Source: an optimization exercise on an open RTL-to-GDS flow (aim: small area). Production flows keep margins and buffers that such runs may drop.
The RTL was checked by simulation tests, not by an equivalence proof against the original design.
Some runs may be left out. An edit can pass the tests and still lose a function that they never use.

==> run.sh <==
#!/bin/bash
# synth_recipe.tcl (not shown) runs the flow's synth.tcl, then flattens the netlist and writes it again
# the make line also repeats each setting of config.mk as NAME=value (left out here)
make -C /OpenROAD-flow-scripts/flow DESIGN_CONFIG=/design/flow/config.mk WORK_HOME=/design/flow/orfs CLKGATE_MAP_FILE= SYNTH_SCRIPT=/design/flow/synth_recipe.tcl finish
==> config.mk <==
export PLATFORM = sky130hd
export DESIGN_NAME = AHB_Master_ALU_REG_pipelined
export DESIGN_NICKNAME = AHB_Master_ALU_REG_pipelined
export VERILOG_FILES = /design/flow/design.v
export SDC_FILE = /design/flow/constraint.sdc
export NUM_CORES = 4
export LEC_CHECK = 0
export CAP_MARGIN = 20
export CORE_MARGIN = 2
export CORE_UTILIZATION = 40
export PLACE_DENSITY = 0.6
export SLEW_MARGIN = 20
==> design.v <==
module AHB_Master_ALU_REG_pipelined (
    input wire        HCLK,        
    input wire        HRESETn,     
    output reg [31:0] HADDR,       
    output reg [2:0] HBURST,         
    output reg [2:0]  HSIZE,       
    output reg [1:0]  HTRANS,      
    output reg [31:0] HWDATA,      
    output reg        HWRITE,      
    input wire [31:0] HRDATA,      
    input wire        HREADY,      
    input wire        HRESP,
    input wire [63:0] cpu_inst
);
    wire [31:0] ReadData1, ReadData2;
    wire [31:0] ALUResult;
    reg RegWrite;
    reg [31:0] WriteData;
    reg type_data ;
    reg ALU_REG;
    reg write_read;
    reg [7:0] burst_length;
    reg [2:0] ReadReg1_ADDR;  
    reg [2:0] ReadReg2_ADDR;   
    reg [2:0] WriteReg_ADDR;   
    reg [2:0] AlU_OP;
    reg [2:0] WriteReg_ADDR2;
    reg [31:0] HWDATA_t;
    reg [31:0] HADDR_delay;
ALU alu(
    .A(ReadData1),
    .B(ReadData2),
    .AlU_OP(AlU_OP),
    .Result(ALUResult)
);
RegisterFile rf(
    .clk(HCLK),
    .rst_n(HRESETn),
    .ReadReg1_ADDR(ReadReg1_ADDR),
    .ReadReg2_ADDR(ReadReg2_ADDR),
    .WriteReg_ADDR(WriteReg_ADDR2),
    .WriteData(WriteData),
    .RegWrite(RegWrite),
    .ReadData1(ReadData1),
    .ReadData2(ReadData2)
);
localparam      IDLE         = 2'b00,
                BUSY     = 2'b01,
                NONSEQ   = 2'b10,
                SEQ      = 2'b11;
reg [9:0] burst_counter;
reg work;
always @(posedge HCLK or negedge HRESETn) begin
    if (!HRESETn)
        HADDR_delay <= 32'b0;
    else
        HADDR_delay <= cpu_inst [63:32];
end
always @(posedge HCLK or negedge HRESETn) begin
    if (!HRESETn)
    begin   
        HTRANS <= IDLE;   
        HADDR <= 32'b0;
        HBURST <= 3'b0;
        HSIZE <= 3'b0;
        HWDATA <= 32'b0;
        HWRITE <= 1'b0;
        RegWrite <= 1'b0;
        WriteData <= 32'b0;
        type_data <= 1'b0;
        ALU_REG <= 1'b0;
        write_read <= 1'b0;
        burst_length <= 8'b0;
        ReadReg1_ADDR <= 3'b0;
        ReadReg2_ADDR <= 3'b0;
        WriteReg_ADDR <= 3'b0;
        AlU_OP <= 3'b0;
        WriteReg_ADDR2 <= 3'b0;
        HWDATA_t <= 32'b0;
        burst_counter <= 10'b0;
        work <= 1'b0;
    end
    else
begin
        RegWrite <= 0;
        case (HTRANS)
            IDLE:begin
                if (type_data == 1)
                begin
                    if(ALU_REG)
                        begin
                            if(write_read)
                            begin
                                WriteData   <= ALUResult;
                                RegWrite    <= 1;
                            end                           
                             else
                            begin
                                HWDATA_t      <= ALUResult;
                                RegWrite    <= 0;
                            end                        end
                        else
                        begin
                            if (HWRITE)
                            begin
                                WriteData   <= HRDATA;
                                RegWrite    <= 1;
                            end
                            else
                            begin
                                HWDATA_t      <= ReadData1;
                                RegWrite    <= 0;
                            end
                        end
                        type_data <= 1;
                end
                type_data <= 1;
                HADDR <= HADDR_delay;
                HSIZE <= cpu_inst[6:4];  
                HWRITE <= cpu_inst[0];   
                HBURST <= cpu_inst[3:1];
                work <= cpu_inst[7];
                write_read <= cpu_inst [31];
                ALU_REG <= cpu_inst [18];
                burst_length <= cpu_inst[15:8];
                ReadReg1_ADDR <= cpu_inst[21:19]; 
                ReadReg2_ADDR <=  cpu_inst[24:22]; 
                WriteReg_ADDR <=  cpu_inst[27:25]; 
                WriteReg_ADDR2 <= WriteReg_ADDR;
                HWDATA <= HWDATA_t;
                AlU_OP <= cpu_inst [30:28];
                if (HREADY && work) begin
                    HTRANS <= NONSEQ;
                    burst_counter <= 0;        
                end
            end 
            BUSY:begin
                work <= cpu_inst[7];
                if (work) begin
                    HTRANS <= IDLE; 
                end
            end
            NONSEQ:begin
                type_data <= 1;
                HADDR <= HADDR_delay;
                HSIZE <= cpu_inst[6:4];  
                HWRITE <= cpu_inst[0];   
                HBURST <= cpu_inst[3:1];
                work <= cpu_inst[7];
                write_read <= cpu_inst [31];
                ALU_REG <= cpu_inst [18];
                burst_length <= cpu_inst[15:8];
                ReadReg1_ADDR <= cpu_inst[21:19]; 
                ReadReg2_ADDR <=  cpu_inst[24:22]; 
                WriteReg_ADDR <=  cpu_inst[27:25]; 
                WriteReg_ADDR2 <= WriteReg_ADDR;
                HWDATA <= HWDATA_t;
                AlU_OP <= cpu_inst [30:28];
                if(ALU_REG)
                        begin
                            if(write_read)
                            begin
                                WriteData   <= ALUResult;
                                RegWrite    <= 1;
                            end
                            else
                            begin
                                HWDATA_t      <= ALUResult;
                                RegWrite    <= 0;
                            end
                        end
                        else
                        begin
                            if (HWRITE)
                            begin
                                WriteData   <= HRDATA;
                                RegWrite    <= 1;
                            end
                            else
                            begin
                                HWDATA_t      <= ReadData1;
                                RegWrite    <= 0;
                            end
                        end
                if (HREADY) begin
                    if (!work)
                    HTRANS <= BUSY;
                    else if (HBURST) begin
                        type_data <= 1;
                        burst_counter <= burst_counter + 1;
                        HTRANS <= SEQ;
                    end else begin
                        type_data <= 1;
                        HTRANS <= IDLE;
                    end
                end
            end  
            SEQ:begin
                HWDATA <= HWDATA_t;
                ReadReg1_ADDR <= ReadReg1_ADDR +1;
                WriteReg_ADDR <=  WriteReg_ADDR;
                WriteReg_ADDR2 <= WriteReg_ADDR;
                RegWrite    <= 0;
                if (HREADY) begin
                    if(ALU_REG)
                        begin
                            if(write_read)
                            begin
                                WriteData   <= ALUResult;
                                RegWrite    <= 1;
                            end
                            else
                            begin
                                HWDATA_t      <= ALUResult;
                                RegWrite    <= 0;
                            end                        end
                        else
                        begin
                            if (HWRITE)
                            begin
                                WriteData   <= HRDATA;
                                RegWrite    <= 1;
                            end
                            else
                            begin
                                HWDATA_t      <= ReadData1;
                                RegWrite    <= 0;
                            end
                        end
                    HADDR <= HADDR + (4 << HSIZE); 
                        burst_counter <= burst_counter + 1;
                    if (!work)
                    HTRANS <= BUSY;
                    else if(HBURST == 3'b001 && burst_counter * HSIZE < 8'b11111111 && burst_counter < burst_length-1)
                    HTRANS <= SEQ;
                        else begin
                        HTRANS <= IDLE;
                    end
                end  
            end
            default:HTRANS <= IDLE;
        endcase
    end
end
endmodule
module ALU(
    input [31:0] A,    
    input [31:0] B,       
    input [2:0] AlU_OP,   
    output reg [31:0] Result 
);
    always @(*) begin
        case (AlU_OP)
            3'b000: Result = A + B;     
            3'b001: Result = A - B;     
            3'b010: Result = A & B;     
            3'b011: Result = A | B;     
            3'b100: Result = A ^ B;     
            3'b101: Result = ~A;        
            3'b110: Result = A << 1;    
            3'b111: Result = A >> 1;    
            default: Result = 8'b0;
        endcase
    end
endmodule
module RegisterFile(
    input clk,
    input rst_n,
    input [2:0] ReadReg1_ADDR,
    input [2:0] ReadReg2_ADDR,
    input [2:0] WriteReg_ADDR,
    input [31:0] WriteData,
    input RegWrite,
    output [31:0] ReadData1,
    output [31:0] ReadData2
);
    reg [31:0] registers [7:0]; 
    assign ReadData1 = registers[ReadReg1_ADDR];
    assign ReadData2 = registers[ReadReg2_ADDR];
    integer i;
    always @(posedge clk or negedge rst_n) begin
        if (!rst_n) begin
            for (i = 0; i < 8; i = i + 1)
                registers[i] <= 32'b0;
        end
        else if (RegWrite) begin
            registers[WriteReg_ADDR] <= WriteData;
        end
    end
endmodule
==> constraint.sdc <==
create_clock -name core_clock -period 6.0 [get_ports {HCLK}]
set_input_delay 1.2000 -clock core_clock [delete_from_list [all_inputs] [get_ports {HCLK}]]
set_output_delay 1.2000 -clock core_clock [all_outputs]
set_load 0.01 [all_outputs]
Figure 1. The clock network (run 1).
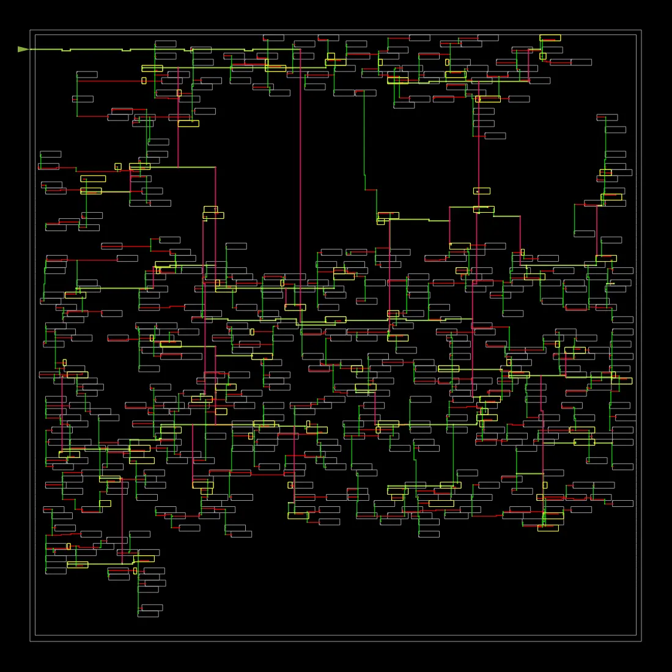
CTS buffer count: 52
clkbuf count: 72
clk sinks: 463

Figure 2. Cell placement (run 1).
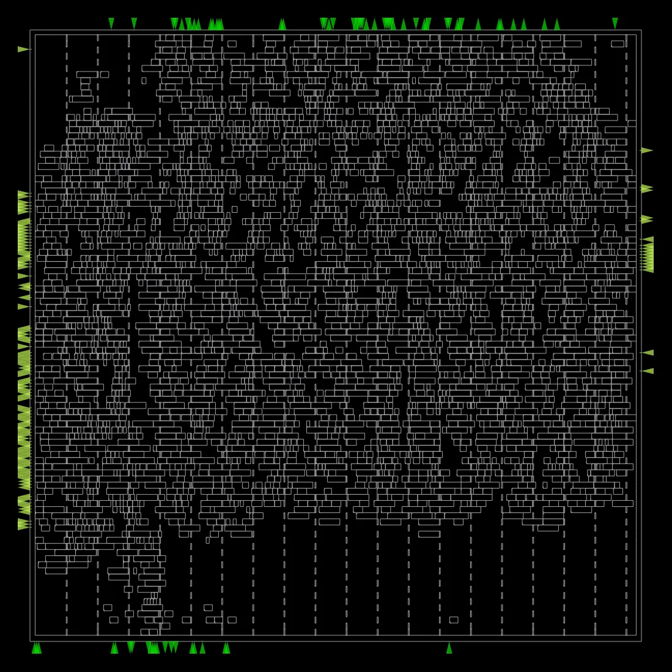
number of sequential cells: 463
num rows: 98
Core Area: 71100 µm²
tap cells: 950

==> results.json, run 1 <==
{
  "top_level_ports": 173,
  "rrSetupSlack_ns": 0.35,
  "use_met3_pct": 4.09,
  "grt_usage_pct": 25.3,
  "wl_um": 94300,
  "busiest_layer": "met2",
  "hold_path.class": "reg2reg",
  "layout-drive-gt1-share_pct": 22.8,
  "rsz0062_at_grt": "false",
  "cp_top_family": "compound AO/OA/AOI/OAI gates",
  "placed_area_um2": 32400,
  "fill_cells": 6573,
  "min_from": "HADDR_delay[0]$_DFF_PN0_",
  "final_cells": 4111,
  "synthSimpleGateAreaFrac_pct": 11.2,
  "met1_length_um": 39700,
  "crit_path_end": "WriteData[23]$_DFFE_PN0P_",
  "period_share_pct": 94.2,
  "critical_path_depth": 24,
  "gr-usage-met2_pct": 42.8,
  "period_needed_ns": 5.65,
  "post_synth_mux_area_share_pct": 17.3,
  "synth_top_family_by_area": "multiplexers",
  "syn_nets": 3116,
  "grt_pass1_vias": 24395,
  "hold_path_end": "HADDR[0]$_DFFE_PN0P_",
  "largest_register_ffs": 256,
  "dp.final_hpwl_um": 64700,
  "maxCapViolCount": 0,
  "globalplace.congestion": 0.889,
  "drc": 0,
  "utilization_pct": 48.0,
  "critPathArrivalTime_ns": 6.15,
  "start_kind": "register",
  "wl_met2_um": 45100,
  "status": "finished clean",
  "synth-xor-area-share_pct": 2.24,
  "cts-root-buf": "clkbuf_16",
  "regMostFlops": "rf.registers",
  "yosysWarnings": 4,
  "vias_per_cell": 5.86,
  "htree_num_levels": 2,
  "grt.overflow.total": 0,
  "firstDrtPassIters": 8,
  "initial_core_util_pct": 40.2,
  "synthToLayoutAreaGrowth_pct": 19.5,
  "clkLatencyLatePin_ns": 0.62,
  "timing.final.ws_setup_ns": 0.345,
  "finClkSkew_ns": 0.0128,
  "relSlewSlack_pct": 35.9,
  "synthArstFlopShare_pct": 100,
  "cts_hold_buffers": 0,
  "reg2reg_depth": 24,
  "grt_max_degree": 133,
  "critPathSlowestCell": "dfrtp_4",
  "crit_start": "ReadReg2_ADDR[1]$_DFFE_PN0N_",
  "port_buffers": 169,
  "wl_met3_um": 6110,
  "tns_ns": 0,
  "die_y_um": 271,
  "grt_pass1_wl_um": 145000,
  "reg2reg_to": "WriteData[23]$_DFFE_PN0P_",
  "ys_top_cells_by_area": "dfrtp_1 (41%), mux2_2 (14%), ha_1 (6.2%)",
  "yosysSeqAreaShare_pct": 40.5,
  "n_all_inverters": 131,
  "netlist_instances": 2864,
  "setup-violations-final": 0,
  "maxSlewViolCount": 0,
  "buffers": 391,
  "place_ws_ns": 0.208,
  "ant_nets": 0,
  "path_buf_inv": 6,
  "synth_seq_cells": 463,
  "yosysUniqueCellTypes": 98,
  "fmax_mhz": 177,
  "diodes": 1,
  "cp_max_fo": 12,
  "wire_per_inst_um": 22.9,
  "clock_area_share_pct": 5.08,
  "worstPathRequired_ns": 6.50,
  "vias": 24083,
  "critical_path.max_stage_delay_ns": 0.59,
  "cp-end-kind": "register",
  "cts_tree": "built",
  "die-area_um2": 73700,
  "synth_compound_area_share_pct": 17.1,
  "cts_setup_buffers": 0,
  "signal_buffer_area_fraction_pct": 10.1,
  "multi_input_cells": 2078,
  "antenna_found_initial": 3,
  "synth_largest_area_cell": "dfrtp_1",
  "stdcell_area_um2": 34200,
  "post_cts_resize_count": 0,
  "drt_iter0_markers": 2025,
  "multi_input_area_um2": 15700,
  "path_cells": "buf_4, nor2b_1, buf_4, buf_4, a222oi_1, o2bb2ai_2, inv_2, nor4_4, nand2_2, o21ai_0, xnor2_1, ha_1, a21o_1, a21o_1, a21oi_1, buf_4, o21ai_0, o21ba_2, o31ai_1, a21oi_1, mux2_2, o311ai_0, buf_4, a21oi_1",
  "highest_layer": "met4",
  "whs_ns": 0.445,
  "nNetsFinal": 3369,
  "multi_input_area_share_pct": 46.0,
  "worst_path_most_repeated_cell": "buf_4",
  "synth_fa_ha_area_share_pct": 6.91,
  "met1_usage_pct": 32.5,
  "syn_area_per_cell_um2": 9.99,
  "synth-main-ff-cell": "dfrtp_1",
  "place_inst": 4012,
  "clockBufferDepth": 3,
  "syn_area_um2": 28600,
  "path_class": "reg2reg",
  "r2r-start": "ReadReg2_ADDR[1]$_DFFE_PN0N_",
  "clk_pin_slew_ns": 0.06,
  "synth_top_area_share_pct": 40.5,
  "tightest_slew_ns": 0.949,
  "synth_enable_flop_cells": 0,
  "hold_violations": 0,
  "largest_class": "multi-input gates"
}
Figure 3. Sequential cells coloured by netlist name (run 1).
(1.5 px per µm)
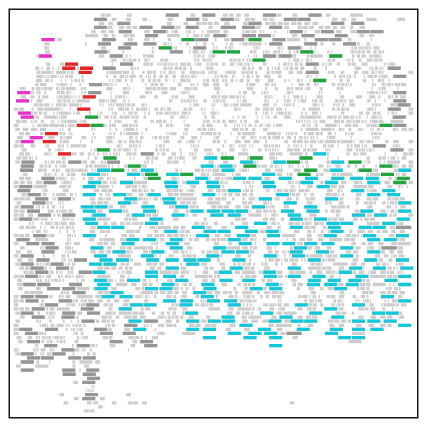
legend:
  green:
    signal: WriteData
    placed_flops: 32
  red:
    signal: burst_counter
    placed_flops: 10
    where: north-west
  magenta:
    signal: burst_length
    placed_flops: 8
    where: north-west
  cyan:
    signal: rf.registers
    placed_flops: 256
register area: 11600 µm²
sequential cell area share: 34.0%

-- run 1: synthesized netlist by cell type (all sizes together), types with 13 or more instances --
library cell and number:
nand2b 24, nor2b 21, a22oi 16, o31ai 27, xnor2 58, mux2 350, and3 20, clkbuf 133
ha 142, a21o 20, o21ai 170, a211oi 24, nand2 276, nand3 29, a222oi 36, dfrtp 463
a221oi 38, buf 59, a21oi 163, a41oi 18, a31oi 27, nand4 24, xor2 15, mux2i 76
o211ai 24, inv 128, o21a 26, and2 13, nor3 19, o22ai 30, nor2 218
-- run 1: layout by cell type, fill, tap and decap left out, types with 15 or more instances in the layout --
cell type and instances:
o21ai_0 155, nor2_1 214, o211ai_1 24, a21oi_1 163, o21ai_1 15, dfrtp_1 456, nand4_1 23, mux2_2 345
a41oi_1 18, clkdlybuf4s50_1 168, nor3_1 16, a31oi_1 27, clkbuf_16 52, a211oi_1 22, nand2b_1 23, buf_4 215
a221oi_1 37, ha_1 141, o22ai_1 29, xnor2_1 58, nand3_1 29, o21a_1 26, nand2_1 274, a21o_1 20
a22oi_1 15, inv_1 125, nor2b_1 21, o31ai_1 27, a222oi_1 36, and3_1 20, xor2_1 15, mux2i_1 76
==> run 2: a larger rewrite; changed files in full <==
==> design.v <==
module AHB_Master_ALU_REG_pipelined (
    input wire        HCLK,
    input wire        HRESETn,
    output reg [31:0] HADDR,
    output reg [2:0]  HBURST,
    output reg [2:0]  HSIZE,
    output reg [1:0]  HTRANS,
    output reg [31:0] HWDATA,
    output reg        HWRITE,
    input wire [31:0] HRDATA,
    input wire        HREADY,
    input wire        HRESP,
    input wire [63:0] cpu_inst
);
localparam IDLE = 2'b00, BUSY = 2'b01, NONSEQ = 2'b10, SEQ = 2'b11;
reg        type_data;    
reg        work;
reg        RegWrite;
reg        t_written;    
reg [7:0]  rf_valid;     
reg [31:0] HADDR_delay;
reg [31:0] HWDATA_t;
reg [31:0] WriteData;
reg        ALU_REG;
reg        write_read;
reg [2:0]  AlU_OP;
reg [2:0]  ReadReg1_ADDR;
reg [2:0]  ReadReg2_ADDR;
reg [2:0]  WriteReg_ADDR;
reg [2:0]  WriteReg_ADDR2;
reg [7:0]  beats;        
reg [31:0] registers [0:7];
wire st_idle   = (HTRANS == IDLE);
wire st_busy   = (HTRANS == BUSY);
wire st_nonseq = (HTRANS == NONSEQ);
wire st_seq    = (HTRANS == SEQ);
wire ld        = ~HTRANS[0];             
reg [31:0] A, B;
integer i;
always @(*) begin
    A = 32'b0;
    B = 32'b0;
    for (i = 0; i < 8; i = i + 1) begin
        if (ReadReg1_ADDR == i && rf_valid[i]) A = A | registers[i];
        if (ReadReg2_ADDR == i && rf_valid[i]) B = B | registers[i];
    end
end
wire op_add = ALU_REG & (AlU_OP == 3'd0);
wire op_sub = ALU_REG & (AlU_OP == 3'd1);
wire op_and = ALU_REG & (AlU_OP == 3'd2);
wire op_or  = ALU_REG & (AlU_OP == 3'd3);
wire op_xor = ALU_REG & (AlU_OP == 3'd4);
wire op_not = ALU_REG & (AlU_OP == 3'd5);
wire op_shl = ALU_REG & (AlU_OP == 3'd6);
wire op_shr = ALU_REG & (AlU_OP == 3'd7);
wire mv_a   = ~ALU_REG & ~HWRITE;
wire mv_h   = ~ALU_REG & HWRITE;
wire bm     = op_add | op_sub | op_and | op_or | op_xor;    
wire bi     = op_sub | op_not;                              
wire selP   = op_add | op_sub | op_or | op_xor | op_not | mv_a;
wire selG   = op_and | op_or;
wire arith  = op_add | op_sub;
wire [31:0] bx = (B & {32{bm}}) ^ {32{bi}};
wire [31:0] p  = A ^ bx;
wire [31:0] g  = A & bx;
reg  [31:0] pg_g, pg_p;
integer l, k;
always @(*) begin
    pg_g = g & {32{arith}};
    pg_p = p;
    pg_g[0] = pg_g[0] | (pg_p[0] & op_sub);
    for (l = 0; l < 5; l = l + 1)
        for (k = 0; k < 32; k = k + 1)
            if ((k + 1) % (2 << l) == 0) begin
                pg_g[k] = pg_g[k] | (pg_p[k] & pg_g[k - (1 << l)]);
                pg_p[k] = pg_p[k] & pg_p[k - (1 << l)];
            end
    for (l = 3; l >= 0; l = l - 1)
        for (k = 0; k < 32; k = k + 1)
            if (k >= (3 << l) - 1 && (k + 1 - (1 << l)) % (2 << l) == 0) begin
                pg_g[k] = pg_g[k] | (pg_p[k] & pg_g[k - (1 << l)]);
                pg_p[k] = pg_p[k] & pg_p[k - (1 << l)];
            end
end
wire [31:0] carry = {pg_g[30:0], op_sub};
wire [31:0] result = ((p & {32{selP}}) ^ carry) | (g & {32{selG}})
                   | ({A[30:0], 1'b0} & {32{op_shl}}) | ({1'b0, A[31:1]} & {32{op_shr}})
                   | (HRDATA & {32{mv_h}});
wire        to_rf  = ALU_REG ? write_read : HWRITE;       
wire        fire   = (st_idle & type_data) | st_nonseq | (st_seq & HREADY);
wire [7:0] len_in  = cpu_inst[15:8];
wire [2:0] size_in = cpu_inst[6:4];
reg  [6:0] len_m2;
reg        bor;
integer m;
always @(*) begin
    bor = 1'b1;
    for (m = 1; m < 8; m = m + 1) begin
        len_m2[m-1] = len_in[m] ^ bor;
        bor = bor & ~len_in[m];
    end
end
wire [7:0] lim_len = (len_in == 8'd0) ? 8'd255 :
                     (len_in[7:1] == 7'd0 || len_in == 8'd2) ? 8'd0 : {len_m2, len_in[0]};
reg  [7:0] lim_size;
always @(*) begin
    case (size_in)
        3'd0: lim_size = 8'd255;
        3'd1: lim_size = 8'd254;
        3'd2: lim_size = 8'd127;
        3'd3: lim_size = 8'd84;
        3'd4: lim_size = 8'd63;
        3'd5: lim_size = 8'd50;
        3'd6: lim_size = 8'd42;
        default: lim_size = 8'd36;
    endcase
end
reg        len_lt;
reg  [7:0] beats_m1;
reg        bb;
always @(*) begin
    len_lt = 1'b0;
    for (m = 0; m < 8; m = m + 1)
        len_lt = (~lim_len[m] & lim_size[m]) | (~(lim_len[m] ^ lim_size[m]) & len_lt);
    bb = 1'b1;
    for (m = 0; m < 8; m = m + 1) begin
        beats_m1[m] = beats[m] ^ bb;
        bb = bb & ~beats[m];
    end
end
wire [7:0] beats_ld = len_lt ? lim_len : lim_size;
wire       seq_more = (HBURST == 3'b001) && (beats != 8'd0);
wire       inc = st_seq & HREADY;
reg [29:0] acarry;
integer j;
always @(*) begin
    acarry[0] = inc & (HSIZE == 3'd0);
    for (j = 1; j < 30; j = j + 1)
        acarry[j] = (acarry[j-1] & HADDR[j+1]) | (j < 8 ? (inc & (HSIZE == j)) : 1'b0);
end
always @(posedge HCLK or negedge HRESETn) begin
    if (!HRESETn) begin
        HTRANS    <= IDLE;
        HADDR     <= 32'b0;
        HBURST    <= 3'b0;
        HSIZE     <= 3'b0;
        HWDATA    <= 32'b0;
        HWRITE    <= 1'b0;
        RegWrite  <= 1'b0;
        type_data <= 1'b0;
        work      <= 1'b0;
        t_written <= 1'b0;
        rf_valid  <= 8'b0;
    end else begin
        type_data <= 1'b1;
        RegWrite  <= fire & to_rf;
        if (fire & ~to_rf)
            t_written <= 1'b1;
        if (RegWrite)
            rf_valid[WriteReg_ADDR2] <= 1'b1;
        if (~st_seq)
            work <= cpu_inst[7];
        if (ld) begin
            HSIZE  <= cpu_inst[6:4];
            HWRITE <= cpu_inst[0];
            HBURST <= cpu_inst[3:1];
        end
        if (~st_busy & t_written)
            HWDATA <= HWDATA_t;
        if ((st_idle & type_data) | st_nonseq)
            HADDR <= HADDR_delay;
        else
            HADDR <= HADDR ^ {acarry, 2'b00};
        case (HTRANS)
            IDLE:   if (HREADY && work) HTRANS <= NONSEQ;
            BUSY:   if (work) HTRANS <= IDLE;
            NONSEQ: if (HREADY) HTRANS <= !work ? BUSY : (HBURST != 3'b0) ? SEQ : IDLE;
            SEQ:    if (HREADY) HTRANS <= !work ? BUSY : seq_more ? SEQ : IDLE;
        endcase
    end
end
always @(posedge HCLK) begin
    HADDR_delay <= cpu_inst[63:32];
    WriteData   <= result;
    WriteReg_ADDR2 <= WriteReg_ADDR;
    if (fire & ~to_rf)
        HWDATA_t <= result;
    if (RegWrite)
        registers[WriteReg_ADDR2] <= WriteData;
    if (ld) begin
        write_read    <= cpu_inst[31];
        ALU_REG       <= cpu_inst[18];
        AlU_OP        <= cpu_inst[30:28];
        ReadReg2_ADDR <= cpu_inst[24:22];
        WriteReg_ADDR <= cpu_inst[27:25];
        ReadReg1_ADDR <= cpu_inst[21:19];
    end else if (st_seq)
        ReadReg1_ADDR <= {ReadReg1_ADDR[2] ^ (ReadReg1_ADDR[1] & ReadReg1_ADDR[0]), ReadReg1_ADDR[1] ^ ReadReg1_ADDR[0], ~ReadReg1_ADDR[0]};
    if (st_nonseq)
        beats <= beats_ld;
    else if (HREADY && ~&beats)
        beats <= beats_m1;
end
endmodule
Figure 4. Cell placement (run 2).
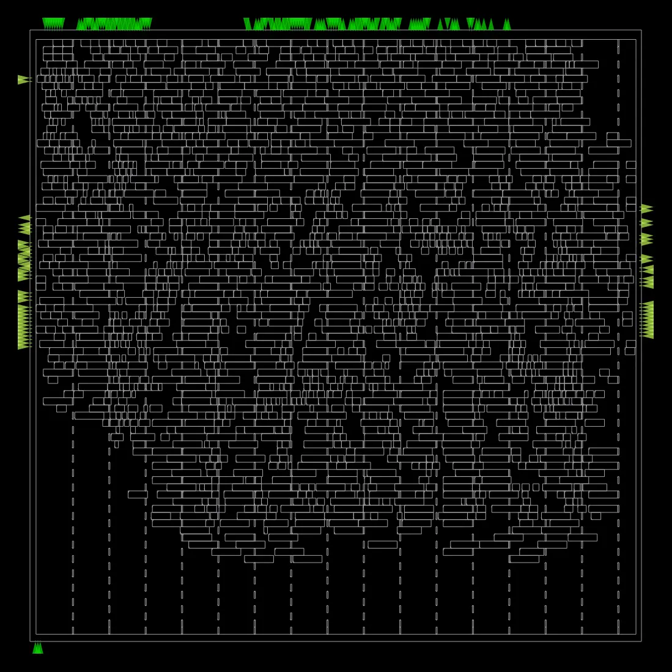
sequential cell area share: 49.5%
number of sequential cells: 462
Core Area: 51400 µm²
fillers: 4464
final std cells w/o fill: 2472

Figure 5. Routed clock nets over the placement (run 2).
(2 px per µm)
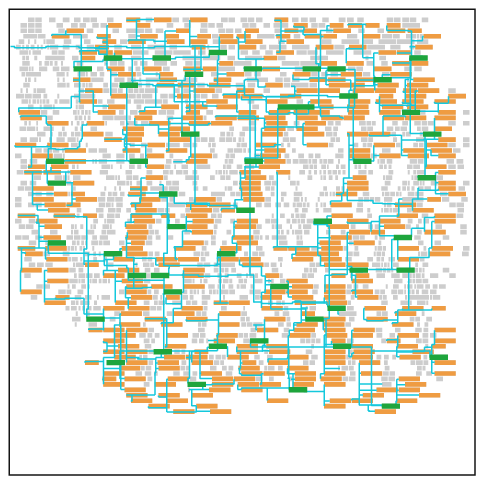
legend:
  orange:
    item: flip-flops
    count: 462
  cyan:
    item: clock wires
    length: 5630 µm
  green:
    item: clock-net drivers
    count: 49
flops lie: spread over the die

Figure 6. Routed metal, one colour a layer (run 2).
(2 px per µm)
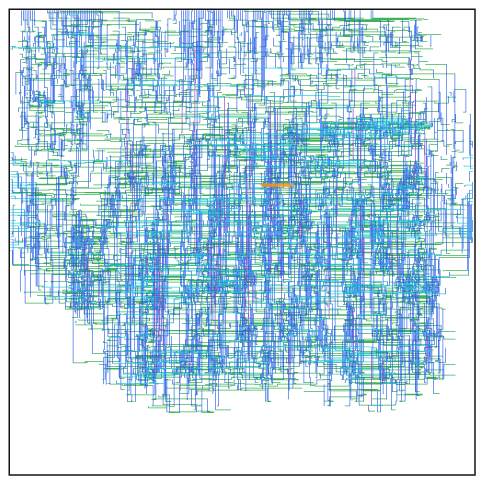
legend:
  green:
    layer: M1
    wire_length: 27.2 mm
  blue:
    layer: M2
    wire_length: 30.8 mm
  orange:
    layer: M5
    wire_length: 13.8 µm
  cyan:
    layer: M3
    wire_length: 7090 µm
  purple:
    layer: M4
    wire_length: 1860 µm

==> run 2 against run 1 <==
Net effect: now fails the layout checks on negative setup slack; maximum frequency decreased by 19%; clock-buffer cell count decreased by 7; sequential cell count decreased by 1; via count decreased by 36%; final cell count decreased by 40%; non-clock buffer count decreased by 142.
==> results.json, run 2 <==
{
  "synth_common_cells": "edfxtp_1 (310), a22oi_1 (112), ha_1 (91)",
  "rsz0062_at_grt": "true",
  "worstPathRequired_ns": 6.46,
  "hold_path_end": "WriteReg_ADDR2[0]$_DFF_P_",
  "so_faults": "negative setup slack",
  "tns_ns": -4.39,
  "period_needed_ns": 6.96,
  "hold_path.class": "reg2reg",
  "tightest_slew_ns": 1.17,
  "dp.final_hpwl_um": 43100,
  "initial_core_util_pct": 40.5,
  "met1_length_um": 27200,
  "place_inst": 2379,
  "layout_common_cells": "edfxtp_1 (310), clkdlybuf4s50_1 (167), a22oi_1 (112), dfrtp_1 (85), a222oi_1 (81)",
  "largest_register_ffs": 256,
  "syn_area_per_cell_um2": 13.4,
  "wl_met3_um": 7090,
  "reg2reg_depth": 41,
  "synth_largest_area_cell": "edfxtp_1",
  "ant_nets": 0,
  "synth_seq_cells": 462,
  "top_level_ports": 173,
  "wl_um": 67000,
  "grt.overflow.total": 0,
  "path_class": "in2reg",
  "r2r-start": "HTRANS[0]$_DFFE_PN0P_",
  "yosysSeqAreaShare_pct": 61.4,
  "die-area_um2": 53900,
  "syn_area_um2": 20800,
  "rrSetupSlack_ns": -0.65,
  "firstDrtPassIters": 9,
  "highest_layer": "met5",
  "htree_num_levels": 2,
  "layout_commonest_cell": "edfxtp_1",
  "yosysUniqueCellTypes": 76,
  "wire_per_inst_um": 27.1,
  "syn_nets": 1746,
  "regMostFlops": "registers",
  "seq_area_um2": 12800,
  "cts_hold_buffers": 0,
  "reg2reg_to": "HADDR[30]$_DFF_PN0_",
  "cp-end-kind": "register",
  "clkLatencyLatePin_ns": 0.59,
  "cp_top_family": "adder cells",
  "setup-violations-final": 8,
  "relSlewSlack_pct": 21.8,
  "synth-main-ff-cell": "edfxtp_1",
  "globalplace.congestion": 0.891,
  "timing.final.ws_setup_ns": -0.962,
  "hold_depth": 0,
  "place_ws_ns": -1.98,
  "yosysMostFrequentCell": "edfxtp_1",
  "min_from": "WriteReg_ADDR[0]$_DFFE_PN_",
  "grt_pass1_wl_um": 98500,
  "vias_per_cell": 6.26,
  "period_share_pct": 116,
  "nNetsFinal": 1943,
  "vias": 15471,
  "grt_pass1_vias": 15718,
  "die_y_um": 232,
  "die_w_um": 232,
  "synthArstFlopShare_pct": 18.4,
  "clockBufferDepth": 3,
  "hold_violations": 0,
  "synth_enable_flop_cells": 310,
  "path_buf_inv": 2,
  "cts-root-buf": "clkbuf_16",
  "critical_path_depth": 42,
  "cts_tree": "built",
  "multi_input_area_um2": 7980,
  "use_met3_pct": 5.60,
  "worst_path_most_repeated_cell": "ha_4",
  "clk_pin_slew_ns": 0.06,
  "start_kind": "primary input",
  "crit_path_end": "HADDR[30]$_DFF_PN0_",
  "port_buffers": 169,
  "finClkSkew_ns": 0.0335,
  "netlist_instances": 1555,
  "diodes": 0,
  "whs_ns": 0.342,
  "maxSlewViolCount": 0,
  "cts_buffers": 49,
  "critical_path.max_stage_delay_ns": 0.25,
  "status": "finished with violations",
  "synthToLayoutAreaGrowth_pct": 24.0,
  "antenna_found_initial": 2,
  "busiest_layer": "met2",
  "maxCapViolCount": 0,
  "critPathArrivalTime_ns": 7.42,
  "critPathSlowestCell": "mux2_4",
  "synth_top_area_share_pct": 44.7,
  "placed_area_um2": 24000,
  "grt_max_degree": 52,
  "gr-usage-met2_pct": 38.5,
  "layout-drive-gt1-share_pct": 17.3,
  "grt_usage_pct": 24.5,
  "drc": 0,
  "utilization_pct": 50.2,
  "drt_iter0_markers": 2551,
  "wl_met2_um": 30800,
  "crit_start": "HREADY",
  "stdcell_area_um2": 25800,
  "cp_max_fo": 2,
  "met1_usage_pct": 33.5,
  "placementRows": 83,
  "fmax_mhz": 144,
  "yosysWarnings": 1,
  "ys_top_cells_by_area": "edfxtp_1 (45%), dfrtp_1 (10%), dfxtp_1 (6.4%)",
  "cts.sinks": 462
}
==> run 2: changes by cell type after synthesis, moves of 73 or more <==
cell      before  now
a21oi_1      163   41
a22oi_1       15  112
dfrtp_1      463   85
edfxtp_1       0  310
inv_1        125   52
mux2_2       345   77
nand2_1      274   74
nor2_1       216   27
o21ai_0      156   48
==> run 2: cells by family (layout without fill, tap and decap cells) <==
| group | Yosys count | count (layout) | synth area share, % |
|---|---|---|---|
| fa+ha+maj | 91 | 91 | 5.47 |
| simple gates | 235 | 235 | 5.82 |
| flops | 462 | 462 | 61.4 |
| other cells | 1 | 1 | 0.0180 |
| mux | 97 | 97 | 5.16 |
| buf+inv | 155 | 392 | 2.80 |
| compound gates | 474 | 474 | 17.6 |
| xor+xnor | 40 | 40 | 1.68 |
==> run 2: final cells by class <==
cell class | count | area share (%)
clock buffer | 65 | 5.38
clock inverter | 26 | 1.06
inverter | 52 | 0.756
multi-input combinational | 938 | 30.9
sequential | 462 | 49.5
tap | 680 | 3.30
timing repair buffer | 249 | 9.06
==> run 2: timing repair <==
action	4_1_cts	5_1_grt
pin swaps	8	7
setup buffers	2	0
endpoints found under the hold margin	0	0
gates resized for setup	15	5
setup endpoints to repair	10	9
==> run 3, diff against run 2 <==
--- a/design.v
+++ b/design.v
@@ -132,10 +132,18 @@
 wire       seq_more = (HBURST == 3'b001) && (beats != 8'd0);
 wire       inc = st_seq & HREADY;
+reg [29:0] y, pre;
 reg [29:0] acarry;
-integer j;
-always @(*) begin
+integer j, q;
+always @(*) begin
+    for (j = 0; j < 30; j = j + 1)
+        y[j] = HADDR[j+2] | (j < 8 ? (HSIZE > j) : 1'b0);
+    pre = y;
+    for (q = 0; q < 5; q = q + 1)
+        for (j = 29; j >= 0; j = j - 1)
+            if (j & (1 << q))
+                pre[j] = pre[j] & pre[((j >> q) << q) - 1];
     acarry[0] = inc & (HSIZE == 3'd0);
     for (j = 1; j < 30; j = j + 1)
-        acarry[j] = (acarry[j-1] & HADDR[j+1]) | (j < 8 ? (inc & (HSIZE == j)) : 1'b0);
+        acarry[j] = inc & pre[j-1] & (j < 8 ? (HSIZE <= j) : 1'b1);
 end
 always @(posedge HCLK or negedge HRESETn) begin
Figure 7. Routed clock nets over the placement (run 3).
(2 px per µm)
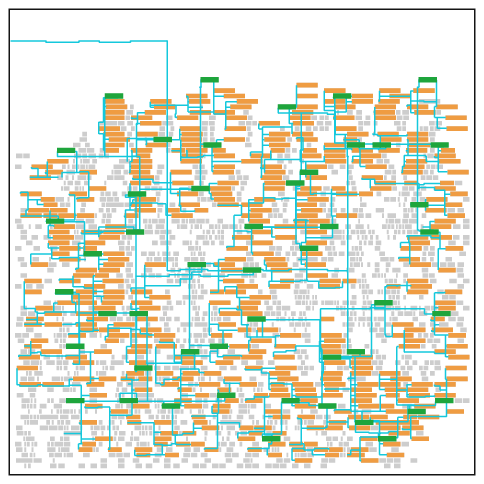
legend:
  orange:
    item: flip-flops
    count: 462
  cyan:
    item: clock wires
    length: 5610 µm
  green:
    item: clock-net drivers
    count: 48
routed clock nets: 49
flops lie: spread over the die

Figure 8. Local utilization (run 3).
(1.5 px per µm) 23 x 23 tiles, from black (low) to pale yellow (high), 0 to 100% covered.
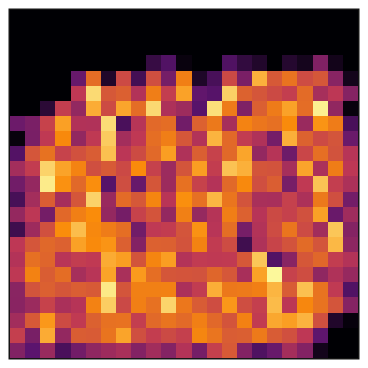
nearly empty tiles: 18%
fullest tile: 98%
mean over tiles: 45%
emptiest ninth of the die: north-west
tiles over 75% full: 12%

Figure 9. Cell placement (run 3).
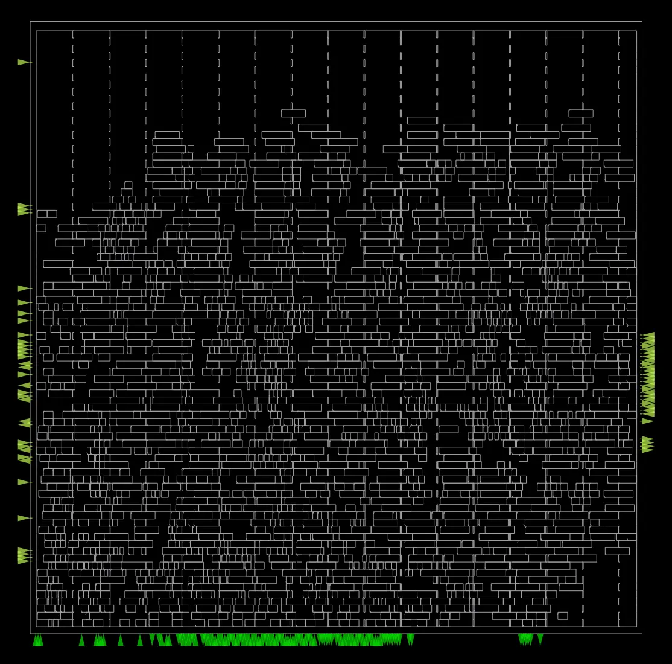
final core occ: 48.9%
fillers: 4495
final std cells w/o fill: 2525
num rows: 83

==> run 3 against run 2 <==
Net effect: the run now finishes clean; synthesized cell count increased by 5.7%; clock skew decreased by 0.0082 ns; wire length decreased by 2.5%; cell area decreased by 2.5%; worst setup slack better by 2.1 ns; area after synthesis barely moved; critical path type is now reg2reg.
==> results.json, run 3 <==
{
  "status": "finished clean",
  "grt_max_degree": 57,
  "tightest_slew_ns": 1.15,
  "rrSetupSlack_ns": 1.11,
  "largest_register_ffs": 256,
  "hold_path_end": "WriteReg_ADDR2[1]$_DFF_P_",
  "regMostFlops": "registers",
  "syn_nets": 1805,
  "hold_violations": 0,
  "clock_buffers": 72,
  "cts_tree": "built",
  "wire_per_inst_um": 25.9,
  "tns_ns": 0,
  "reg2reg_to": "HWDATA_t[31]$_DFFE_PP_",
  "busiest_layer": "met2",
  "cp_max_fo": 15,
  "cts_setup_buffers": 0,
  "highest_layer": "met4",
  "signal_buffer_area_fraction_pct": 8.20,
  "rsz0062_at_grt": "false",
  "synthToLayoutAreaGrowth_pct": 20.9,
  "top_level_ports": 173,
  "firstDrtPassIters": 7,
  "reg2reg_depth": 13,
  "cts_buffers": 48,
  "hold_path.class": "reg2reg",
  "n_all_inverters": 62,
  "met1_length_um": 26600,
  "yosysWarnings": 1,
  "clockBufferDepth": 3,
  "largest_class": "flip-flops and latches",
  "critical_path.max_stage_delay_ns": 1.00,
  "crit_start": "ReadReg2_ADDR[1]$_DFFE_PN_",
  "htree_num_levels": 2,
  "whs_ns": 0.340,
  "yosysSeqAreaShare_pct": 61.4,
  "initial_core_util_pct": 40.5,
  "synth-main-ff-cell": "edfxtp_1",
  "ant_nets": 0,
  "maxCapViolCount": 0,
  "worstPathRequired_ns": 6.30,
  "start_kind": "register",
  "wl_um": 65300,
  "cp-end-kind": "register",
  "drt_iter0_markers": 2606,
  "netlist_instances": 1644,
  "critPathArrivalTime_ns": 5.19,
  "placed_area_um2": 23400,
  "synth_top_area_share_pct": 44.8,
  "multi_input_cells": 1013,
  "path_buf_inv": 1,
  "path_class": "reg2reg",
  "wl_met2_um": 29800,
  "wl_met3_um": 6690,
  "buffers": 217,
  "clkLatencyLatePin_ns": 0.60,
  "vias": 15791,
  "period_needed_ns": 4.89,
  "r2r-start": "ReadReg2_ADDR[1]$_DFFE_PN_",
  "path_cells": "and4b_1, buf_4, a22o_1, a221oi_1, a31oi_1, xnor2_1, ha_1, and4_1, and2_1, nand2_1, o22ai_1, o21ai_1, o311ai_0",
  "ys_top_cells_by_area": "edfxtp_1 (45%), dfrtp_1 (10%), dfxtp_1 (6.4%)",
  "maxSlewViolCount": 0,
  "die_w_um": 232,
  "syn_area_per_cell_um2": 12.7,
  "layout-drive-gt1-share_pct": 11.1,
  "multi_input_area_um2": 7520,
  "clk_pin_slew_ns": 0.06,
  "syn_area_um2": 20800,
  "fmax_mhz": 205,
  "synth_seq_cells": 462,
  "cts_hold_buffers": 0,
  "cts.sinks": 462,
  "coreArea_um2": 51400,
  "grt_pass1_vias": 15607,
  "grt_pass1_wl_um": 96200,
  "synthArstFlopShare_pct": 18.4,
  "multi_input_area_share_pct": 29.9,
  "critical_path_depth": 13,
  "antenna_found_initial": 1,
  "relSlewSlack_pct": 23.5,
  "dp.final_hpwl_um": 40300,
  "setup-violations-final": 0,
  "post_cts_resize_count": 0,
  "cp_top_family": "simple AND/OR/NAND/NOR gates",
  "place_inst": 2433,
  "gr-usage-met2_pct": 38.0,
  "die-area_um2": 53800,
  "synth_enable_flop_cells": 310,
  "n_tap_cell": 680,
  "nNetsFinal": 1965,
  "met1_usage_pct": 32.5,
  "stdcell_area_um2": 25200,
  "layout_common_cells": "edfxtp_1 (310), clkdlybuf4s50_1 (168), nand2_1 (114), a22oi_1 (113), dfrtp_1 (85)",
  "seq_area_um2": 12800,
  "grt.overflow.total": 0,
  "seq_cells": 462,
  "synth_common_cells": "edfxtp_1 (310), nand2_1 (115), a22oi_1 (113)",
  "use_met3_pct": 4.54,
  "port_buffers": 169,
  "hold_depth": 0,
  "die_y_um": 232,
  "critPathSlowestCell": "and4b_1",
  "yosysMostFrequentCell": "edfxtp_1",
  "min_from": "WriteReg_ADDR[1]$_DFFE_PN_",
  "cts-root-buf": "clkbuf_16",
  "drc": 0,
  "period_share_pct": 81.4,
  "grt_usage_pct": 23.9,
  "diodes": 1,
  "timing.final.ws_setup_ns": 1.11,
  "finClkSkew_ns": 0.0253,
  "vias_per_cell": 6.25,
  "globalplace.congestion": 0.870,
  "sh_seq_area_pct": 50.8,
  "synth_largest_area_cell": "edfxtp_1",
  "yosysUniqueCellTypes": 67,
  "place_ws_ns": 0.838,
  "clock_area_share_pct": 6.78,
  "crit_path_end": "HWDATA_t[31]$_DFFE_PP_",
  "layout_commonest_cell": "edfxtp_1"
}
==> run 3: cell types whose count changed after synthesis, moves of 7 or more <==
cell,delta
nand2_1,+41
mux2_2,-32
ha_1,-30
nor2_1,+27
o21ai_0,+22
xnor2_1,+17
a21o_1,+12
inv_1,+10
xor2_1,+10
nor3_1,+8
and3_1,+7
==> run 3: kinds of logic (layout without fill, tap and decap cells) <==
| family | after synthesis | after routing | synth area share, % |
|---|---|---|---|
| adder cells (fa/ha/maj) | 61 | 61 | 3.67 |
| AND/OR/NAND/NOR | 322 | 322 | 7.67 |
| flip-flops | 462 | 462 | 61.4 |
| multiplexers | 60 | 60 | 3.16 |
| XOR/XNOR | 67 | 67 | 2.82 |
| other | 1 | 2 | 0.0180 |
| buffers and inverters | 169 | 369 | 3.07 |
| AO/OA/AOI/OAI | 502 | 502 | 18.2 |
==> run 4, diff against run 3 <==
--- a/config.mk
+++ b/config.mk
@@ -9,4 +9,7 @@
 export CORE_MARGIN = 2
 export CORE_UTILIZATION = 40
+export CTS_BUF_LIST = sky130_fd_sc_hd__clkbuf_16
+export CTS_CLUSTER_DIAMETER = 80
+export CTS_CLUSTER_SIZE = 25
 export PLACE_DENSITY = 0.6
 export SLEW_MARGIN = 20
Figure 10. Cell placement (run 4).
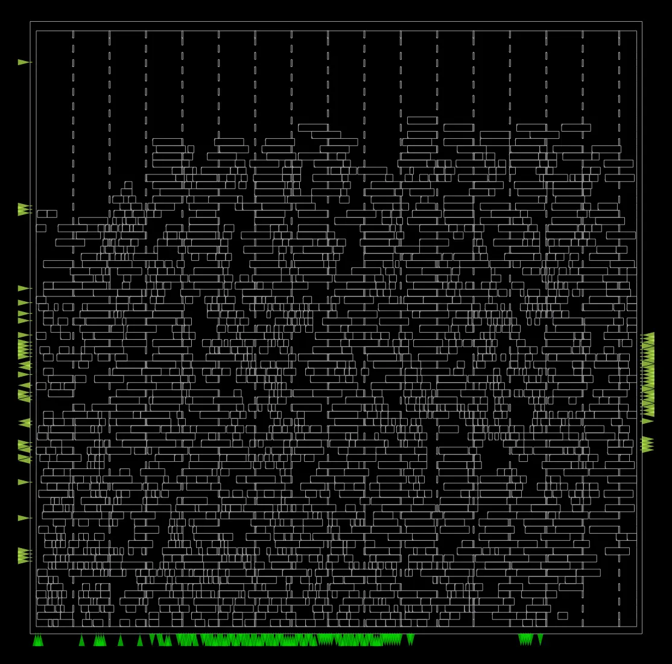
final std cells w/o fill: 2479
fillers: 4550

Figure 11. Routed clock nets over the placement (run 4).
(2 px per µm)
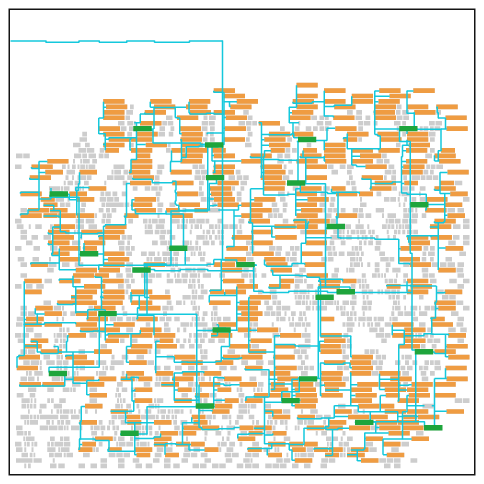
legend:
  orange:
    item: flip-flops
    count: 462
  green:
    item: clock-net drivers
    count: 25
  cyan:
    item: clock wires
    length: 5020 µm
flops lie: spread over the die

Figure 12. Routed metal, one colour a layer (run 4).
(2 px per µm)
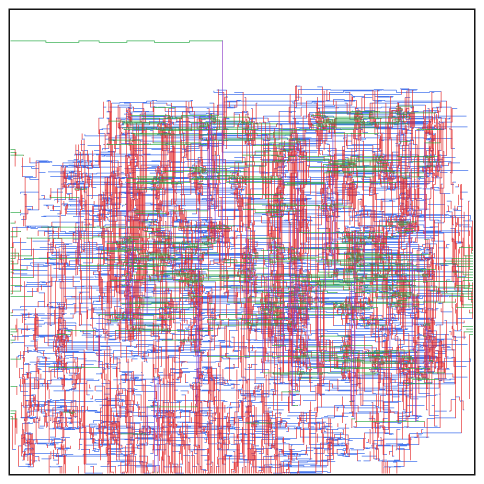
legend:
  green:
    layer: M3
    wire_length: 6600 µm
  red:
    layer: M2
    wire_length: 29.8 mm
  purple:
    layer: M4
    wire_length: 1960 µm
  blue:
    layer: M1
    wire_length: 26.2 mm

==> run 4 against run 3 <==
Net effect: wire length is 1.1% lower; critical path depth stayed put; sequential share of layout area rose by 1.9 points; synthesized cell count did not move; via count shrank 1.5%; register-to-register slack lost 0.02 ns; final cell count is 1.8% lower; maximum frequency is 0.40% lower; clock skew is 0.0016 ns higher; critical endpoint unchanged.
==> results.json, run 4 <==
{
  "crit_start": "ReadReg2_ADDR[1]$_DFFE_PN_",
  "setup-violations-final": 0,
  "signal_buffer_area_fraction_pct": 8.51,
  "multi_input_cells": 1013,
  "hold_depth": 0,
  "drc": 0,
  "ant_nets": 0,
  "cts-root-buf": "clkbuf_16",
  "firstDrtPassIters": 9,
  "synth-xor-area-share_pct": 2.82,
  "vias": 15556,
  "yosysWarnings": 1,
  "cts.sinks": 462,
  "syn_area_per_cell_um2": 12.7,
  "largest_class": "flip-flops and latches",
  "syn_nets": 1805,
  "multi_input_area_um2": 7520,
  "synth_enable_flop_cells": 310,
  "start_kind": "register",
  "grt_max_degree": 57,
  "yosysSeqAreaShare_pct": 61.4,
  "synth_largest_area_cell": "edfxtp_1",
  "layout-drive-gt1-share_pct": 9.17,
  "cp_max_fo": 15,
  "period_needed_ns": 4.91,
  "critPathSlowestCell": "and4b_1",
  "synth_compound_area_share_pct": 18.2,
  "utilization_pct": 47.1,
  "synth_common_cells": "edfxtp_1 (310), nand2_1 (115), a22oi_1 (113)",
  "synth_top_family_by_area": "compound AO/OA/AOI/OAI gates",
  "path_buf_inv": 1,
  "die_w_um": 232,
  "cp_top_family": "simple AND/OR/NAND/NOR gates",
  "status": "finished clean",
  "path_cells": "and4b_1, buf_4, a22o_1, a221oi_1, a31oi_1, xnor2_1, ha_1, and4_1, and2_1, nand2_1, o22ai_1, o21ai_1, o311ai_0",
  "cts_buffers": 25,
  "antenna_found_initial": 0,
  "syn_area_um2": 20800,
  "yosysMostFrequentCell": "edfxtp_1",
  "n_all_inverters": 62,
  "place_ws_ns": 0.838,
  "critical_path.max_stage_delay_ns": 1.04,
  "worstPathRequired_ns": 6.29,
  "reg2reg_depth": 13,
  "diodes": 0,
  "clockBufferDepth": 3,
  "grt_usage_pct": 23.5,
  "crit_path_end": "HWDATA_t[31]$_DFFE_PP_",
  "initial_core_util_pct": 40.5,
  "sh_seq_area_pct": 52.7,
  "clk_pin_slew_ns": 0.10,
  "grt_pass1_wl_um": 95300,
  "finClkSkew_ns": 0.0270,
  "hold_path.class": "reg2reg",
  "multi_input_area_share_pct": 31.0,
  "hold_violations": 0,
  "post_cts_resize_count": 0,
  "cts_tree": "built",
  "globalplace.congestion": 0.870,
  "buffers": 217,
  "seq_cells": 462,
  "rsz0062_at_grt": "false",
  "synth_top_area_share_pct": 44.8,
  "critPathArrivalTime_ns": 5.20,
  "port_buffers": 169,
  "vias_per_cell": 6.28,
  "tns_ns": 0,
  "n_tap_cell": 680,
  "rrSetupSlack_ns": 1.09,
  "ys_top_cells_by_area": "edfxtp_1 (45%), dfrtp_1 (10%), dfxtp_1 (6.4%)",
  "layout_common_cells": "edfxtp_1 (310), clkdlybuf4s50_1 (168), nand2_1 (114), a22oi_1 (113), dfrtp_1 (85)",
  "relSlewSlack_pct": 23.6,
  "post_synth_mux_area_share_pct": 3.16,
  "grt_pass1_vias": 15417,
  "r2r-start": "ReadReg2_ADDR[1]$_DFFE_PN_",
  "period_share_pct": 81.8,
  "coreArea_um2": 51400,
  "drt_iter0_markers": 2563,
  "netlist_instances": 1644,
  "path_class": "reg2reg",
  "synth_seq_cells": 462,
  "critical_path_depth": 13,
  "tightest_slew_ns": 1.15,
  "cp-end-kind": "register",
  "layout_commonest_cell": "edfxtp_1",
  "synth_fa_ha_area_share_pct": 3.67,
  "largest_register_ffs": 256,
  "cts_setup_buffers": 0,
  "timing.final.ws_setup_ns": 1.09,
  "wire_per_inst_um": 26.0,
  "placed_area_um2": 23400,
  "synth-main-ff-cell": "edfxtp_1",
  "yosysUniqueCellTypes": 67,
  "synthToLayoutAreaGrowth_pct": 16.5,
  "maxCapViolCount": 0,
  "wl_um": 64500,
  "hold_path_end": "WriteReg_ADDR2[2]$_DFF_P_",
  "reg2reg_to": "HWDATA_t[31]$_DFFE_PP_",
  "synthArstFlopShare_pct": 18.4,
  "clkLatencyLatePin_ns": 0.59,
  "grt.overflow.total": 0,
  "die-area_um2": 53800,
  "top_level_ports": 173,
  "cts_hold_buffers": 0,
  "min_from": "WriteReg_ADDR[2]$_DFFE_PN_",
  "whs_ns": 0.331,
  "stdcell_area_um2": 24200,
  "dp.final_hpwl_um": 40300,
  "htree_num_levels": 1,
  "synthSimpleGateAreaFrac_pct": 7.67,
  "place_inst": 2433,
  "clock_buffers": 25,
  "seq_area_um2": 12800,
  "nNetsFinal": 1942,
  "clock_area_share_pct": 3.27,
  "fmax_mhz": 204,
  "maxSlewViolCount": 0,
  "regMostFlops": "registers",
  "die_y_um": 232,
  "placementRows": 83
}
==> run 4: cell counts after synthesis <==
No cell type changed its count.
==> run 4: cell families (layout without fill, tap and decap cells) <==
logic type / Yosys count / count (layout)
xor gates and xnor gates: 67 / 67
adders and majority gates: 61 / 61
buffers and inverters: 169 / 324
AOI/OAI and AO/OA: 502 / 502
and+or+nand+nor: 322 / 322
DFF: 462 / 462
muxes: 60 / 60
other: 1 / 1
==> run 4: metal layers <==
layer  vias to the layer above  track usage [%]  part of all wire (%)  wire length, µm
li1                       6789                -                     -                -
met1                      7732             32.3                    41            26200
met2                       901             38.1                    46            29800
met3                       134             4.13                    10             6600
met4                         0             7.07                   3.0             1960
met5                         -                0                     0                0
==> run 5, diff against run 4 <==
==> flow/run.sh (new file) <==
#!/bin/bash
set -euo pipefail
cd "$(dirname "$0")/.."
cat >> config.mk <<'EOC'
export BUFFER_PORTS_ARGS = -buffer_cell sky130_fd_sc_hd__buf_1
EOC
bash standard.sh > standard.log 2>&1
==> standard.sh (new file) <==
#!/bin/bash
# synth_recipe.tcl (not shown) runs the flow's synth.tcl, then flattens the netlist and writes it again
# the make line also repeats each setting of config.mk as NAME=value (left out here)
make -C /OpenROAD-flow-scripts/flow DESIGN_CONFIG=/design/flow/config.mk WORK_HOME=/design/flow/orfs CLKGATE_MAP_FILE= SYNTH_SCRIPT=/design/flow/synth_recipe.tcl "${@:-finish}"
--- a/config.mk
+++ b/config.mk
@@ -14,2 +14,3 @@
 export PLACE_DENSITY = 0.6
 export SLEW_MARGIN = 20
+export BUFFER_PORTS_ARGS = -buffer_cell sky130_fd_sc_hd__buf_1
removed: run.sh
Figure 13. Cell placement (run 5).
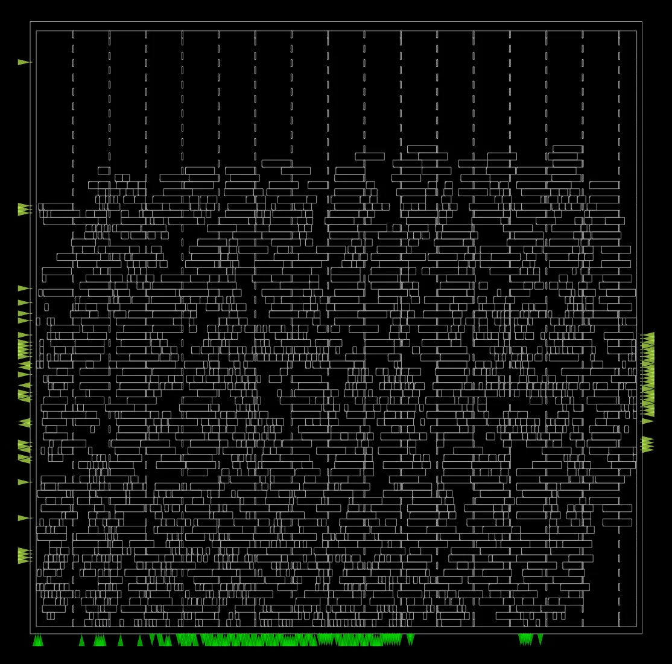
sequential cell area share: 55.1%
fillers: 4703

Figure 14. The clock network (run 5).
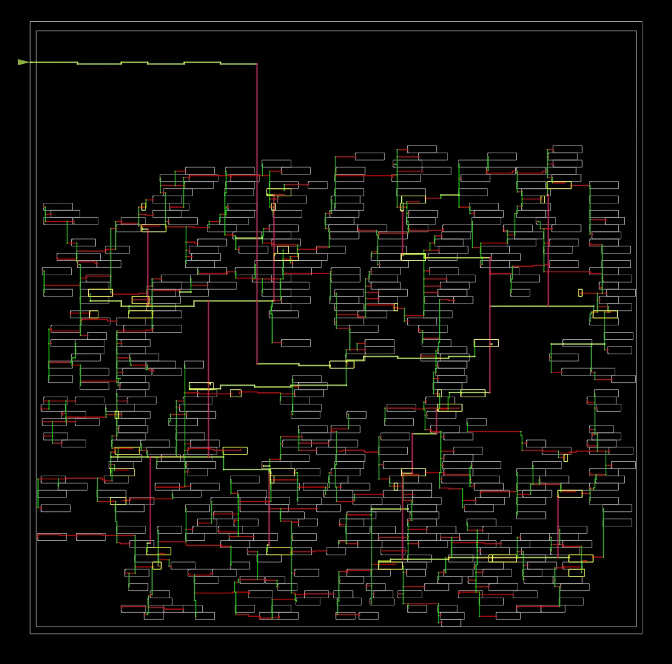
CTS buffer count: 24
clkbuf count: 25
clock latency (worst-skew pair): 0.58 ns
clk sinks: 462

Figure 15. Sequential cells coloured by netlist name (run 5).
(2 px per µm)
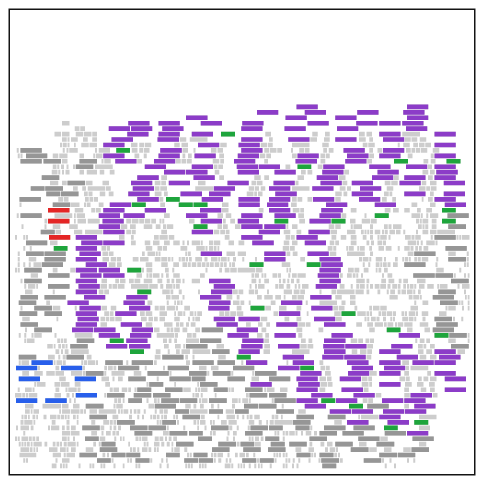
legend:
  red:
    signal: ReadReg1_ADDR
    placed_flops: 3
  purple:
    signal: registers
    placed_flops: 256
  green:
    signal: WriteData
    placed_flops: 32
  blue:
    signal: beats
    placed_flops: 8
    where: south-west
not coloured: 163

==> run 5 against run 4 <==
Net effect: still clean; utilization shrank 2.1 points; wire length shrank 3.7%; first-iteration DRC count shrank 1.7%; maximum frequency shrank 2.4%; clock skew shrank 0.00086 ns; hold slack gained 0.014 ns; largest cell class unchanged.
==> results.json, run 5 <==
{
  "yosysMostFrequentCell": "edfxtp_1",
  "maxSlewViolCount": 0,
  "period_share_pct": 83.8,
  "worst_path_most_repeated_cell": "a22oi_1",
  "met1_usage_pct": 31.2,
  "nNetsFinal": 1946,
  "rrSetupSlack_ns": 0.97,
  "path_buf_inv": 1,
  "critical_path_depth": 13,
  "netlist_instances": 1644,
  "synthToLayoutAreaGrowth_pct": 11.4,
  "cts_tree": "built",
  "hold_path_end": "WriteReg_ADDR2[1]$_DFF_P_",
  "port_buffers": 169,
  "drc": 0,
  "synth_seq_cells": 462,
  "grt_pass1_wl_um": 92900,
  "grt_pass1_vias": 15183,
  "globalplace.congestion": 0.934,
  "layout-drive-gt1-share_pct": 9.10,
  "hold_violations": 0,
  "clockBufferDepth": 3,
  "layout_commonest_cell": "edfxtp_1",
  "reg2reg_depth": 13,
  "synth-main-ff-cell": "edfxtp_1",
  "clk_pin_slew_ns": 0.10,
  "utilization_pct": 45.1,
  "min_from": "WriteReg_ADDR[1]$_DFFE_PN_",
  "regMostFlops": "registers",
  "wl_met2_um": 28800,
  "firstDrtPassIters": 7,
  "antenna_found_initial": 0,
  "initial_core_util_pct": 40.5,
  "ant_nets": 0,
  "path_class": "reg2reg",
  "layout_common_cells": "edfxtp_1 (310), buf_1 (168), nand2_1 (114), a22oi_1 (113), dfrtp_1 (85)",
  "period_needed_ns": 5.03,
  "cp_top_family": "compound AO/OA/AOI/OAI gates",
  "synth_largest_area_cell": "edfxtp_1",
  "worstPathRequired_ns": 6.25,
  "drt_iter0_markers": 2520,
  "top_level_ports": 173,
  "maxCapViolCount": 0,
  "syn_area_um2": 20800,
  "grt_usage_pct": 22.7,
  "largest_register_ffs": 256,
  "relSlewSlack_pct": 20.3,
  "hold_path.class": "reg2reg",
  "grt_max_degree": 57,
  "synth_common_cells": "edfxtp_1 (310), nand2_1 (115), a22oi_1 (113)",
  "vias_per_cell": 6.26,
  "crit_path_end": "HWDATA_t[20]$_DFFE_PP_",
  "htree_num_levels": 1,
  "hold_depth": 0,
  "synth_enable_flop_cells": 310,
  "wl_um": 62200,
  "status": "finished clean",
  "die_w_um": 232,
  "post_cts_resize_count": 0,
  "path_cells": "and4b_1, buf_4, a22o_1, a221oi_1, a31oi_1, xnor2_1, ha_1, nand4_1, nor2_1, a22oi_1, o21ai_1, a22oi_1, o2111ai_1",
  "highest_layer": "met4",
  "met1_length_um": 25300,
  "cts_hold_buffers": 0,
  "tightest_slew_ns": 1.20,
  "dp.final_hpwl_um": 39900,
  "critical_path.max_stage_delay_ns": 1.05,
  "vias": 15540,
  "rsz0062_at_grt": "false",
  "crit_start": "ReadReg2_ADDR[2]$_DFFE_PN_",
  "yosysUniqueCellTypes": 67,
  "synthArstFlopShare_pct": 18.4,
  "coreArea_um2": 51400,
  "cts_setup_buffers": 0,
  "critPathArrivalTime_ns": 5.27,
  "placementRows": 83,
  "cp-end-kind": "register",
  "tns_ns": 0,
  "use_met3_pct": 3.89,
  "syn_nets": 1805,
  "cts-root-buf": "clkbuf_16",
  "finClkSkew_ns": 0.0261,
  "syn_area_per_cell_um2": 12.7,
  "critPathSlowestCell": "and4b_1",
  "die_y_um": 232
}
[run 5: cell counts after synthesis]
Identical to the previous run, type by type.
[run 5: through the flow]
| step | area (µm²) | cells | worst slack (ns) |
|---|---|---|---|
| floorplan | 20800 | 1644 | 1.69 |
| global placement | 22400 | 2438 | 1.24 |
| detailed placement | 22400 | 2439 | 1.15 |
| CTS | 23200 | 2483 | 1.19 |
| global route | 23200 | 2483 | 0.841 |
| finish | 23200 | 2484 | 0.972 |
[run 5: cell type report]
type	count	area, µm²	area share, %
Clock inverter	19	135	0.583
Clock buffer	25	626	2.70
Sequential cell	462	12800	55.1
Tap cell	680	851	3.67
Inverter	62	233	1.00
Multi-Input combinational cell	1013	7520	32.4
Timing Repair Buffer	222	1040	4.49
Antenna cell	1	2.50	0.0108
[run 5: cell families (layout without fill, tap and decap cells)]
logic type	after synthesis	after routing	synth area share (%)
xor gates and xnor gates	67	67	2.82
muxes	60	60	3.16
AOI/OAI and AO/OA	502	502	18.2
other	1	2	0.0180
buffers and inverters	169	328	3.07
and+or+nand+nor	322	322	7.67
adders and majority gates	61	61	3.67
DFF	462	462	61.4
## Run 6: files that changed since run 5, shown whole
removed: flow/run.sh
removed: standard.sh
==> design.v <==
module AHB_Master_ALU_REG_pipelined (
    input wire        HCLK,
    input wire        HRESETn,
    output reg [31:0] HADDR,
    output reg [2:0]  HBURST,
    output reg [2:0]  HSIZE,
    output reg [1:0]  HTRANS,
    output reg [31:0] HWDATA,
    output reg        HWRITE,
    input wire [31:0] HRDATA,
    input wire        HREADY,
    input wire        HRESP,
    input wire [63:0] cpu_inst
);
localparam IDLE = 2'b00, BUSY = 2'b01, NONSEQ = 2'b10, SEQ = 2'b11;
reg        type_data;    
reg        work;
reg        RegWrite;
reg        t_written;    
reg [7:0]  rf_valid;     
reg [31:0] HADDR_delay;
reg [31:0] HWDATA_t;
reg [31:0] WriteData;
reg        ALU_REG;
reg        write_read;
reg [2:0]  AlU_OP;
reg [2:0]  ReadReg1_ADDR;
reg [2:0]  ReadReg2_ADDR;
reg [2:0]  WriteReg_ADDR;
reg [2:0]  WriteReg_ADDR2;
reg [7:0]  beats;        
reg [31:0] registers [0:7];
wire st_idle   = (HTRANS == IDLE);
wire st_busy   = (HTRANS == BUSY);
wire st_nonseq = (HTRANS == NONSEQ);
wire st_seq    = (HTRANS == SEQ);
wire ld        = ~HTRANS[0];             
wire op_add = ALU_REG & (AlU_OP == 3'd0);
wire op_sub = ALU_REG & (AlU_OP == 3'd1);
wire op_and = ALU_REG & (AlU_OP == 3'd2);
wire op_or  = ALU_REG & (AlU_OP == 3'd3);
wire op_xor = ALU_REG & (AlU_OP == 3'd4);
wire op_not = ALU_REG & (AlU_OP == 3'd5);
wire op_shl = ALU_REG & (AlU_OP == 3'd6);
wire op_shr = ALU_REG & (AlU_OP == 3'd7);
wire mv_a   = ~ALU_REG & ~HWRITE;
wire mv_h   = ~ALU_REG & HWRITE;
wire bm     = op_add | op_sub | op_and | op_or | op_xor | op_shl;    
wire bi     = op_sub | op_not;                              
wire selP   = op_add | op_sub | op_or | op_xor | op_not | mv_a | op_shl;
wire selG   = op_and | op_or;
wire arith  = op_add | op_sub | op_shl;
wire [2:0] rb_addr = op_shl ? ReadReg1_ADDR : ReadReg2_ADDR;
reg [31:0] A, B;
integer i;
always @(*) begin
    A = 32'b0;
    B = 32'b0;
    for (i = 0; i < 8; i = i + 1) begin
        if (ReadReg1_ADDR == i && rf_valid[i]) A = A | registers[i];
        if (rb_addr == i && rf_valid[i] && bm) B = B | registers[i];
    end
end
wire [31:0] bx = B ^ {32{bi}};
wire [31:0] p  = A ^ bx;
wire [31:0] g  = A & bx;
reg  [31:0] pg_g, pg_p;
integer l, k;
always @(*) begin
    pg_g = g & {32{arith}};
    pg_p = p;
    pg_g[0] = pg_g[0] | (pg_p[0] & op_sub);
    for (l = 0; l < 5; l = l + 1)
        for (k = 0; k < 32; k = k + 1)
            if ((k + 1) % (2 << l) == 0) begin
                pg_g[k] = pg_g[k] | (pg_p[k] & pg_g[k - (1 << l)]);
                pg_p[k] = pg_p[k] & pg_p[k - (1 << l)];
            end
    for (l = 3; l >= 0; l = l - 1)
        for (k = 0; k < 32; k = k + 1)
            if (k >= (3 << l) - 1 && (k + 1 - (1 << l)) % (2 << l) == 0) begin
                pg_g[k] = pg_g[k] | (pg_p[k] & pg_g[k - (1 << l)]);
                pg_p[k] = pg_p[k] & pg_p[k - (1 << l)];
            end
end
wire [31:0] carry = {pg_g[30:0], op_sub};
wire [31:0] result = ((p & {32{selP}}) ^ carry) | (g & {32{selG}})
                   | ({1'b0, A[31:1]} & {32{op_shr}})
                   | (HRDATA & {32{mv_h}});
wire        to_rf  = ALU_REG ? write_read : HWRITE;       
wire        fire   = (st_idle & type_data) | st_nonseq | (st_seq & HREADY);
wire [7:0] len_in  = cpu_inst[15:8];
wire [2:0] size_in = cpu_inst[6:4];
reg  [7:0] tp1;         
reg        use_len;     
always @(*) begin
    case (size_in)
        3'd0: tp1 = 8'd1;
        3'd1: tp1 = 8'd0;
        3'd2: tp1 = 8'd129;
        3'd3: tp1 = 8'd86;
        3'd4: tp1 = 8'd65;
        3'd5: tp1 = 8'd52;
        3'd6: tp1 = 8'd44;
        default: tp1 = 8'd38;
    endcase
    case (size_in)
        3'd0, 3'd1: use_len = 1'b1;
        3'd2: use_len = (len_in <= 8'd129);
        3'd3: use_len = (len_in <= 8'd86);
        3'd4: use_len = (len_in <= 8'd65);
        3'd5: use_len = (len_in <= 8'd52);
        3'd6: use_len = (len_in <= 8'd44);
        default: use_len = (len_in <= 8'd38);
    endcase
    use_len = use_len & (len_in != 8'd0);
end
wire [7:0] beats_ld = use_len ? ((len_in[7:1] == 7'd0) ? 8'd2 : len_in) : tp1;
reg  [7:0] beats_m1;
reg        bb;
integer m;
always @(*) begin
    bb = 1'b1;
    for (m = 0; m < 8; m = m + 1) begin
        beats_m1[m] = beats[m] ^ bb;
        bb = bb & ~beats[m];
    end
end
wire       seq_more = (HBURST == 3'b001) && (beats != 8'd2);
wire       inc = st_seq & HREADY;
reg [29:0] y, pre;
reg [29:0] acarry;
integer j, q;
always @(*) begin
    for (j = 0; j < 30; j = j + 1)
        y[j] = HADDR[j+2] | (j < 8 ? (HSIZE > j) : 1'b0);
    pre = y;
    for (q = 0; q < 5; q = q + 1)
        for (j = 29; j >= 0; j = j - 1)
            if (j & (1 << q))
                pre[j] = pre[j] & pre[((j >> q) << q) - 1];
    acarry[0] = inc & (HSIZE == 3'd0);
    for (j = 1; j < 30; j = j + 1)
        acarry[j] = inc & pre[j-1] & (j < 8 ? (HSIZE <= j) : 1'b1);
end
always @(posedge HCLK or negedge HRESETn) begin
    if (!HRESETn) begin
        HTRANS    <= IDLE;
        HADDR     <= 32'b0;
        HBURST    <= 3'b0;
        HSIZE     <= 3'b0;
        HWDATA    <= 32'b0;
        HWRITE    <= 1'b0;
        RegWrite  <= 1'b0;
        type_data <= 1'b0;
        work      <= 1'b0;
        t_written <= 1'b0;
        rf_valid  <= 8'b0;
    end else begin
        type_data <= 1'b1;
        RegWrite  <= fire & to_rf;
        if (fire & ~to_rf)
            t_written <= 1'b1;
        if (RegWrite)
            rf_valid[WriteReg_ADDR2] <= 1'b1;
        if (~st_seq)
            work <= cpu_inst[7];
        if (ld) begin
            HSIZE  <= cpu_inst[6:4];
            HWRITE <= cpu_inst[0];
            HBURST <= cpu_inst[3:1];
        end
        if (~st_busy & t_written)
            HWDATA <= HWDATA_t;
        if ((st_idle & type_data) | st_nonseq)
            HADDR <= HADDR_delay;
        else
            HADDR <= HADDR ^ {acarry, 2'b00};
        case (HTRANS)
            IDLE:   if (HREADY && work) HTRANS <= NONSEQ;
            BUSY:   if (work) HTRANS <= IDLE;
            NONSEQ: if (HREADY) HTRANS <= !work ? BUSY : (HBURST != 3'b0) ? SEQ : IDLE;
            SEQ:    if (HREADY) HTRANS <= !work ? BUSY : seq_more ? SEQ : IDLE;
        endcase
    end
end
always @(posedge HCLK) begin
    HADDR_delay <= cpu_inst[63:32];
    WriteData   <= result;
    WriteReg_ADDR2 <= WriteReg_ADDR;
    if (fire & ~to_rf)
        HWDATA_t <= result;
    if (RegWrite)
        registers[WriteReg_ADDR2] <= WriteData;
    if (ld) begin
        write_read    <= cpu_inst[31];
        ALU_REG       <= cpu_inst[18];
        AlU_OP        <= cpu_inst[30:28];
        ReadReg2_ADDR <= cpu_inst[24:22];
        WriteReg_ADDR <= cpu_inst[27:25];
        ReadReg1_ADDR <= cpu_inst[21:19];
    end else if (st_seq)
        ReadReg1_ADDR <= {ReadReg1_ADDR[2] ^ (ReadReg1_ADDR[1] & ReadReg1_ADDR[0]), ReadReg1_ADDR[1] ^ ReadReg1_ADDR[0], ~ReadReg1_ADDR[0]};
    if (st_nonseq)
        beats <= beats_ld;
    else if (HREADY && beats != 8'd1)
        beats <= beats_m1;
end
endmodule
==> run.sh <==
#!/bin/bash
# synth_recipe.tcl (not shown) runs the flow's synth.tcl, then flattens the netlist and writes it again
# the make line also repeats each setting of config.mk as NAME=value (left out here)
make -C /OpenROAD-flow-scripts/flow DESIGN_CONFIG=/design/flow/config.mk WORK_HOME=/design/flow/orfs CLKGATE_MAP_FILE= SYNTH_SCRIPT=/design/flow/synth_recipe.tcl finish
==> config.mk <==
export PLATFORM = sky130hd
export DESIGN_NAME = AHB_Master_ALU_REG_pipelined
export DESIGN_NICKNAME = AHB_Master_ALU_REG_pipelined
export VERILOG_FILES = /design/flow/design.v
export SDC_FILE = /design/flow/constraint.sdc
export NUM_CORES = 4
export LEC_CHECK = 0
export CAP_MARGIN = 20
export CORE_MARGIN = 2
export CORE_UTILIZATION = 65
export CTS_BUF_LIST = sky130_fd_sc_hd__clkbuf_16
export CTS_CLUSTER_DIAMETER = 80
export CTS_CLUSTER_SIZE = 30
export PLACE_DENSITY = 0.8
export SLEW_MARGIN = 20
Figure 16. Routed metal, one colour a layer (run 6).
(2 px per µm)
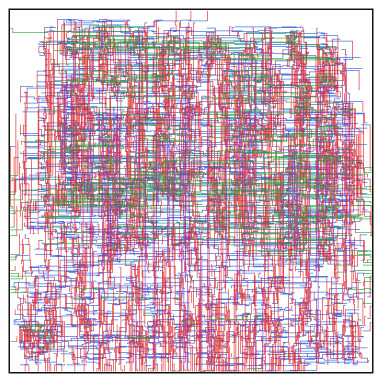
legend:
  purple:
    layer: M4
    wire_length: 3500 µm
  green:
    layer: M3
    wire_length: 7390 µm
  blue:
    layer: M1
    wire_length: 20.6 mm
  red:
    layer: M2
    wire_length: 27.1 mm
wire per inst: 27.6 µm
GRT Util Overall: 35.2%
routed vias: 15305
routed wire length: 58600 µm

Figure 17. Routed clock nets over the placement (run 6).
(2 px per µm)
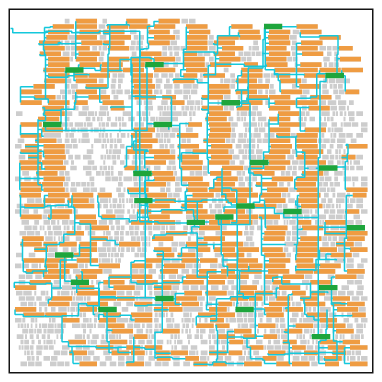
legend:
  orange:
    item: flip-flops
    count: 462
  green:
    item: clock-net drivers
    count: 23
  cyan:
    item: clock wires
    length: 4330 µm
flops lie: spread over the die

Figure 18. The clock network (run 6).
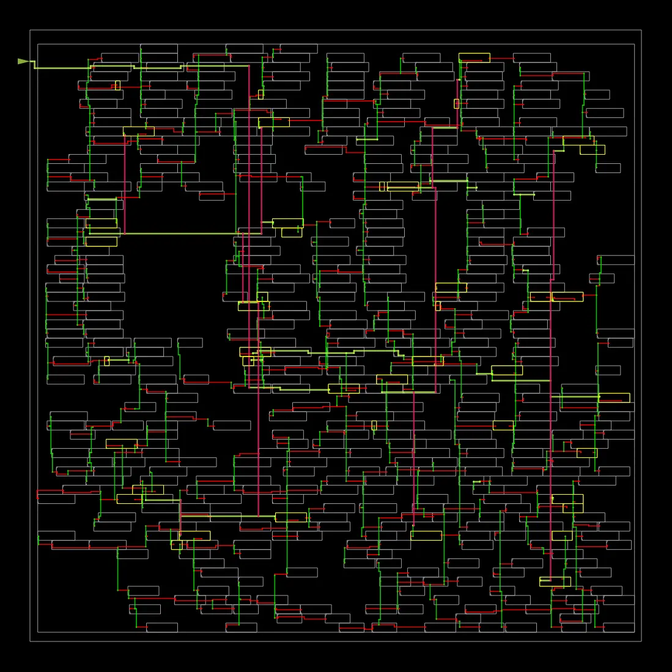
clkbuf count: 24
CTS buffer count: 23
clock latency (worst-skew pair): 0.57 ns
Worst Skew: 0.0406 ns

==> run 6 against run 5 <==
Net effect: first-iteration DRC count rose by 15%; die area down 39%; critical endpoint is now HWDATA_t[22]$_DFFE_PP_; critical path type unchanged; global-route usage up 13 points.
==> results.json, run 6 <==
{
  "whs_ns": 0.354,
  "clk_pin_slew_ns": 0.11,
  "timing.final.ws_setup_ns": 0.231,
  "synth_fa_ha_area_share_pct": 3.01,
  "firstDrtPassIters": 12,
  "worstPathRequired_ns": 6.29,
  "vias_per_cell": 7.20,
  "sh_seq_area_pct": 54.6,
  "post_cts_resize_count": 0,
  "nNetsFinal": 1861,
  "cts.sinks": 462,
  "hold_path.class": "reg2reg",
  "die-area_um2": 32800,
  "cp_top_family": "compound AO/OA/AOI/OAI gates",
  "signal_buffer_area_fraction_pct": 8.91,
  "critPathArrivalTime_ns": 6.06,
  "n_all_inverters": 38,
  "use_met3_pct": 7.18,
  "rrSetupSlack_ns": 0.23,
  "maxSlewViolCount": 0,
  "multi_input_area_um2": 7100,
  "tightest_slew_ns": 1.22,
  "path_class": "reg2reg",
  "buffers": 219,
  "syn_area_per_cell_um2": 12.9,
  "regMostFlops": "registers",
  "yosysUniqueCellTypes": 72,
  "layout_commonest_cell": "edfxtp_1",
  "yosysSeqAreaShare_pct": 62.8,
  "hold_violations": 0,
  "ant_nets": 0,
  "syn_nets": 1726,
  "multi_input_cells": 968,
  "start_kind": "register",
  "cts_tree": "built",
  "fill_cells": 1914,
  "placementRows": 64,
  "seq_area_um2": 12800,
  "met1_usage_pct": 46.8,
  "setup-violations-final": 0,
  "synth_enable_flop_cells": 310,
  "netlist_instances": 1577,
  "cts_setup_buffers": 0,
  "busiest_layer": "met2",
  "relSlewSlack_pct": 18.8,
  "clock_area_share_pct": 3.38,
  "grt.overflow.total": 0,
  "status": "finished clean",
  "synth-xor-area-share_pct": 3.01,
  "synth_seq_cells": 462,
  "seq_cells": 462,
  "tns_ns": 0,
  "clockBufferDepth": 3,
  "largest_register_ffs": 256,
  "critPathSlowestCell": "a211oi_1",
  "dp.final_hpwl_um": 36100,
  "stdcell_area_um2": 23400,
  "cp_max_fo": 21,
  "rsz0062_at_grt": "false",
  "cts_hold_buffers": 0,
  "globalplace.congestion": 0.903,
  "maxCapViolCount": 0,
  "highest_layer": "met4",
  "layout_common_cells": "edfxtp_1 (310), a22oi_1 (171), clkdlybuf4s50_1 (168), nand2_1 (98), a222oi_1 (92)",
  "drc": 0
}
==> run 6: cell types whose count changed after synthesis, moves of 19 or more <==
cell and change:
nand4_1 +27, inv_1 -24, a31oi_1 -25, a22o_1 -29, nor2_1 +19, a221oi_1 -34
a22oi_1 +58, o21ai_0 -37
==> run 6: final timing paths <==
check	from	endpoint	cells after the start
max	AlU_OP[1]$_DFFE_PN_	HWDATA_t[22]$_DFFE_PP_	17
min	WriteReg_ADDR[2]$_DFFE_PN_	WriteReg_ADDR2[2]$_DFF_P_	0
max reg2reg	AlU_OP[1]$_DFFE_PN_	HWDATA_t[22]$_DFFE_PP_	17
min reg2reg	WriteReg_ADDR[2]$_DFFE_PN_	WriteReg_ADDR2[2]$_DFF_P_	0
max in group asynchronous	HRESETn	HWDATA[7]$_DFFE_PN0P_	2
min in group asynchronous	HRESETn	HBURST[2]$_DFFE_PN0N_	1

==> screenshots <==
Local utilization.
shot_01.png
(2 px per µm) 18 x 18 tiles, from black (low) to pale yellow (high), 0 to 100% covered.
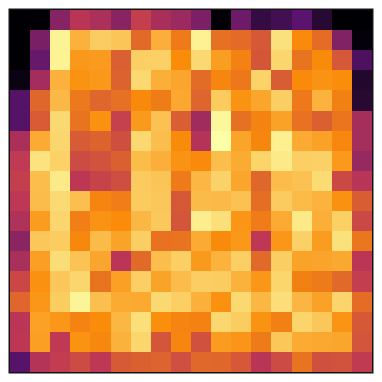
shot_02.png
(1.5 px per µm) 23 x 23 tiles, from black (low) to pale yellow (high), 0 to 100% covered.
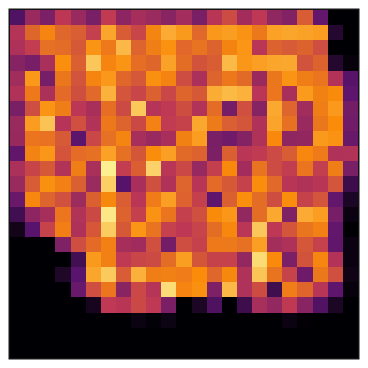
shot_03.png
(1.5 px per µm) 27 x 27 tiles, from black (low) to pale yellow (high), 0 to 100% covered.
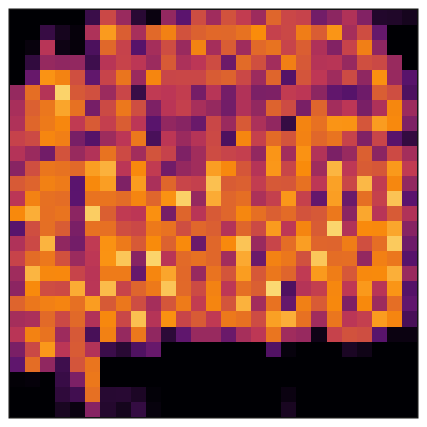
shot_04.png
(1.5 px per µm) 23 x 23 tiles, from black (low) to pale yellow (high), 0 to 100% covered.
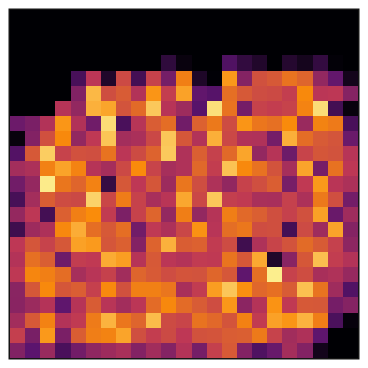
run 1 -> shot_03.png
run 6 -> shot_01.png
run 2 -> shot_02.png
run 4 -> shot_04.png

Key to shot_04.png:
fullest tile: 96%
tiles over 75% full: 9.8%
mean over tiles: 43%
emptiest ninth of the die: north-west
nearly empty tiles: 19%


==> gallery <==
Routed metal, one colour a layer.
panel A
(2 px per µm)
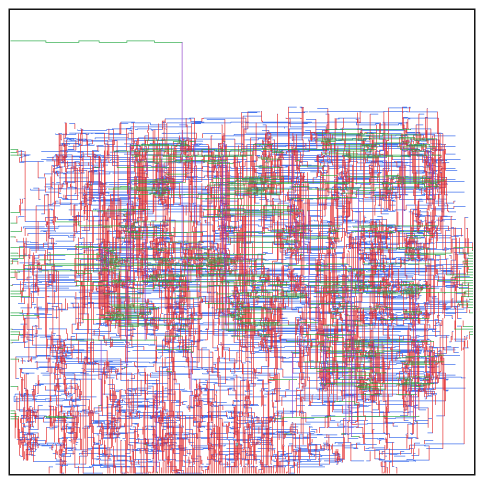
panel B
(1.5 px per µm)
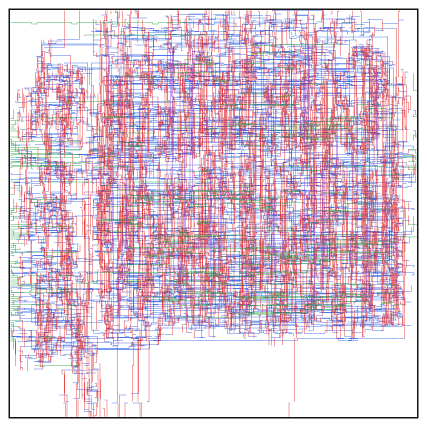
panel C
(2 px per µm)
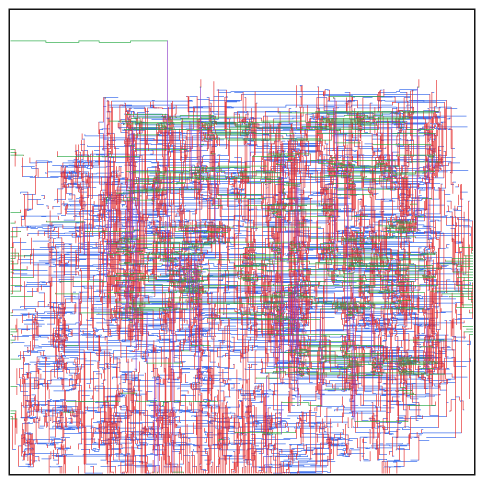
| picture | from |
|---|---|
| panel C | run 3 |
| panel A | run 5 |
| panel B | run 1 |
- most wire: panel B

Key to panel A:
legend:
  purple:
    layer: M4
    wire_length: 1570 µm
  green:
    layer: M3
    wire_length: 6450 µm
  blue:
    layer: M1
    wire_length: 25.3 mm
  red:
    layer: M2
    wire_length: 28.8 mm

what the ideal ports hide:
The flow's constraints put no driver on any port. The routed layouts listed below were extracted and timed again, unchanged, in two steps. Step 1, drivers: a clkbuf_16 drives HCLK and a buf_2 each remaining input, both assumed. Step 2, shift: input delay + t, output delay - t, t = (earliest + latest rising clock arrival at the registers) / 2. This alone moves slack from input paths to output paths. a / b / c = ideal / step 1 / step 2; a / b = the first two.
| run | t, ns | slack for setup (ns) | worst setup path after step 2 | worst register clock-pin slew, ns | worst data-port slew with drivers (ns) |
|---|---|---|---|---|---|
| run 1 | 0.673 | 0.345 / 0.345 / 0.345 | register to register | 0.06 / 0.06 | 0.07 |
| run 2 | 0.633 | -0.962 / -0.949 / -1.582 | input to register | 0.06 / 0.06 | 0.07 |
| run 3 | 0.646 | 1.113 / 1.113 / 0.842 | input to register | 0.07 / 0.07 | 0.10 |
| run 4 | 0.629 | 1.093 / 1.093 / 0.869 | input to register | 0.10 / 0.10 | 0.08 |
| run 5 | 0.622 | 0.972 / 0.972 / 0.972 | register to register | 0.10 / 0.10 | 0.10 |
| run 6 | 0.613 | 0.231 / 0.231 / 0.231 | register to register | 0.11 / 0.11 | 0.06 |
For run 2, which loses most, drivers alone change the setup slack by +0.013 ns; drivers and shift together by -0.620 ns.
